From an optimization exercise on the open Yosys and OpenROAD flow, aimed at small area; shortcuts taken in it are not production practice.
At most, simulation tests tie the RTL to the original design; equivalence was not proved.
The series may have gaps, and a smaller design here may also do less where the tests do not look.
For run 2, only the layout was checked, not whether the RTL still works.

## flow/design.v

```verilog
module freq_decoder (
	input[3:0] decoder_in, 
	output reg[0:6] decoder_out
	);
	always@(*)
	begin
		case(decoder_in)
		0:
			decoder_out=7'b0000001;
		1:
			decoder_out=7'b1001111;
		2:
			decoder_out=7'b0010010;
		3:
			decoder_out=7'b0000110;
		4:
			decoder_out=7'b1001100;
		5:
			decoder_out=7'b0100100;
		6:
			decoder_out=7'b0100000;
		7:
			decoder_out=7'b0001111;
		8:
			decoder_out=7'b0000000;
		9:
			decoder_out=7'b0000100;
		default:
			decoder_out=7'b1111111;
		endcase
	end
endmodule
module frecuenciometro (
    input wire clk,
    input wire rst,
    input wire signal_in,
    output wire[0:6] display_unidad, display_decena, display_centena, display_mil, display_dmil, display_cmil
);
    reg [31:0] pulse_count;
    reg [31:0] time_count;
    reg [31:0] frequency;
    reg prev_signal;
	 wire [0:6] AUX_unidad;
     wire [0:6] AUX_decena;
     wire [0:6] AUX_centena;
     wire [0:6] AUX_mil;
     wire [0:6] AUX_dmil;
     wire [0:6] AUX_cmil;
    localparam BASE_TIME = 999_999;
    reg [23:0] freq_bcd;
    always @(posedge clk) begin
        prev_signal <= signal_in;
        if (rst) 
        begin
            pulse_count <= 0;
            time_count <= 0;
            frequency <= 0;
        end 
        else 
        begin
            if (prev_signal == 0 && signal_in == 1)
                pulse_count <= pulse_count + 1;
            if (time_count < BASE_TIME) 
            begin
                time_count <= time_count + 1;
            end 
            else 
            begin
                frequency <= pulse_count;
                pulse_count <= 0;
                time_count <= 0;
            end
        end
    end
    always @(posedge clk) begin
        freq_bcd[3:0]   <= frequency % 10;         
        freq_bcd[7:4]   <= (frequency / 10) % 10;  
        freq_bcd[11:8]  <= (frequency / 100) % 10; 
        freq_bcd[15:12] <= (frequency / 1000) % 10; 
        freq_bcd[19:16] <= (frequency / 10000) % 10; 
        freq_bcd[23:20] <= (frequency / 100000) % 10; 
    end
	freq_decoder decoder_unidades (
		.decoder_in(freq_bcd[3:0]),
		.decoder_out(AUX_unidad)
	);
	freq_decoder decoder_decenas (
		.decoder_in(freq_bcd[7:4]),
		.decoder_out(AUX_decena)
	);
	freq_decoder decoder_centenas (
		.decoder_in(freq_bcd[11:8]),
		.decoder_out(AUX_centena)
	);
	freq_decoder decoder_mil (
		.decoder_in(freq_bcd[15:12]),
		.decoder_out(AUX_mil)
	);
    freq_decoder decoder_dmil (
		.decoder_in(freq_bcd[19:16]),
		.decoder_out(AUX_dmil)
	);
	freq_decoder decoder_cmil (
		.decoder_in(freq_bcd[23:20]),
		.decoder_out(AUX_cmil)
	);
    assign display_unidad = AUX_unidad;
    assign display_decena = AUX_decena;
    assign display_centena = AUX_centena;
    assign display_mil = AUX_mil;
    assign display_dmil = AUX_dmil;
    assign display_cmil = AUX_cmil;
endmodule
```

## flow/run.sh

```bash
#!/bin/bash
# synth_recipe.tcl (not shown) runs the flow's synth.tcl, then flattens the netlist and writes it again
# the make line also repeats each setting of config.mk as NAME=value (left out here)
make -C /OpenROAD-flow-scripts/flow DESIGN_CONFIG=/design/flow/config.mk WORK_HOME=/design/flow/orfs CLKGATE_MAP_FILE= SYNTH_SCRIPT=/design/flow/synth_recipe.tcl finish
```

## flow/config.mk

```make
export PLATFORM = sky130hd
export DESIGN_NAME = frecuenciometro
export DESIGN_NICKNAME = frecuenciometro
export VERILOG_FILES = /design/flow/design.v
export SDC_FILE = /design/flow/constraint.sdc
export NUM_CORES = 4
export LEC_CHECK = 0
export CAP_MARGIN = 20
export CORE_MARGIN = 2
export CORE_UTILIZATION = 40
export SLEW_MARGIN = 20
```

## flow/constraint.sdc

```tcl
create_clock -name core_clock -period 45.0 [get_ports {clk}]
set_input_delay 9.0000 -clock core_clock [delete_from_list [all_inputs] [get_ports {clk}]]
set_output_delay 9.0000 -clock core_clock [all_outputs]
set_load 0.01 [all_outputs]
```

==> run_1/met1.png <==
Scale: 1.5 px per um. Cells faint in the background.
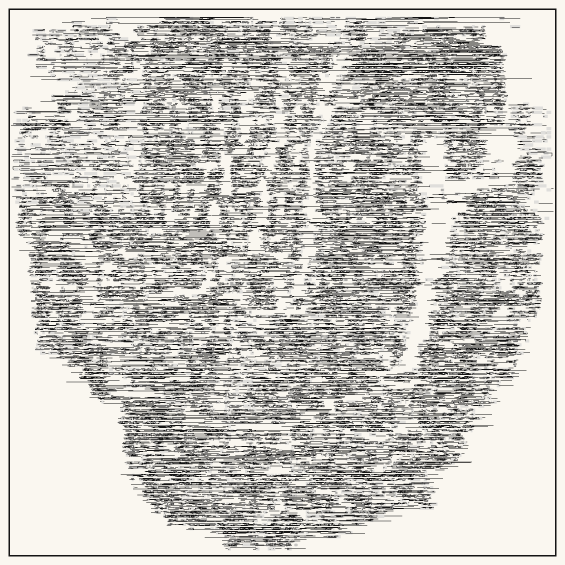
main direction: horizontal
nets with wire on the layer: 7446
wire length on this layer: 84.1 mm
final wirelength: 186400 um
detailed-route via count: 60230

==> run_1/met2.png <==
Scale: 1.5 px per um.
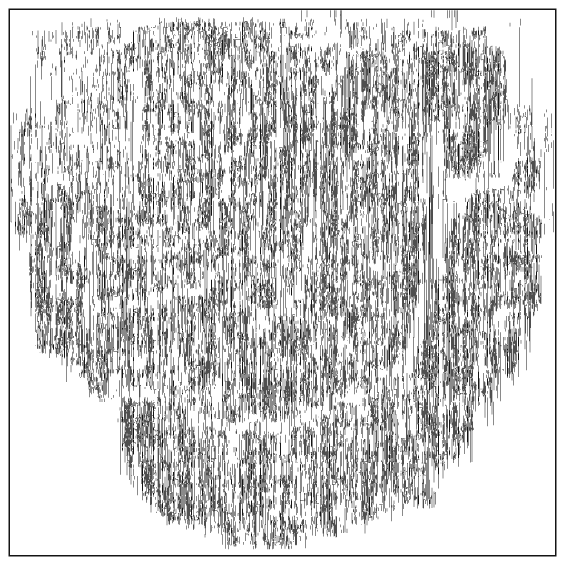
share of all routed wire: 46%
nets with wire on the layer: 6578
wire length on this layer: 85.9 mm
longest straight run: 85.7 um
main direction: vertical
GR Layer Usage met2: 44.11%

==> run_1/met3.png <==
Scale: 1 px per um.
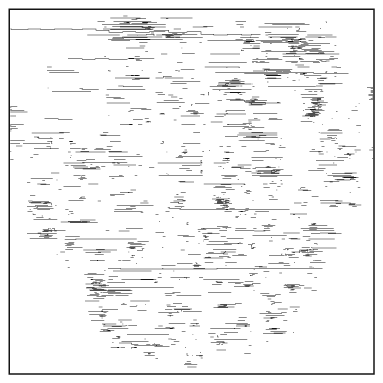
main direction: horizontal
wire length on this layer: 11900 um

==> impl_results.md, run 1 <==
- Final critical path time including I/O delays and setup: 43.11 ns
- Class of the most critical setup path: flop to flop
- Maximum clock path buffer count: 2
- Netlist area before placement: 51650 sq um
- Worst setup path end: display_dmil[5]
- Capture endpoint of the worst hold path: time_count[0]
- Fill cell total of the finished layout: 13130
- Via-per-instance ratio: 6.396
- Area leader, netlist: sky130_fd_sc_hd__xnor2_1
- Number of clock buffers inserted by TritonCTS: 17
- Highest net fanout along the worst path: 24
- Clk pin slew, worst setup/hold paths: 0.08 ns
- CTS root buffer: sky130_fd_sc_hd__clkbuf_16
- Nets: 7798
- Number of enable-type register cells in the synthesized netlist: 0
- Post-route clock skew: 0.02101 ns
- Slowest Stage Delay on Critical Path: 0.75 ns
- Number of H-tree branching levels: 4
- Layout Cell Area excl Fill: 57310 sq um
- Initial Util: 40.40%
- Routability cong.: 0.9839
- Final Max Slew Viols: 0
- Input/output buffers: 44
- Fraction of area in multi-input gates: 81.16%
- Result of the run: no timing/DRC/antenna violations
- Most frequent cell after synthesis: sky130_fd_sc_hd__nor2_1
- Maximum number of pins on one net before global-route repair: 57
- Endpoints failing setup: 0
- Diode insertion count for antenna repair: 1
- Clock tree cell share of total cell area: 1.009%
- Endpoints failing hold: 0
- Worst EP arrival: 43.47 ns
- DRC viols: 0
- Flip-flop and latch count: 139
- Period utilisation layout: 95.79%
- Die Y-Extent: 363.4 um
- Synth Instances: 7550
- Register-to-register setup slack: 1.89 ns
- Number of combinational gates with multiple inputs: 6789
- Max-Slew Margin vs Limit: 27.96%
- DPL Wire Length: 146900 um
- Router iterations before antenna repair: 6
- Worst reg2reg endpoint: display_dmil[5]
- Most common cell after layout, fill and taps aside: sky130_fd_sc_hd__nor2_1
- Origin of the critical flop-to-flop path: frequency[25]
- Number of synthesized register bits: 139
==> run 1: worst max-delay path: cells and delay by family, from the launching register on <==
| family | cells | cell delay, ns |
|---|---|---|
| DFF | 1 | 0.48 |
| muxes | 4 | 1.34 |
| adders and majority gates | 1 | 0.23 |
| and+or+nand+nor | 53 | 17.73 |
| buffers and inverters | 23 | 4.93 |
| AOI/OAI and AO/OA | 61 | 16.77 |
| xor gates and xnor gates | 6 | 1.40 |
==> run 1: timing repair <==
action	4_1_cts	5_1_grt
pin swaps	2	30
resized for setup	9	174
setup buffers	1	45
setup endpoints to repair	5	7
endpoints found under the hold margin	0	0
==> run 1: cell families (layout without fill, tap and decap cells) <==
logic type               count (synthesis)  in the layout  share of synthesized area, %
AND/OR/NAND/NOR                       3263           3263                         33.40
flip-flops                             139            139                         5.387
multiplexers                           229            229                         4.634
adder cells (fa/ha/maj)                102            102                         2.236
XOR/XNOR                               742            742                         13.00
other                                    1             13                      0.007260
AO/OA/AOI/OAI                         2441           2441                         34.56
buffers and inverters                  633            827                         6.780
==> run 1: per-layer routing <==
layer | wire length, um | GRT usage [%]
met5 | 0 | 0
met4 | 4526 | 6.509
met3 | 11890 | 2.413
met2 | 85850 | 44.11
met1 | 84100 | 36.56
--- run 2 (diff from run 1) ---
==> flow/design.v (replaced) <==
module freq_decoder (
	input [3:0] decoder_in,
	output [0:6] decoder_out
	);
	assign decoder_out[0] = (decoder_in == 4'd1) | (decoder_in == 4'd4);
	assign decoder_out[1] = (decoder_in == 4'd5) | (decoder_in == 4'd6) | (decoder_in == 4'd13) | (decoder_in == 4'd14);
	assign decoder_out[2] = (decoder_in == 4'd2) | (decoder_in == 4'd10);
	assign decoder_out[3] = (decoder_in == 4'd1) | (decoder_in == 4'd4) | (decoder_in == 4'd7) | (decoder_in == 4'd15);
	assign decoder_out[4] = (decoder_in == 4'd1) | (decoder_in == 4'd3) | (decoder_in == 4'd4) | (decoder_in == 4'd5) | (decoder_in == 4'd7) | (decoder_in == 4'd9) | (decoder_in == 4'd11) | (decoder_in == 4'd12) | (decoder_in == 4'd13) | (decoder_in == 4'd15);
	assign decoder_out[5] = (decoder_in == 4'd1) | (decoder_in == 4'd2) | (decoder_in == 4'd3) | (decoder_in == 4'd7) | (decoder_in == 4'd11) | (decoder_in == 4'd15);
	assign decoder_out[6] = (decoder_in == 4'd0) | (decoder_in == 4'd1) | (decoder_in == 4'd7) | (decoder_in == 4'd15);
endmodule
module freq_decoder_top (
	input [2:0] decoder_in,
	output [0:6] decoder_out
	);
	assign decoder_out[0] = (decoder_in == 3'd1) | (decoder_in == 3'd4);
	assign decoder_out[1] = (decoder_in == 3'd5) | (decoder_in == 3'd7);
	assign decoder_out[2] = (decoder_in == 3'd2) | (decoder_in == 3'd6);
	assign decoder_out[3] = (decoder_in == 3'd1) | (decoder_in == 3'd4);
	assign decoder_out[4] = (decoder_in == 3'd1) | (decoder_in == 3'd3) | (decoder_in == 3'd4) | (decoder_in == 3'd5) | (decoder_in == 3'd6) | (decoder_in == 3'd7);
	assign decoder_out[5] = (decoder_in == 3'd1) | (decoder_in == 3'd2) | (decoder_in == 3'd3) | (decoder_in == 3'd6);
	assign decoder_out[6] = (decoder_in == 3'd0) | (decoder_in == 3'd1);
endmodule
module frecuenciometro (
    input wire clk,
    input wire rst,
    input wire signal_in,
    output wire[0:6] display_unidad, display_decena, display_centena, display_mil, display_dmil, display_cmil
);
    localparam [19:0] TEND = 20'hC3AF5;
    reg        prev_signal;
    reg [19:0] timer;
    reg        ld;             
    reg [22:0] cnt;            
    reg [22:0] disp;           
    wire tend = (timer == TEND);
    wire clr  = rst | tend;
    wire inc  = signal_in & ~prev_signal & ~clr;
    wire [22:0] base = (ld | rst) ? 23'd0 : cnt;
    wire c0 = inc;
    wire c1 = c0 & (base[3:0]   == 4'd9);
    wire c2 = c1 & (base[7:4]   == 4'd9);
    wire c3 = c2 & (base[11:8]  == 4'd9);
    wire c4 = c3 & (base[15:12] == 4'd9);
    wire c5 = c4 & (base[19:16] == 4'd9);
    function [3:0] dinc(input [3:0] d, input c);
        dinc = c ? ((d == 4'd9) ? 4'd0 : d + 4'd1) : d;
    endfunction
    always @(posedge clk) begin
        prev_signal <= signal_in;
        timer <= clr ? 20'd0 : {timer[18:0], ~(timer[19] ^ timer[16])};
        ld <= clr;
        if (ld) disp <= cnt;
        cnt[3:0]   <= dinc(base[3:0],   c0);
        cnt[7:4]   <= dinc(base[7:4],   c1);
        cnt[11:8]  <= dinc(base[11:8],  c2);
        cnt[15:12] <= dinc(base[15:12], c3);
        cnt[19:16] <= dinc(base[19:16], c4);
        cnt[22:20] <= c5 ? base[22:20] + 3'd1 : base[22:20];
    end
    freq_decoder decoder_unidades (.decoder_in(disp[3:0]),          .decoder_out(display_unidad));
    freq_decoder decoder_decenas  (.decoder_in(disp[7:4]),          .decoder_out(display_decena));
    freq_decoder decoder_centenas (.decoder_in(disp[11:8]),         .decoder_out(display_centena));
    freq_decoder decoder_mil      (.decoder_in(disp[15:12]),        .decoder_out(display_mil));
    freq_decoder decoder_dmil     (.decoder_in(disp[19:16]),        .decoder_out(display_dmil));
    freq_decoder_top decoder_cmil (.decoder_in(disp[22:20]), .decoder_out(display_cmil));
endmodule
--- a/flow/config.mk
+++ b/flow/config.mk
@@ -7,2 +7,3 @@
 export LEC_CHECK = 0
+export ABC_AREA = 1
 export CAP_MARGIN = 20
==> run_2/met2.png <==
Scale: 6 px per um.
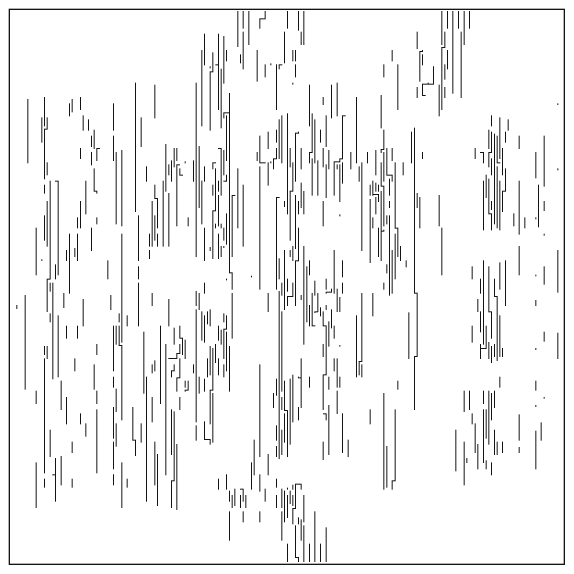
nets with wire on the layer: 372
share of all routed wire: 47%
wire length on this layer: 2550 um
main direction: vertical

==> run_2/registers.png <==
Scale: 8 px per um. Other sequential cells in the stronger grey, the rest of the logic in the fainter grey.
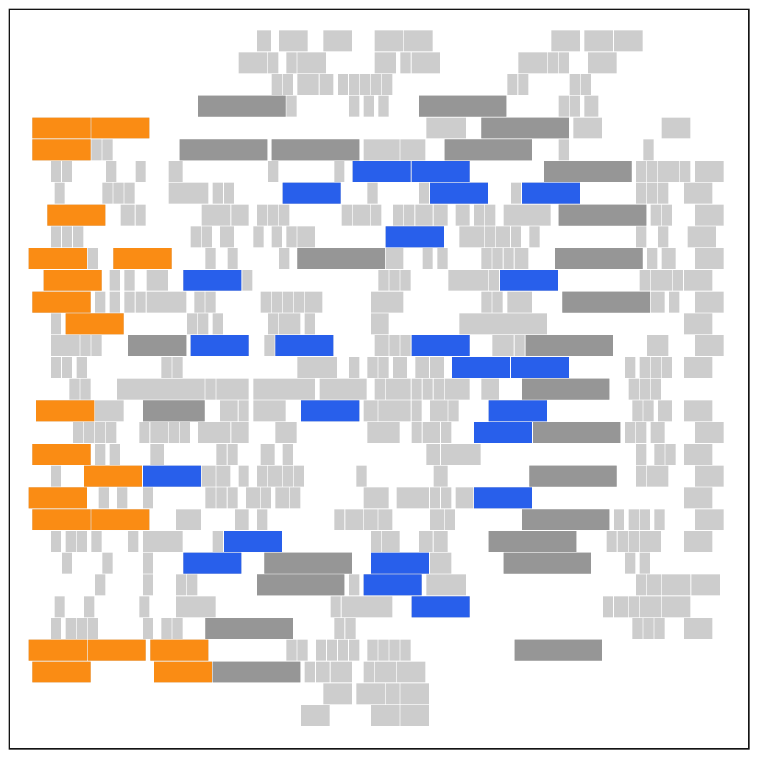
| colour | name in the netlist | flops |
|---|---|---|
| orange | timer | 20 |
| blue | cnt | 23 |

==> run_2/layout.png <==
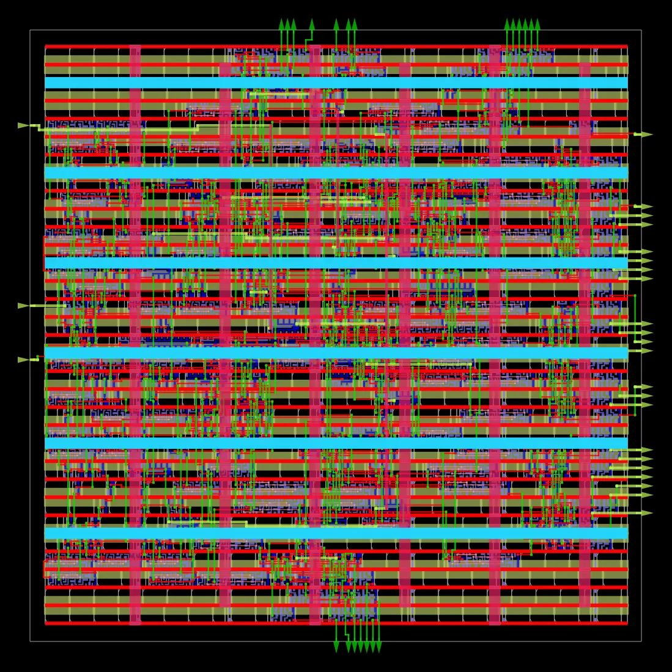
# IOs: 45
Layout Cell Area excl Fill: 3871 sq um
final instance count without filler cells: 551

==> run 2 against run 1 <==
Global-route usage fell by 12 points. Worst setup slack better by 32 ns. Non-clock buffer count down 549. Maximum frequency grew to 3.8 times the previous value. Clock-buffer cell count is 8 lower. Critical path type is now input pin to flop. Critical endpoint is now cnt[17].
==> impl_results.md, run 2 <==
- Core Footprint: 7647 sq um
- Routability cong.: 0.8167
- Fraction of met1 tracks used by global routing: 16.75%
- Routed met1 length: 2499 um
- Met2 Routed Length: 2547 um
- Commonest cells after routing, fill and taps aside: sky130_fd_sc_hd__nand2_1 (90), sky130_fd_sc_hd__nor2_1 (80), sky130_fd_sc_hd__inv_1 (62)
- Clk pin slew, worst setup/hold paths: 0.07 ns
- Synthesis warning total: 1
- Dpl ws: 33.34 ns
- Synth Instances: 394
- Number of synthesized register bits: 68
- GR Layer Usage met3: 4.355%
- Post-route clock skew: 0.006123 ns
- Met3 wirelength from detailed routing: 262 um
- Most congested layer reported by global routing: met2
- Result of the run: no timing/DRC/antenna violations
- CTS root buffer: sky130_fd_sc_hd__clkbuf_8
- Class of the most critical setup path: input pin to flop
- Setup repair after global routing missed its margin: false
- Nets: 448
- Worst EP arrival: 11.52 ns
- Number of clock buffers inserted by TritonCTS: 9
- Initial Util: 40.76%
- Highest net fanout along the worst path: 20
- GR Layer Usage met2: 23.41%
- DPL Wire Length: 4077 um
- Diode insertion count for antenna repair: 0
- Number of buffers inserted to repair setup after CTS: 0
- Uppermost layer routed: met4
- Input/output buffers: 44
- DRC viols: 0
- Max-Slew Margin vs Limit: 40.81%
- Maximum number of pins on one net before global-route repair: 26
- Final wirelength: 5417 um
- Endpoint required time on the critical path: 45.24 ns
- Netlist area before placement: 3117 sq um
- Number of H-tree branching levels: 3
- Most common cell after layout, fill and taps aside: sky130_fd_sc_hd__nand2_1
- Via-per-instance ratio: 4.541
- Die Y-Extent: 92.27 um
- Capturing element type of the critical path: flop
- Critical path's top delay family: simple AND/OR/NAND/NOR gates
- Number of enable-type register cells in the synthesized netlist: 23
- Commonest cells post-synth: sky130_fd_sc_hd__nand2_1 (90), sky130_fd_sc_hd__nor2_1 (80), sky130_fd_sc_hd__inv_1 (62)
- Die span in x: 92.27 um
- Share of synthesized area occupied by flip-flops and latches: 51.06%
- Placed Cells: 535
- Final Max Slew Viols: 0
- Slowest Stage Delay on Critical Path: 0.72 ns
- Cells along the critical path: clkdlybuf4s50_1 > nor2_2 > nand3_1 > nor2_4 > nand4_4 > nor3_4 > nand2_2 > nand2_1 > nand2_1
- Endpoints failing hold: 0
- Fill cell total of the finished layout: 759
- Starting DRT DRC Count: 125
- Period utilisation layout: 25.06%
- Detailed-route via count: 2502
- Number of max-capacitance violations reported: 0
- Router iterations before antenna repair: 4
- Clock net sink count: 68
- Area leader, netlist: sky130_fd_sc_hd__dfxtp_1
- Final critical path time including I/O delays and setup: 11.28 ns
- Final hold slack: 0.4255 ns
- Share of Yosys cell area claimed by the top area cell type: 28.90%
- Most frequent cell after synthesis: sky130_fd_sc_hd__nand2_1
- Number of buffers and inverters on the critical path: 1
- Number of instances resized during post-cts repair: 0
- Maximum clock path buffer count: 2
- Endpoints failing setup: 0
## run 2: cell count changes in the layout (fill, tap and decap cells not counted), sizes merged, moves of 181 or more
cell	previous run	this run
nand3	305	10
xnor2	510	1
a21oi	543	13
mux2i	181	0
nor3	304	9
xor2	230	5
nand2	720	98
nor2	859	87
o21ai	450	9
buf	549	0
## run 2: final timing paths
path                    end  slack [ns]      start  depth (start not counted)
setup / recovery    cnt[17]       33.72        rst                          9
hold / removal    timer[12]        0.43  timer[11]                          2
setup reg to reg    cnt[17]       42.32         ld                          8
hold reg to reg   timer[12]        0.43  timer[11]                          2
## run 2: final cells by class
class,instances,area [sq um],area share (%)
Sequential cell,68,1593,41.14
Inverter,66,247.7,6.399
Clock inverter,6,88.84,2.295
Clock buffer,10,127.6,3.297
Timing Repair Buffer,44,440.4,11.38
Tap cell,102,127.6,3.297
Multi-Input combinational cell,255,1246,32.19
## run 2: cell families after synthesis
group | Yosys count | share of synthesized area, %
AND/OR/NAND/NOR | 211 | 30.87
XOR/XNOR | 6 | 1.686
flip-flops | 68 | 51.06
adder cells (fa/ha/maj) | 1 | 0.4014
buffers and inverters | 71 | 8.952
AO/OA/AOI/OAI | 37 | 7.026
--- run 3 (diff from run 2) ---
--- a/flow/design.v
+++ b/flow/design.v
@@ -30,3 +30,3 @@
 );
-    localparam [19:0] TEND = 20'hC3AF5;
+    localparam [19:0] TEND = 20'h41653;
     reg        prev_signal;
@@ -51,3 +51,3 @@
         prev_signal <= signal_in;
-        timer <= clr ? 20'd0 : {timer[18:0], ~(timer[19] ^ timer[16])};
+        timer <= ~({timer[18:0], timer[19] ^ timer[16]} | {20{clr}});
         ld <= clr;
==> run_3/met3.png <==
Scale: 4 px per um.
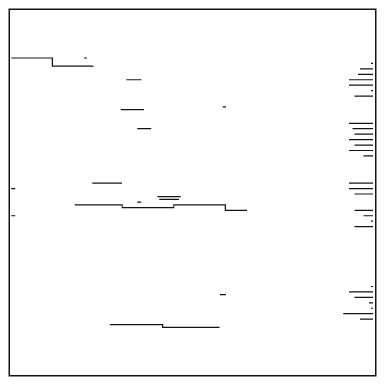
main direction: horizontal
share of all routed wire: 4.3%

==> run_3/cts_layout.png <==
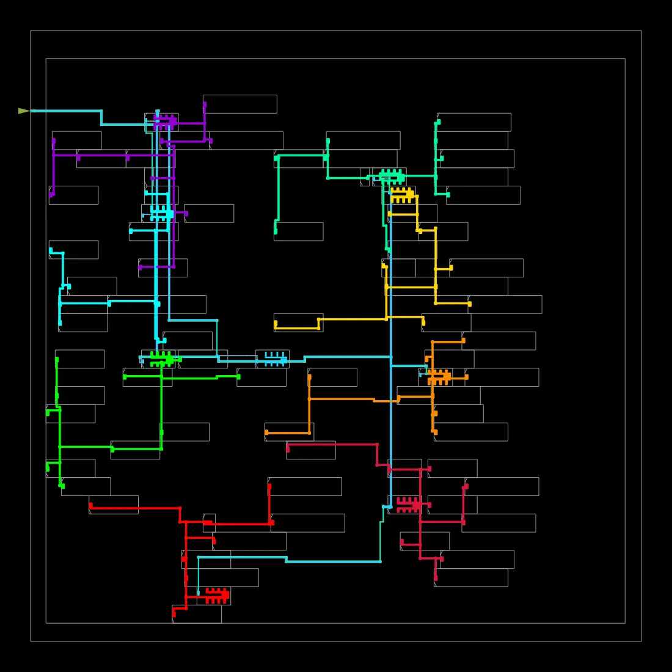
number of clock buffers inserted by TritonCTS: 9
flip-flop and latch count: 68

==> run_3/met1.png <==
Scale: 6 px per um. Cells faint in the background.
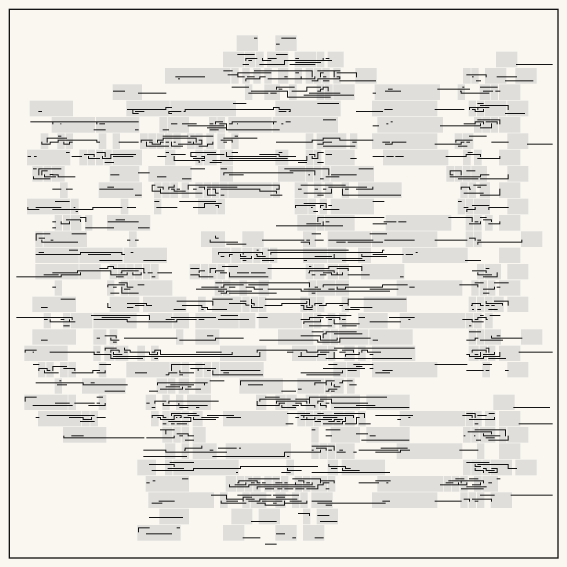
wire length on this layer: 2610 um
main direction: horizontal
longest straight run: 24.4 um
share of all routed wire: 48%
nets with wire on the layer: 391
fraction of met1 tracks used by global routing: 17.02%
final wirelength: 5464 um
detailed-route via count: 2440

==> run 3 against run 2 <==
Still clean. Synthesized cell count decreased by 4.6%. Utilization increased by 1.1 points. Maximum frequency increased by 1.9%. Clock skew decreased by 0.0013 ns. Worst hold slack got worse by 0.015 ns. Global-route usage decreased by 0.24 points. Cell area decreased by 2.5%. Synthesized area decreased by 2.4%. Flip-flop and latch count unchanged. Sequential share of layout area increased by 1.0 points. First-iteration DRC count decreased by 25%. Largest cell class unchanged.
==> impl_results.md, run 3 <==
- Number of buffers and inverters on the critical path: 1
- Result of the run: no timing/DRC/antenna violations
- Worst setup path end: cnt[19]
- Initial Util: 41.73%
- Post-Syn Area per Cell: 8.093 sq um
- # IOs: 45
- Commonest cells after routing, fill and taps aside: sky130_fd_sc_hd__nand2_1 (86), sky130_fd_sc_hd__nor2_1 (84), sky130_fd_sc_hd__dfxtp_1 (45)
- Critical path's top delay family: simple AND/OR/NAND/NOR gates
- Worst reg2reg path depth: 8
- Clock tree cell share of total cell area: 5.071%
- Number of max-capacitance violations reported: 0
- Fraction of final layout cells sized beyond drive strength 1: 8.333%
- Number of clock buffers in the layout: 15
- Most common cell after layout, fill and taps aside: sky130_fd_sc_hd__nand2_1
- Dpl ws: 33.58 ns
- Commonest cells post-synth: sky130_fd_sc_hd__nand2_1 (86), sky130_fd_sc_hd__nor2_1 (84), sky130_fd_sc_hd__dfxtp_1 (45)
- Final critical path time including I/O delays and setup: 11.07 ns
- Worst hold path stage count: 1
- Worst setup path start: rst
- Fill cell total of the finished layout: 736
- Origin of the critical flop-to-flop path: ld
- Synth Instances: 376
- Number of synthesized register bits: 68
- Capturing element type of the critical path: flop
- Number of instances resized during post-cts repair: 0
- Area used by multi-input combinational logic: 1251 sq um
- DPL Wire Length: 3921 um
- Most frequent cell after synthesis: sky130_fd_sc_hd__nand2_1
- Layout Cell Area excl Fill: 3775 sq um
- Routability cong.: 0.7835
- Die Y-Extent: 91.22 um
- Fraction of area in multi-input gates: 33.15%
- Dominant kind of cell: registers
- DRC viols: 0
- Share of synthesized area occupied by flip-flops and latches: 52.30%
- Endpoints failing setup: 0
- Via-per-instance ratio: 4.595
- Maximum number of pins on one net before global-route repair: 25
- Capture endpoint of the worst hold path: timer[2]
- Highest net fanout along the worst path: 22
- Clock net sink count: 68
- Setup repair after global routing missed its margin: false
- Worst EP arrival: 11.31 ns
- Final hold slack: 0.4108 ns
- Die span in x: 91.22 um
- Startpoint of the worst hold path: timer[1]
- Final-layout setup total negative slack: 0 ns
- Worst reg2reg endpoint: cnt[17]
- Router iterations before antenna repair: 4
- Input/output buffers: 44
- Nets: 431
- Class of the most critical setup path: input pin to flop
- Number of H-tree branching levels: 3
- Number of enable-type register cells in the synthesized netlist: 23
- Register cell area after layout: 1592 sq um
- Starting DRT DRC Count: 94
- Number of tap cells inserted: 99
- Final instance count without filler cells: 531
- Share of async-settable or async-resettable flops after synthesis: 0%
- Max Freq: 90.34 MHz
- Diode insertion count for antenna repair: 0
- Cells along the critical path: clkdlybuf4s50_1 > nor2_4 > nand3_1 > nor2_4 > nand4_4 > nor3_4 > nand2_2 > nand2_1 > nand2_1
- Fraction of area in non-clock buffers: 11.87%
- Endpoint required time on the critical path: 45.24 ns
- Register-to-register setup slack: 42.82 ns
- Number of buffers inserted to repair setup after CTS: 0
- Final Max Slew Viols: 0
- Number of standard-cell rows in the floorplan: 31
- Placed Cells: 515
- Period utilisation layout: 24.60%
- Synthesis warning total: 1
- Maximum clock path buffer count: 2
- Number of combinational gates with multiple inputs: 258
- Clk pin slew, worst setup/hold paths: 0.07 ns
- Area leader, netlist: sky130_fd_sc_hd__dfxtp_1
- Number of gates on the worst path with buffers counted: 9
- Non-clk bufs: 45
- Slowest Stage Delay on Critical Path: 0.50 ns
- Vias in the first global route: 2228
- Share of Yosys cell area claimed by the top area cell type: 29.61%
- Core Footprint: 7292 sq um
- Endpoints failing hold: 0
- WL/cell: 10.29 um
- Netlist area before placement: 3043 sq um
- Max-Slew Margin vs Limit: 61.10%
- Post-route clock skew: 0.004782 ns
- Layout inverter count without the clock tree: 45
- Fraction of standard cell area that is sequential: 42.16%
- CTS root buffer: sky130_fd_sc_hd__clkbuf_8
==> run 3: logic make-up after synthesis <==
kind of cell	count (synthesis)	synth area share [%]
AOI/OAI and AO/OA	37	7.196
DFF	68	52.30
adders and majority gates	1	0.4111
buffers and inverters	50	6.579
and+or+nand+nor	213	31.50
xor gates and xnor gates	7	2.015
==> run 3: layer usage <==
| layer | routed length, um | global-route usage [%] |
|---|---|---|
| met2 | 2479 | 22.41 |
| met1 | 2608 | 17.02 |
| met5 | 0 | 0 |
| met3 | 232 | 3.485 |
| met4 | 143 | 7.449 |
==> run_3/registers.png <==
Scale: 8 px per um. Other sequential cells in the stronger grey, the rest of the logic in the fainter grey.
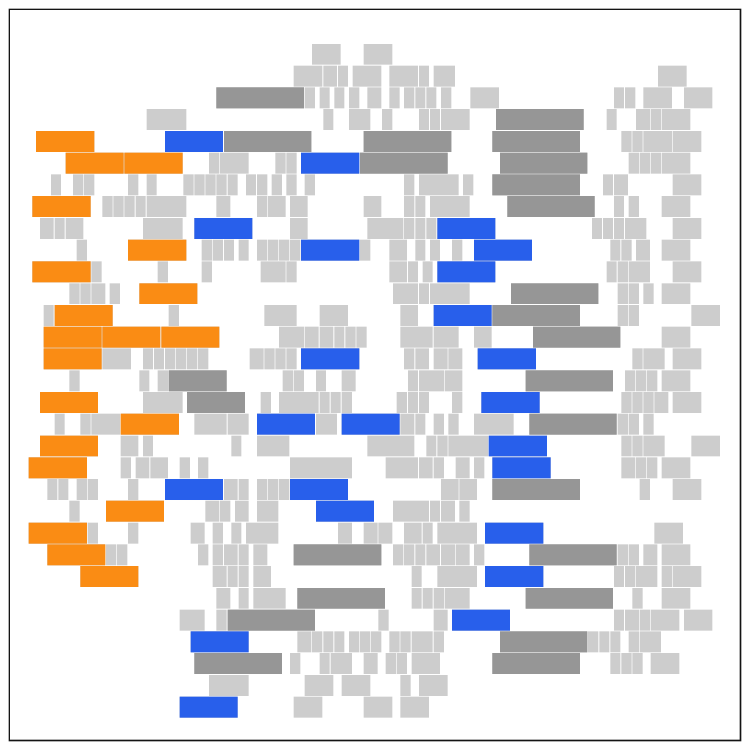

--- run 4 (diff from run 3) ---
==> flow/flow/run.sh (new file) <==
#!/bin/bash
# Standard ORFS layout with smaller port buffers and a leaner clock tree.
set -euo pipefail
W=$PWD
export BUFFER_PORTS_ARGS="-buffer_cell sky130_fd_sc_hd__buf_1"
export CTS_ARGS="-sink_clustering_enable -repair_clock_nets -dont_use_dummy_load"
bash standard.sh synth > $W/synth.log 2>&1
bash standard.sh finish > $W/finish.log 2>&1
==> flow/standard.sh (new file) <==
#!/bin/bash
# synth_recipe.tcl (not shown) runs the flow's synth.tcl, then flattens the netlist and writes it again
# the make line also repeats each setting of config.mk as NAME=value (left out here)
make -C /OpenROAD-flow-scripts/flow DESIGN_CONFIG=/design/flow/config.mk WORK_HOME=/design/flow/orfs CLKGATE_MAP_FILE= SYNTH_SCRIPT=/design/flow/synth_recipe.tcl "${@:-finish}"
removed: flow/run.sh
==> run_4/registers.png <==
Scale: 8 px per um. Other sequential cells in the stronger grey, the rest of the logic in the fainter grey.
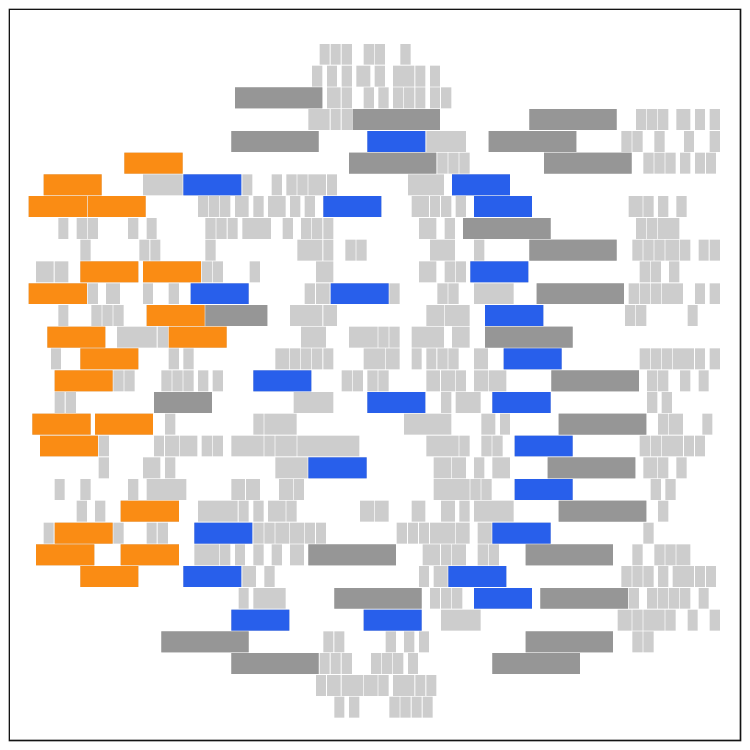
| colour | name in the netlist | flops |
|---|---|---|
| blue | cnt | 23 |
| orange | timer | 20 |

==> run_4/met2.png <==
Scale: 6 px per um.
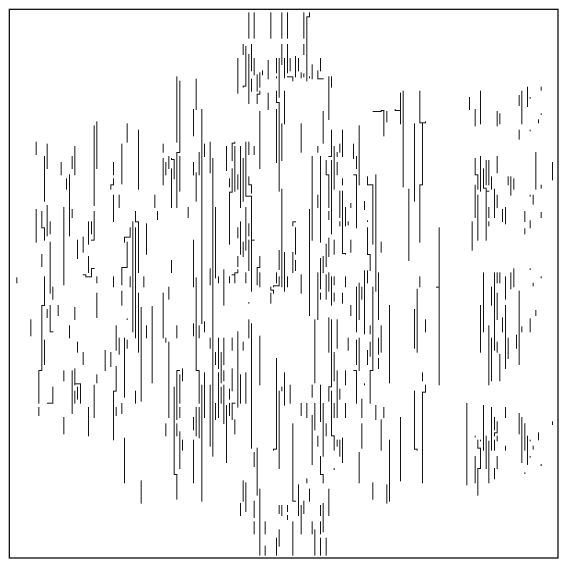
longest straight run: 49.6 um
nets with wire on the layer: 353
wire length on this layer: 2370 um
main direction: vertical
share of all routed wire: 44%
GR Layer Usage met2: 21.91%
detailed-route via count: 2457
final wirelength: 5319 um

==> run 4 against run 3 <==
Via count grew 0.70%. Global-route usage shrank 0.16 points. Clock skew grew 0.0034 ns. Utilization shrank 4.8 points. Non-clock buffer count shrank 1. Synthesized area is the same. Sequential share of layout area grew 4.3 points. Critical path depth is the same. Final cell count shrank 1.5%. Maximum frequency grew 3.9%.
==> impl_results.md, run 4 <==
- Result of the run: no timing/DRC/antenna violations
- DRC viols: 0
- Via-per-instance ratio: 4.698
- Core Footprint: 7292 sq um
- Routability cong.: 0.7986
- Number of buffers inserted to repair setup after CTS: 0
- Final critical path time including I/O delays and setup: 10.66 ns
- Input/output buffers: 44
- Nets: 430
- Routed met1 length: 2592 um
- Router iterations before antenna repair: 4
- Final instance count without filler cells: 523
- Number of combinational gates with multiple inputs: 258
- Share of async-settable or async-resettable flops after synthesis: 0%
- Clock tree cell share of total cell area: 3.616%
- Startpoint of the worst hold path: timer[18]
- Synth Instances: 376
- GR Layer Usage met3: 3.900%
- Met3 wirelength from detailed routing: 253 um
- Number of enable-type register cells in the synthesized netlist: 23
- Capturing element type of the critical path: flop
- Number of max-capacitance violations reported: 0
- # IOs: 45
- Area leader, netlist: sky130_fd_sc_hd__dfxtp_1
- Area fraction in compound gates after synthesis: 7.196%
- Endpoints failing hold: 0
- Commonest cells post-synth: sky130_fd_sc_hd__nand2_1 (86), sky130_fd_sc_hd__nor2_1 (84), sky130_fd_sc_hd__dfxtp_1 (45)
- Most frequent cell after synthesis: sky130_fd_sc_hd__nand2_1
- Maximum number of pins on one net before global-route repair: 26
- Die span in x: 91.22 um
- Adder-Cell Fraction of Synth Area: 0.4112%
- Diode insertion count for antenna repair: 0
- Dpl ws: 33.97 ns
- WL/cell: 10.17 um
- Dominant kind of cell: registers
- Flip-flop and latch count: 68
- Most common cell after layout, fill and taps aside: sky130_fd_sc_hd__nand2_1
- Register cell area after layout: 1593 sq um
==> run_4/cts_layout.png <==
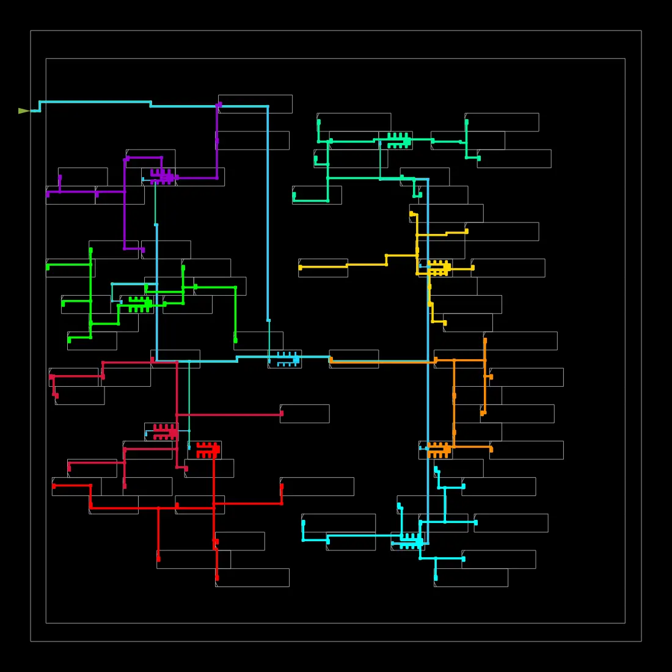
CTS root buffer: sky130_fd_sc_hd__clkbuf_8
clock net sink count: 68
number of H-tree branching levels: 3

run 4: changes by cell type in the layout (fill, tap and decap cells not counted):
cell and delta:
sky130_fd_sc_hd__buf_1 +44, sky130_fd_sc_hd__buf_4 -1, sky130_fd_sc_hd__clkbuf_1 -2, sky130_fd_sc_hd__clkbuf_8 -4, sky130_fd_sc_hd__clkdlybuf4s50_1 -44, sky130_fd_sc_hd__clkinv_2 -1, sky130_fd_sc_hd__dfxtp_1 -1, sky130_fd_sc_hd__dfxtp_2 +1
run 4: worst max-delay path: stages:
cell and delay (ns):
sky130_fd_sc_hd__buf_1 0.13, sky130_fd_sc_hd__nor2_4 0.47, sky130_fd_sc_hd__nand3_1 0.25, sky130_fd_sc_hd__nor2_4 0.19
sky130_fd_sc_hd__nand4_4 0.20, sky130_fd_sc_hd__nor3_4 0.36, sky130_fd_sc_hd__nand2_2 0.14, sky130_fd_sc_hd__nand2_1 0.08
sky130_fd_sc_hd__nand2_1 0.05
run 4: path summary, 6_finish.rpt:
check,slack (ns),cells after the start,end
worst max register to register,42.58,8,cnt[19]
worst min register to register,0.41,1,timer[19]
worst min-delay path,0.41,1,timer[19]
worst max-delay path,34.34,9,cnt[19]
--- run 5 (diff from run 4) ---
==> flow/flow/run.sh (replaced) <==
#!/bin/bash
# Own layout flow: the standard synthesis, then the combinational logic
# between the (unchanged) registers is re-mapped by ABC for area; then the
# standard ORFS layout, with buf_1 port buffers and a leaner clock tree.
# Every tool writes its full output to a log file in this folder.
set -euo pipefail
W=$PWD
F=$W/flow
R=$W/orfs/results/sky130hd/frecuenciometro/base
LIB=$FLOW_HOME/platforms/sky130hd/lib/sky130_fd_sc_hd__tt_025C_1v80.lib
YOSYS=$(command -v yosys || echo "$FLOW_HOME/../tools/install/yosys/bin/yosys")

bash standard.sh synth > "$W/synth.log" 2>&1
cp "$R/1_2_yosys.v" "$W/std_synth.v"

cat > "$W/remap.ys" <<EOS
read_liberty -ignore_miss_func $LIB
read_verilog $W/std_synth.v
hierarchy -top $FLOW_TOP
setattr -mod -set keep_hierarchy 1 sky130_fd_sc_hd__dfxtp_1 sky130_fd_sc_hd__edfxtp_1
flatten
opt_clean
abc -liberty $LIB -dont_use sky130_fd_sc_hd__lpflow_* -dont_use sky130_fd_sc_hd__probe* -script $F/remap.abc
opt_clean -purge
setundef -zero
splitnets
opt_clean -purge
hilomap -singleton -hicell sky130_fd_sc_hd__conb_1 HI -locell sky130_fd_sc_hd__conb_1 LO
insbuf -buf sky130_fd_sc_hd__buf_1 A X
blackbox sky130_fd_sc_hd__dfxtp_1 sky130_fd_sc_hd__edfxtp_1
tee -o $W/remap_stat.txt stat -liberty $LIB
write_verilog -noattr -nohex -nodec $W/remap.v
EOS
"$YOSYS" -s "$W/remap.ys" > "$W/remap.log" 2>&1
cp "$W/remap.v" "$R/1_2_yosys.v"
rm -f "$R/1_synth.odb" "$R/1_synth.sdc"

export BUFFER_PORTS_ARGS="-buffer_cell sky130_fd_sc_hd__buf_1"
export CTS_ARGS="-sink_clustering_enable -repair_clock_nets -dont_use_dummy_load"
bash standard.sh finish > "$W/finish.log" 2>&1
==> flow/flow/remap.abc (new file) <==
strash
&get -n
&deepsyn -T 10
&put
&get -n
&dch -f
&nf -R 1000
&put
==> run_5/met2.png <==
Scale: 6 px per um.
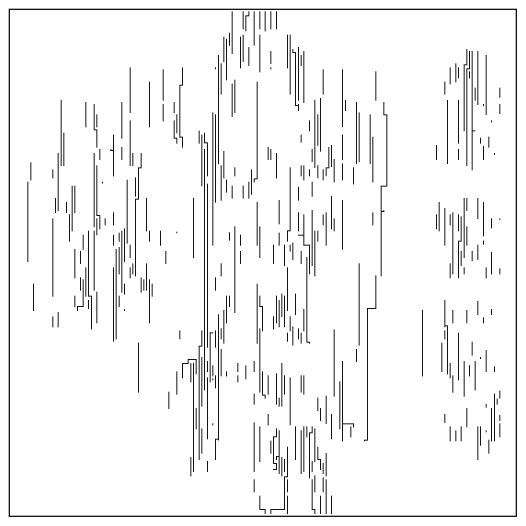
wire length on this layer: 1810 um
nets with wire on the layer: 250
longest straight run: 40.1 um
main direction: vertical
detailed-route via count: 1868
GR Layer Usage met2: 18.40%

==> run_5/met1.png <==
Scale: 6 px per um. Cells faint in the background.
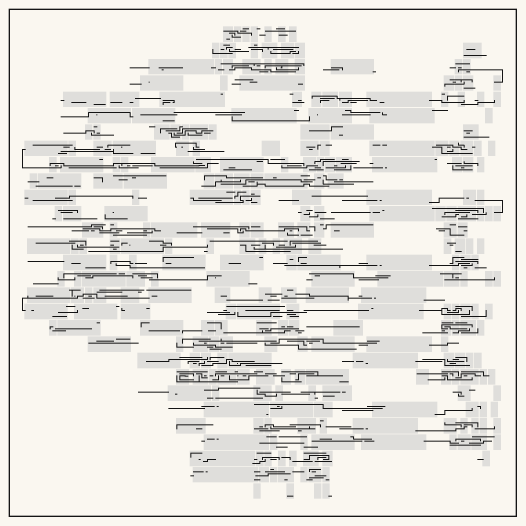
share of all routed wire: 48%
main direction: horizontal
final wirelength: 4135 um
fraction of met1 tracks used by global routing: 16.65%

==> run_5/cts_layout.png <==
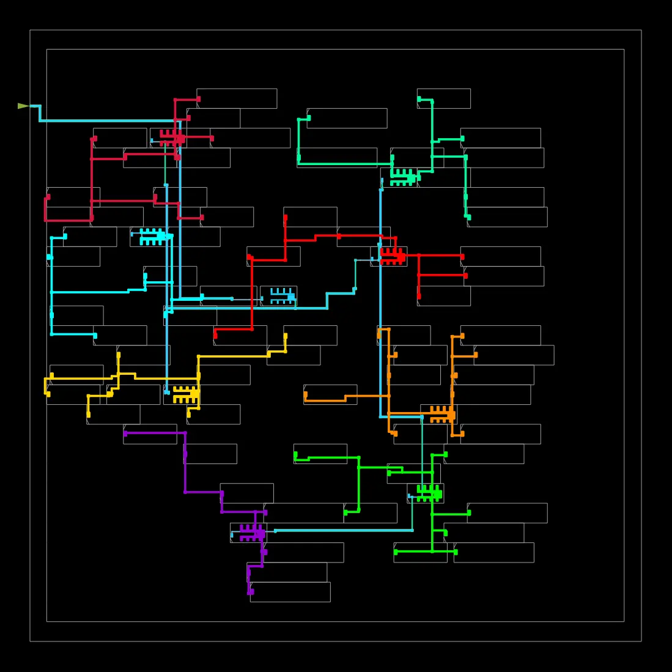

==> run 5 against run 4 <==
Clock-buffer cell count unchanged. Critical path depth increased by 7. Clock skew increased by 0.0027 ns. Synthesized cell count decreased by 34%. Highest routed layer unchanged. First-iteration DRC count decreased by 24%. Via count decreased by 24%. Routed wire length decreased by 22%. Worst setup slack got worse by 2.1 ns.
==> impl_results.md, run 5 <==
- Result of the run: no timing/DRC/antenna violations
- Synth Instances: 250
- Total grt overflow: 0
- Layout Cell Area excl Fill: 2959 sq um
- Clock net sink count: 68
- Post-Syn Area per Cell: 10.30 sq um
- Final-layout setup total negative slack: 0 ns
- Final critical path time including I/O delays and setup: 12.74 ns
- WL/cell: 10.91 um
- Cells along the critical path: buf_1 > a41o_1 > nor3b_1 > nand3_1 > nor3b_1 > nand2_1 > nor3_1 > nand2_1 > nor3_1 > and2_0 > nor2b_1 > and3_1 > nor2b_1 > and4_1 > nand2_1 > xor2_1
- Worst EP arrival: 12.96 ns
- Input/output buffers: 44
- Most used cell, CP: sky130_fd_sc_hd__nand2_1
- Vias in the first global route: 1610
- Number of clock buffers inserted by TritonCTS: 9
- Placed Area: 2834 sq um
- Via-per-instance ratio: 4.929
- Dpl ws: 31.91 ns
- Maximum number of pins on one net before global-route repair: 29
- DRC viols: 0
- Slowest Stage Delay on Critical Path: 0.50 ns
- Commonest cells after routing, fill and taps aside: sky130_fd_sc_hd__nor2_1 (50), sky130_fd_sc_hd__dfxtp_1 (44), sky130_fd_sc_hd__buf_1 (44)
- Starting DRT DRC Count: 90
- Initial Util: 41.04%
- Worst reg2reg endpoint: cnt[22]
- Endpoints failing hold: 0
- Critical path's slowest cell: sky130_fd_sc_hd__nor3b_1
- CTS root buffer: sky130_fd_sc_hd__clkbuf_8
- Number of buffers inserted to repair setup after CTS: 0
- Worst setup path start: rst
- Most common cell after layout, fill and taps aside: sky130_fd_sc_hd__nor2_1
- Wire length of the first global-routing pass: 7127 um
- Final hold slack: 0.4009 ns
- Fraction of final layout cells sized beyond drive strength 1: 3.311%
- Worst reg2reg path depth: 16
- Router iterations before antenna repair: 4
- Fill cell total of the finished layout: 594
- Critical path's top delay family: simple AND/OR/NAND/NOR gates
- Netlist area before placement: 2576 sq um
- Antenna Violating Nets Remaining: 0
- Setup repair after global routing missed its margin: false
- Number of instances resized during post-cts repair: 0
- Core Footprint: 6277 sq um
- Class of the most critical setup path: input pin to flop
- TritonCTS clock tree: yes
- # IOs: 45
- Number of max-capacitance violations reported: 0
- Origin of the critical flop-to-flop path: timer[9]
- Register-to-register setup slack: 40.70 ns
- Max-Slew Margin vs Limit: 38.77%
- Final instance count without filler cells: 379
- Final Util: 47.14%
- Number of standard-cell rows in the floorplan: 29
- Synthesis warning total: 1
- Number of buffers and inverters on the critical path: 1
- Post-route clock skew: 0.01092 ns
- Maximum clock path buffer count: 2
- Placed Cells: 370
- DPL Wire Length: 2939 um
- Final Max Slew Viols: 0
- Highest net fanout along the worst path: 20
- Die Area: 7099 sq um
- Diode insertion count for antenna repair: 0
- Number of gates on the worst path with buffers counted: 16
- Die Y-Extent: 84.26 um
- Capturing element type of the critical path: flop
- Routability cong.: 0.7475
- Worst setup path end: cnt[22]
- Endpoints failing setup: 0
- Die span in x: 84.26 um
- Number of H-tree branching levels: 3
- Clk pin slew, worst setup/hold paths: 0.06 ns
- Later-pin clock latency in the skew report: 0.33 ns
- Endpoint required time on the critical path: 45.22 ns
- Period utilisation layout: 28.32%
- Max Freq: 78.47 MHz
- Nets: 307
## run 5: changes by cell type in the layout (fill, tap and decap cells not counted), sizes merged, moves of 10 or more
cell	delta
nor2b	+10
inv	-45
nor2	-39
nand2	-83
## run 5: worst min path at each step
| stage | depth (start not counted) | startpoint | slack, ns | to |
|---|---|---|---|---|
| floorplan | 1 | timer[2] | 0.38 | timer[3] |
| global placement | 1 | timer[4] | 0.40 | timer[5] |
| detailed placement | 1 | timer[15] | 0.39 | timer[16] |
| CTS | 1 | timer[15] | 0.40 | timer[16] |
| global route | 1 | timer[15] | 0.41 | timer[16] |
| finish | 1 | timer[15] | 0.40 | timer[16] |
## run 5: area by class of cell
cell class | instances | area (sq um) | share of cell area (%)
Multi-Input combinational cell | 174 | 954.7 | 32.26
Tap cell | 77 | 96.34 | 3.256
Clock buffer | 9 | 123.9 | 4.186
Sequential cell | 68 | 1593 | 53.83
Timing Repair Buffer | 44 | 165.2 | 5.581
Inverter | 7 | 26.28 | 0.8879
## run 5: metal layers
metal	routed length, um	track usage (%)	share of wire [%]	up-vias
met1	1992	16.65	48	817
met3	253	3.835	6.1	9
met5	0	0	0	-
met4	84	7.038	2.0	0
li1	-	-	-	991
met2	1805	18.40	44	51
--- run 6 (diff from run 5) ---
==> flow/design.v (replaced) <==
module freq_decoder #(
	parameter W = 4,
	parameter [111:0] TT = 112'h0
	) (
	input [3:0] decoder_in,
	output [0:6] decoder_out
	);
	genvar s;
	generate
		for (s = 0; s < 7; s = s + 1) begin : seg
			wire [15:0] t = TT[(6 - s) * 16 +: 16];
			assign decoder_out[s] = t[decoder_in];
		end
	endgenerate
endmodule
module frecuenciometro (
    input wire clk,
    input wire rst,
    input wire signal_in,
    output wire[0:6] display_unidad, display_decena, display_centena, display_mil, display_dmil, display_cmil
);
    localparam [19:0] TEND = 20'h41653;
    localparam [3:0] C0 = 4'd12, C1 = 4'd9;
    localparam [2:0] T0 = 3'd0;
    localparam [15:0] NX0 = 16'h7777, NX1 = 16'hec00, NX2 = 16'ha0af, NX3 = 16'hf8f8;
    localparam [15:0] L9 = 16'h00cc;
    localparam [7:0] TX0 = 8'h76, TX1 = 8'hee, TX2 = 8'h33;
    reg        prev_signal;
    reg [19:0] timer;
    reg        ld;             
    reg [22:0] cnt;            
    reg [22:0] disp;           
    wire tend = (timer == TEND);
    wire clr  = rst | tend;
    wire inc  = signal_in & ~prev_signal & ~clr;
    wire cc   = ld | rst;      
    function [3:0] nxt(input [3:0] q);
        nxt = {NX3[q], NX2[q], NX1[q], NX0[q]};
    endfunction
    function [2:0] nxt_top(input [2:0] q);
        nxt_top = {TX2[q], TX1[q], TX0[q]};
    endfunction
    wire [5:0] en;             
    assign en[0] = inc;
    assign en[1] = en[0] & L9[cnt[3:0]];
    assign en[2] = en[1] & L9[cnt[7:4]];
    assign en[3] = en[2] & L9[cnt[11:8]];
    assign en[4] = en[3] & L9[cnt[15:12]];
    assign en[5] = en[4] & L9[cnt[19:16]];
    always @(posedge clk) begin
        prev_signal <= signal_in;
        timer <= ~({timer[18:0], timer[19] ^ timer[16]} | {20{clr}});
        ld <= clr;
        if (ld) disp <= cnt;
        cnt[3:0]   <= cc ? (inc ? C1 : C0) : (inc ? nxt(cnt[3:0]) : cnt[3:0]);
        cnt[7:4]   <= cc ? C0 : (en[1] ? nxt(cnt[7:4])   : cnt[7:4]);
        cnt[11:8]  <= cc ? C0 : (en[2] ? nxt(cnt[11:8])  : cnt[11:8]);
        cnt[15:12] <= cc ? C0 : (en[3] ? nxt(cnt[15:12]) : cnt[15:12]);
        cnt[19:16] <= cc ? C0 : (en[4] ? nxt(cnt[19:16]) : cnt[19:16]);
        cnt[22:20] <= cc ? T0 : (en[5] ? nxt_top(cnt[22:20]) : cnt[22:20]);
    end
    freq_decoder #(.W(4), .TT({16'h2200, 16'hc000, 16'h0003, 16'h2a00, 16'haaa8, 16'h0a33, 16'h1b11})) decoder_unidades (.decoder_in(disp[3:0]),   .decoder_out(display_unidad));
    freq_decoder #(.W(4), .TT({16'h2200, 16'hc000, 16'h0003, 16'h2a00, 16'haaa8, 16'h0a33, 16'h1b11})) decoder_decenas  (.decoder_in(disp[7:4]),   .decoder_out(display_decena));
    freq_decoder #(.W(4), .TT({16'h2200, 16'hc000, 16'h0003, 16'h2a00, 16'haaa8, 16'h0a33, 16'h1b11})) decoder_centenas (.decoder_in(disp[11:8]),  .decoder_out(display_centena));
    freq_decoder #(.W(4), .TT({16'h2200, 16'hc000, 16'h0003, 16'h2a00, 16'haaa8, 16'h0a33, 16'h1b11})) decoder_mil      (.decoder_in(disp[15:12]), .decoder_out(display_mil));
    freq_decoder #(.W(4), .TT({16'h2200, 16'hc000, 16'h0003, 16'h2a00, 16'haaa8, 16'h0a33, 16'h1b11})) decoder_dmil     (.decoder_in(disp[19:16]), .decoder_out(display_dmil));
    freq_decoder #(.W(3), .TT({16'h5454, 16'h0a0a, 16'h2222, 16'h5454, 16'hdcdc, 16'hf0f0, 16'h1111})) decoder_cmil (.decoder_in({1'b0, disp[22:20]}), .decoder_out(display_cmil));
endmodule
--- a/flow/flow/run.sh
+++ b/flow/flow/run.sh
@@ -38,3 +38,3 @@
 export BUFFER_PORTS_ARGS="-buffer_cell sky130_fd_sc_hd__buf_1"
-export CTS_ARGS="-sink_clustering_enable -repair_clock_nets -dont_use_dummy_load"
+export CTS_ARGS="-sink_clustering_enable -repair_clock_nets -dont_use_dummy_load -buf_list sky130_fd_sc_hd__clkbuf_4"
 bash standard.sh finish > "$W/finish.log" 2>&1
==> run_6/met3.png <==
Scale: 4 px per um.
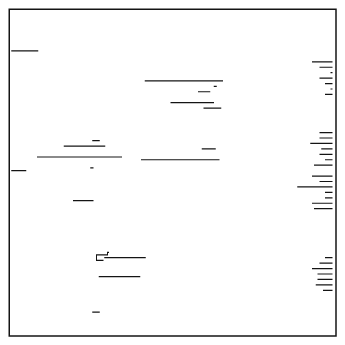
share of all routed wire: 5.8%
nets with wire on the layer: 39
wire length on this layer: 224 um
main direction: horizontal

==> run_6/layout.png <==
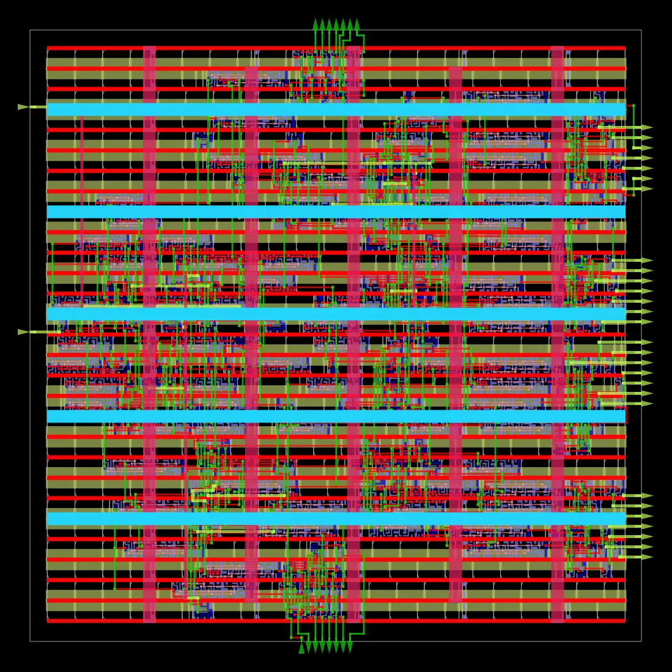
Die Area: 6609 sq um
Final Util: 46.32%

==> run_6/cts_layout.png <==
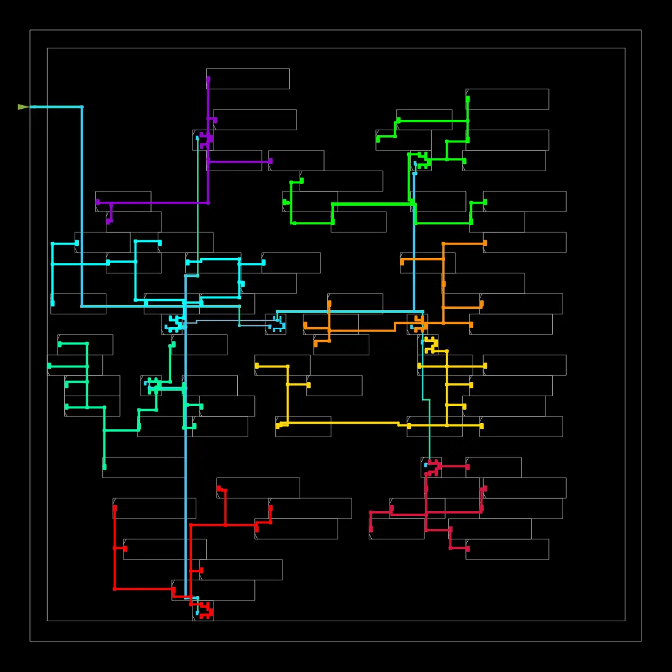
CTS root buffer: sky130_fd_sc_hd__clkbuf_4

==> run 6 against run 5 <==
Routed wire length shrank 7.0%. Register-to-register slack gained 0.64 ns. Sequential share of layout area grew 6.4 points. Highest routed layer unchanged.
==> impl_results.md, run 6 <==
- Layout Cell Area excl Fill: 2710 sq um
- Vias in the first global route: 1403
- Synth Instances: 213
- Input/output buffers: 44
- Number of buffers and inverters on the critical path: 1
- Critical path's top delay family: simple AND/OR/NAND/NOR gates
- Max-Slew Margin vs Limit: 51.14%
- Most common cell after layout, fill and taps aside: sky130_fd_sc_hd__buf_1
- Post-Syn Area per Cell: 11.22 sq um
- Synthesis warning total: 1
- Startpoint types: input pin
- Diode insertion count for antenna repair: 0
- Clk pin slew, worst setup/hold paths: 0.11 ns
- Fraction of final layout cells sized beyond drive strength 1: 3.788%
- Placed Area: 2641 sq um
- Register cell area after layout: 1633 sq um
- Max Freq: 84.01 MHz
- Antenna Violating Nets Remaining: 0
- # IOs: 45
- Endpoint required time on the critical path: 45.31 ns
- Number of standard-cell rows in the floorplan: 28
- Worst EP arrival: 12.22 ns
- Largest registers: cnt x23, disp x23, timer x20
- WL/cell: 11.34 um
- Final instance count without filler cells: 339
- Maximum clock path buffer count: 2
- Final Max Slew Viols: 0
- Final wirelength: 3845 um
- Placed Cells: 330
- Setup repair after global routing missed its margin: false
- Area used by multi-input combinational logic: 747.0 sq um
- Die Y-Extent: 81.30 um
- Number of instances resized during post-cts repair: 0
- Number of H-tree branching levels: 3
- Wire length of the first global-routing pass: 6065 um
- Endpoints failing hold: 0
- Class of the most critical setup path: input pin to flop
- Total grt overflow: 0
- Slowest Stage Delay on Critical Path: 0.47 ns
- Router iterations before antenna repair: 5
- Final-layout setup total negative slack: 0 ns
- TritonCTS clock tree: yes
- All-layer global routing usage: 12.53%
- DPL Wire Length: 2653 um
- Result of the run: no timing/DRC/antenna violations
- Detailed-route via count: 1716
- Capturing element type of the critical path: flop
- Highest net fanout along the worst path: 20
- Period utilisation layout: 26.45%
- Cells along the critical path: buf_1 > a41o_1 > nor3b_1 > and3b_1 > and2_0 > nand2_1 > nor2_1 > nand2_1 > nor2_1 > nand2_1 > nor2_1 > and2_0 > a21oi_1 > a311oi_1
- Fill cell total of the finished layout: 574
- Maximum number of pins on one net before global-route repair: 28
- Nets: 269
- Via-per-instance ratio: 5.062
- Netlist area before placement: 2390 sq um
- Routability cong.: 0.7197
- Later-pin clock latency in the skew report: 0.40 ns
- Hold WC Path Type: flop to flop
- Antenna violations before repair: 0
- Endpoints failing setup: 0
- Die span in x: 81.30 um
- Number of buffers inserted to repair setup after CTS: 0
- Number of max-capacitance violations reported: 0
- Core Footprint: 5851 sq um
- Final critical path time including I/O delays and setup: 11.90 ns
- PnR worst setup slack: 33.10 ns
- Dpl ws: 32.69 ns
- Pin slew with the least headroom to its limit: 0.7328 ns
- Final hold slack: 0.3864 ns
- Commonest cells after routing, fill and taps aside: sky130_fd_sc_hd__buf_1 (44), sky130_fd_sc_hd__dfxtp_1 (40), sky130_fd_sc_hd__nor2_1 (36)
- Initial Util: 40.85%
- Clock net sink count: 68
- Starting DRT DRC Count: 114
- Number of clock buffers inserted by TritonCTS: 9
- Number of buffers added to fix hold violations after cts: 0
- Post-route clock skew: 0.03338 ns
- Relative area change from synthesis to final layout: 13.40%
- DRC viols: 0
- Critical path's slowest cell: sky130_fd_sc_hd__nor3b_1
==> run 6: worst paths after layout <==
path	start	end	slack [ns]	depth (start not counted)
max	rst	cnt[20]	33.10	14
min reg2reg	timer[10]	timer[11]	0.39	1
max reg2reg	timer[15]	cnt[20]	41.34	15
min	timer[10]	timer[11]	0.39	1
==> run 6: routing by layer <==
metal	wire length, um	share of wire (%)	vias up	track usage [%]
li1	-	-	886	-
met1	1855	48	766	15.50
met2	1677	44	56	18.52
met3	223	5.8	8	3.333
met4	87	2.3	0	9.661
met5	0	0	-	0
==> run 6: final cells by class <==
cell class | count | share of cell area (%)
sequential | 68 | 60.25
tap | 75 | 3.463
clock buffer | 9 | 2.493
multi-input combinational | 142 | 27.56
timing repair buffer | 44 | 6.094
inverter | 1 | 0.1385
--- run 7 (diff from run 6) ---
--- a/flow/design.v
+++ b/flow/design.v
@@ -26,3 +26,3 @@
     localparam [15:0] L9 = 16'h00cc;
-    localparam [7:0] TX0 = 8'h76, TX1 = 8'hee, TX2 = 8'h33;
+    localparam [7:0] TX0 = 8'h0f, TX1 = 8'h3e, TX2 = 8'hfc;
     reg        prev_signal;
@@ -66,3 +66,3 @@
     freq_decoder #(.W(4), .TT({16'h2200, 16'hc000, 16'h0003, 16'h2a00, 16'haaa8, 16'h0a33, 16'h1b11})) decoder_dmil     (.decoder_in(disp[19:16]), .decoder_out(display_dmil));
-    freq_decoder #(.W(3), .TT({16'h5454, 16'h0a0a, 16'h2222, 16'h5454, 16'hdcdc, 16'hf0f0, 16'h1111})) decoder_cmil (.decoder_in({1'b0, disp[22:20]}), .decoder_out(display_cmil));
+    freq_decoder #(.W(3), .TT({16'h3232, 16'h4444, 16'h0c0c, 16'h3232, 16'hf2f2, 16'haaaa, 16'h0303})) decoder_cmil (.decoder_in({1'b0, disp[22:20]}), .decoder_out(display_cmil));
 endmodule
==> run 7 against run 6 <==
Register-to-register slack better by 0.19 ns. Critical path depth down 1. Cell area up 0.42%. Via count decreased by 1.2%. Highest routed layer unchanged. Flip-flop and latch count is the same. Worst setup slack better by 0.15 ns. Critical path type unchanged. Clock skew shrank 0.017 ns. Routed wire length shrank 1.4%. Largest cell class unchanged.
==> impl_results.md, run 7 <==
- Commonest cells after routing, fill and taps aside: sky130_fd_sc_hd__buf_1 (44), sky130_fd_sc_hd__nor2_1 (42), sky130_fd_sc_hd__dfxtp_1 (40)
- Highest net fanout along the worst path: 20
- Hold WC Path Type: flop to flop
- Result of the run: no timing/DRC/antenna violations
- Starting DRT DRC Count: 65
- Critical path's slowest cell: sky130_fd_sc_hd__nor3b_1
- Endpoints failing hold: 0
- PnR worst setup slack: 33.25 ns
- Final critical path time including I/O delays and setup: 11.75 ns
- Pin slew with the least headroom to its limit: 0.7375 ns
- Critical path's top delay family: simple AND/OR/NAND/NOR gates
- Non-clk bufs: 44
- Uppermost layer routed: met4
- Antenna Violating Nets Remaining: 0
- Synthesis warning total: 1
- Cells along the critical path: buf_1 > a41o_1 > nor3b_1 > nand3b_1 > nor2_1 > nand2_1 > or3_1 > nor2_1 > nand2_1 > nor3b_1 > o21a_1 > o21ai_0 > a31oi_1
- Maximum clock path buffer count: 2
- Slowest Stage Delay on Critical Path: 0.46 ns
- Dominant kind of cell: registers
- Number of clock buffers in the layout: 9
- Final instance count without filler cells: 341
- Worst setup path end: cnt[21]
- Met3 wirelength from detailed routing: 229 um
- DPL Wire Length: 2731 um
- Fraction of area in non-clock buffers: 6.069%
- Diode insertion count for antenna repair: 0
- Nets: 271
- Fill cell total of the finished layout: 547
- Final hold slack: 0.4054 ns
- Die span in x: 81.48 um
- Later-pin clock latency in the skew report: 0.40 ns
- Maximum number of pins on one net before global-route repair: 28
- Capturing element type of the critical path: flop
- Layout inverter count without the clock tree: 2
- Layout Cell Area excl Fill: 2721 sq um
- Area used by multi-input combinational logic: 754.5 sq um
- Fraction of final layout cells sized beyond drive strength 1: 3.759%
[run 7: worst register-to-register path, cell delays in order, from the launching register on]
cell                       delay [ns]
sky130_fd_sc_hd__dfxtp_1         0.33
sky130_fd_sc_hd__nand2b_1        0.13
sky130_fd_sc_hd__nor4_1          0.06
sky130_fd_sc_hd__a41o_1          0.38
sky130_fd_sc_hd__nor3b_1         0.44
sky130_fd_sc_hd__nand3b_1        0.17
sky130_fd_sc_hd__nor2_1          0.27
sky130_fd_sc_hd__nand2_1         0.15
sky130_fd_sc_hd__or3_1           0.37
sky130_fd_sc_hd__nor2_1          0.13
sky130_fd_sc_hd__nand2_1         0.10
sky130_fd_sc_hd__nor3b_1         0.46
sky130_fd_sc_hd__o21a_1          0.19
sky130_fd_sc_hd__o21ai_0         0.07
sky130_fd_sc_hd__a31oi_1         0.17
[run 7: worst min path at each step]
stage / from / to / cells past startpoint
after global routing: timer[13] / timer[14] / 1
final: timer[12] / timer[13] / 1
after floorplan: timer[15] / timer[16] / 1
after global placement: timer[10] / timer[11] / 1
after detailed placement: timer[7] / timer[8] / 1
after CTS: timer[7] / timer[8] / 1
==> run_7/met2.png <==
Scale: 8 px per um.
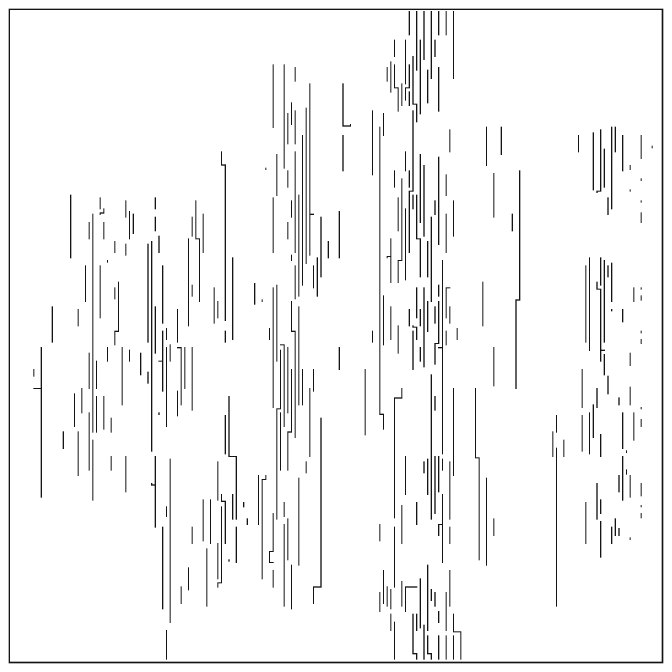
share of all routed wire: 46%
longest straight run: 35.9 um
wire length on this layer: 1730 um
detailed-route via count: 1695
GR Layer Usage met2: 18.85%
final wirelength: 3790 um

==> run_7/layout.png <==
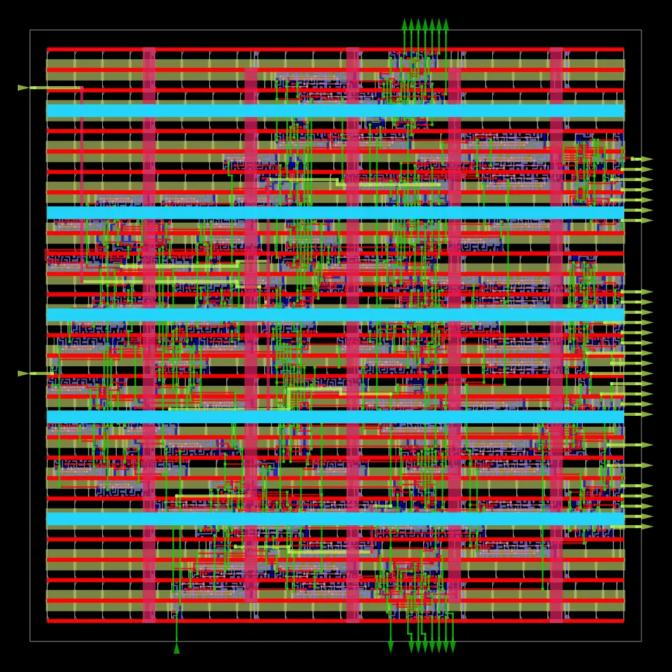
Die Area: 6638 sq um
number of standard-cell rows in the floorplan: 28
Die Y-Extent: 81.48 um

==> run_7/cts_layout.png <==
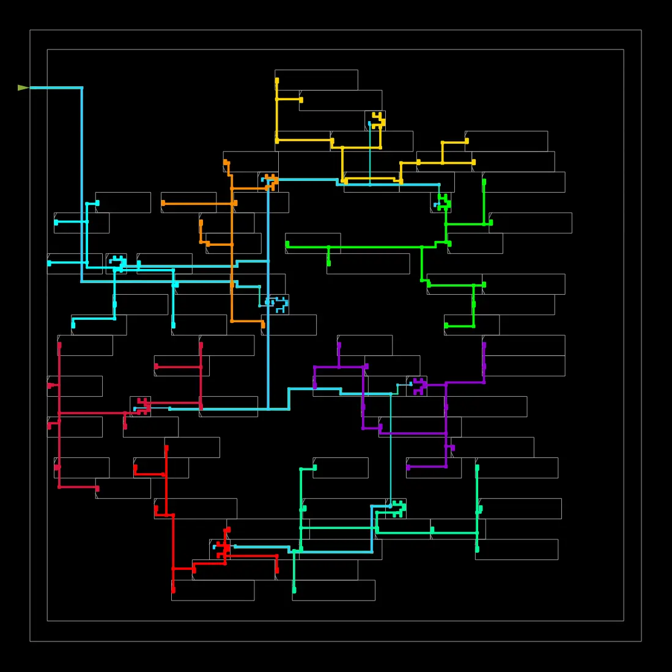

--- run 8 (diff from run 7) ---
==> flow/flow/remap.abc (replaced) <==
strash
&get -n
&deepsyn -T 30
&put
&get -n
&dch -f
&nf -R 1000
&put
--- a/flow/config.mk
+++ b/flow/config.mk
@@ -7,3 +7,2 @@
 export LEC_CHECK = 0
-export ABC_AREA = 1
 export CAP_MARGIN = 20
==> run_8/layout.png <==
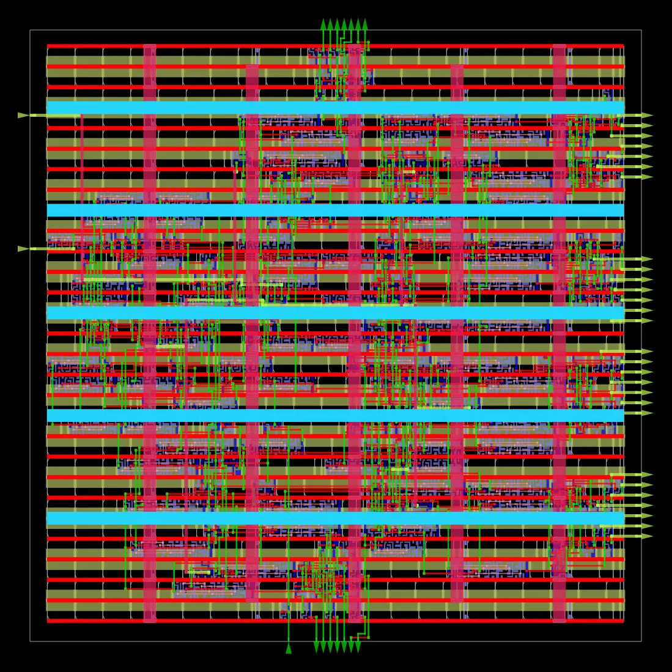
die span in x: 81.01 um
Die Area: 6563 sq um
Die Y-Extent: 81.01 um
final wirelength: 3748 um

==> run_8/met3.png <==
Scale: 4 px per um.
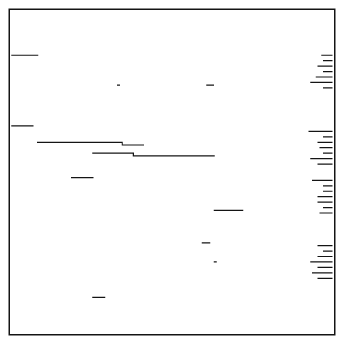
share of all routed wire: 4.9%
wire length on this layer: 183 um
main direction: horizontal
nets with wire on the layer: 32
detailed-route via count: 1678
GR Layer Usage met3: 3.667%

==> run 8 against run 7 <==
Still clean on timing, DRC and antenna. Utilization down 0.21 points. First-iteration DRC count up 51%. Cell area down 1.1%. Synthesized cell count down 1.4%. Maximum frequency down 0.11%. Clock-buffer cell count unchanged. Routed wire length down 1.1%. Non-clock buffer count unchanged. Critical path type unchanged.
==> impl_results.md, run 8 <==
- Fraction of met1 tracks used by global routing: 14.45%
- Placed Cells: 329
- Layout Cell Area excl Fill: 2693 sq um
- Synthesis warning total: 1
- Final-layout setup total negative slack: 0 ns
- Synth Instances: 212
- Final Max Slew Viols: 0
- Endpoints failing hold: 0
- Endpoints failing setup: 0
- Via-per-instance ratio: 4.964
- Endpoint required time on the critical path: 45.35 ns
- Class of the most critical setup path: input pin to flop
- Final critical path time including I/O delays and setup: 11.76 ns
- Critical path's slowest cell: sky130_fd_sc_hd__nor3b_1
- Antenna Violating Nets Remaining: 0
- Total grt overflow: 0
- Later-pin clock latency in the skew report: 0.41 ns
- Diode insertion count for antenna repair: 0
- Cells along the critical path: buf_1 > a41o_1 > nor3b_1 > and3b_1 > and2_0 > nand2_1 > nor2_1 > nand2_1 > nor2_1 > nand2_1 > nor2_1 > and2_0 > o21a_1 > o21ai_0 > a31oi_1
- Routability cong.: 0.7384
- All-layer global routing usage: 12.44%
- Initial Util: 40.79%
- Max-Slew Margin vs Limit: 52.30%
- Highest net fanout along the worst path: 14
- Wire length of the first global-routing pass: 6023 um
- Clock net sink count: 68
- WL/cell: 11.09 um
- Result of the run: no timing/DRC/antenna violations
- Final instance count without filler cells: 338
- Core Footprint: 5816 sq um
- Maximum number of pins on one net before global-route repair: 28
- Clk pin slew, worst setup/hold paths: 0.11 ns
- Final Util: 46.30%
- Starting DRT DRC Count: 98
- GR Layer Usage met2: 19.26%
- Fraction of final layout cells sized beyond drive strength 1: 3.802%
- Slowest Stage Delay on Critical Path: 0.42 ns
- Input/output buffers: 44
- Number of clock buffers inserted by TritonCTS: 9
- Router iterations before antenna repair: 4
- Nets: 268
- Final hold slack: 0.4033 ns
- Vias in the first global route: 1404
- DRC viols: 0
- Number of H-tree branching levels: 3
- Fill cell total of the finished layout: 553
- Period utilisation layout: 26.14%
- Met3 wirelength from detailed routing: 182 um
- Antenna violations before repair: 0
- Setup repair after global routing missed its margin: false
- Number of instances resized during post-cts repair: 0
- Netlist area before placement: 2372 sq um
- Most congested layer reported by global routing: met2
- Uppermost layer routed: met4
- Routed met1 length: 1834 um
- Post-route clock skew: 0.03788 ns
- Number of standard-cell rows in the floorplan: 28
- Commonest cells after routing, fill and taps aside: sky130_fd_sc_hd__buf_1 (44), sky130_fd_sc_hd__dfxtp_1 (40), sky130_fd_sc_hd__nor2_1 (36)
- Number of buffers inserted to repair setup after CTS: 0
- Met2 Routed Length: 1612 um
- PnR worst setup slack: 33.24 ns
- Max Freq: 85.00 MHz
- Worst EP arrival: 12.12 ns
- Maximum clock path buffer count: 2
- Number of buffers and inverters on the critical path: 1
- CTS root buffer: sky130_fd_sc_hd__clkbuf_4
- Register cell area after layout: 1633 sq um
- Dpl ws: 32.83 ns
- Largest registers: cnt x23, disp x23, timer x20
- Capturing element type of the critical path: flop
- Number of max-capacitance violations reported: 0
- Area used by multi-input combinational logic: 729.5 sq um
- Most common cell after layout, fill and taps aside: sky130_fd_sc_hd__buf_1
- Pin slew with the least headroom to its limit: 0.7156 ns
- Critical path's top delay family: simple AND/OR/NAND/NOR gates
- # IOs: 45
- Post-Syn Area per Cell: 11.19 sq um
- Placed Area: 2624 sq um
- DPL Wire Length: 2594 um
- Number of buffers added to fix hold violations after cts: 0
- Relative area change from synthesis to final layout: 13.50%
- Hold WC Path Type: flop to flop
- TritonCTS clock tree: yes
- Startpoint types: input pin
==> run_8/registers.png <==
Scale: 8 px per um. Other sequential cells in the stronger grey, the rest of the logic in the fainter grey.
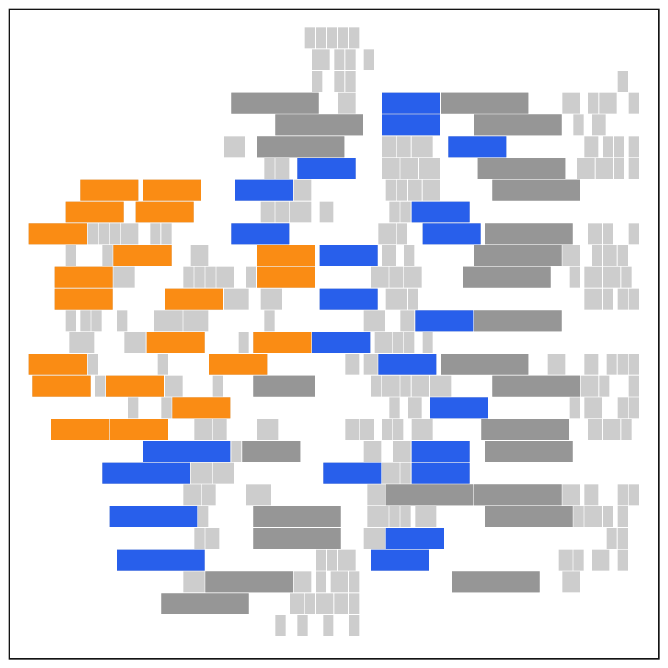
| colour | name in the netlist | flops |
|---|---|---|
| orange | timer | 20 |
| blue | cnt | 23 |
not coloured: 25

## run 8: cell types whose count changed in the layout (fill, tap and decap cells not counted), sizes merged, moves of 2 or more
cell,delta
o21a,+2
nand3b,-2
nor3,+2
o21ai,-3
nand2,+2
and2,+3
o32a,-4
o22ai,+3
a21oi,+2
nor2,-6
## run 8: layout make-up
cell class	instances	share of cell area [%]
tap	75	3.485
inverter	1	0.1394
clock buffer	9	2.509
multi-input combinational	141	27.09
sequential	68	60.64
timing repair buffer	44	6.134
## run 8: path summary, 6_finish.rpt
path | startpoint | to | slack [ns] | cells past startpoint
max reg2reg | timer[12] | cnt[21] | 41.61 | 15
max | rst | cnt[21] | 33.24 | 15
min reg2reg | timer[6] | timer[7] | 0.40 | 1
min | timer[6] | timer[7] | 0.40 | 1

static timing again, ports no longer ideal:
The results above use ideal ports. As a check the final layouts listed here were re-extracted and re-timed, cells and wires unchanged. Step 1 assumes that a clkbuf_16 drives the clock port and a buf_2 every other input. Step 2 adds t to the input delays and takes it off the output delays; t is the mean of the earliest and latest rising clock arrival at the registers after step 1. Input paths then give back, and output paths get back, about the clock's delay inside the block. a / b / c = ideal ports / drivers / drivers and shift; a / b = the first two.
run	t (ns)	slack for setup (ns)	worst hold slack (ns)	worst setup path at the end	worst data-port slew with drivers (ns)
run 1	0.514	1.893 / 1.893 / 1.893	0.469 / 0.469 / 0.469	register to register	0.08
run 2	0.363	33.722 / 33.723 / 33.360	0.425 / 0.425 / 0.425	input to register	0.03
run 3	0.369	33.931 / 33.934 / 33.564	0.411 / 0.411 / 0.411	input to register	0.03
run 4	0.358	34.342 / 34.341 / 33.983	0.407 / 0.407 / 0.407	input to register	0.03
run 5	0.350	32.256 / 32.261 / 31.911	0.401 / 0.401 / 0.401	input to register	0.03
run 6	0.402	33.097 / 33.101 / 32.699	0.386 / 0.386 / 0.386	input to register	0.03
run 7	0.411	33.249 / 33.253 / 32.842	0.405 / 0.405 / 0.405	input to register	0.03
run 8	0.417	33.235 / 33.234 / 32.817	0.403 / 0.403 / 0.403	input to register	0.03
After both steps every run listed still meets setup and hold. The setup slack of run 8, which loses most, moves by -0.001 ns with the drivers and by -0.418 ns with both steps.
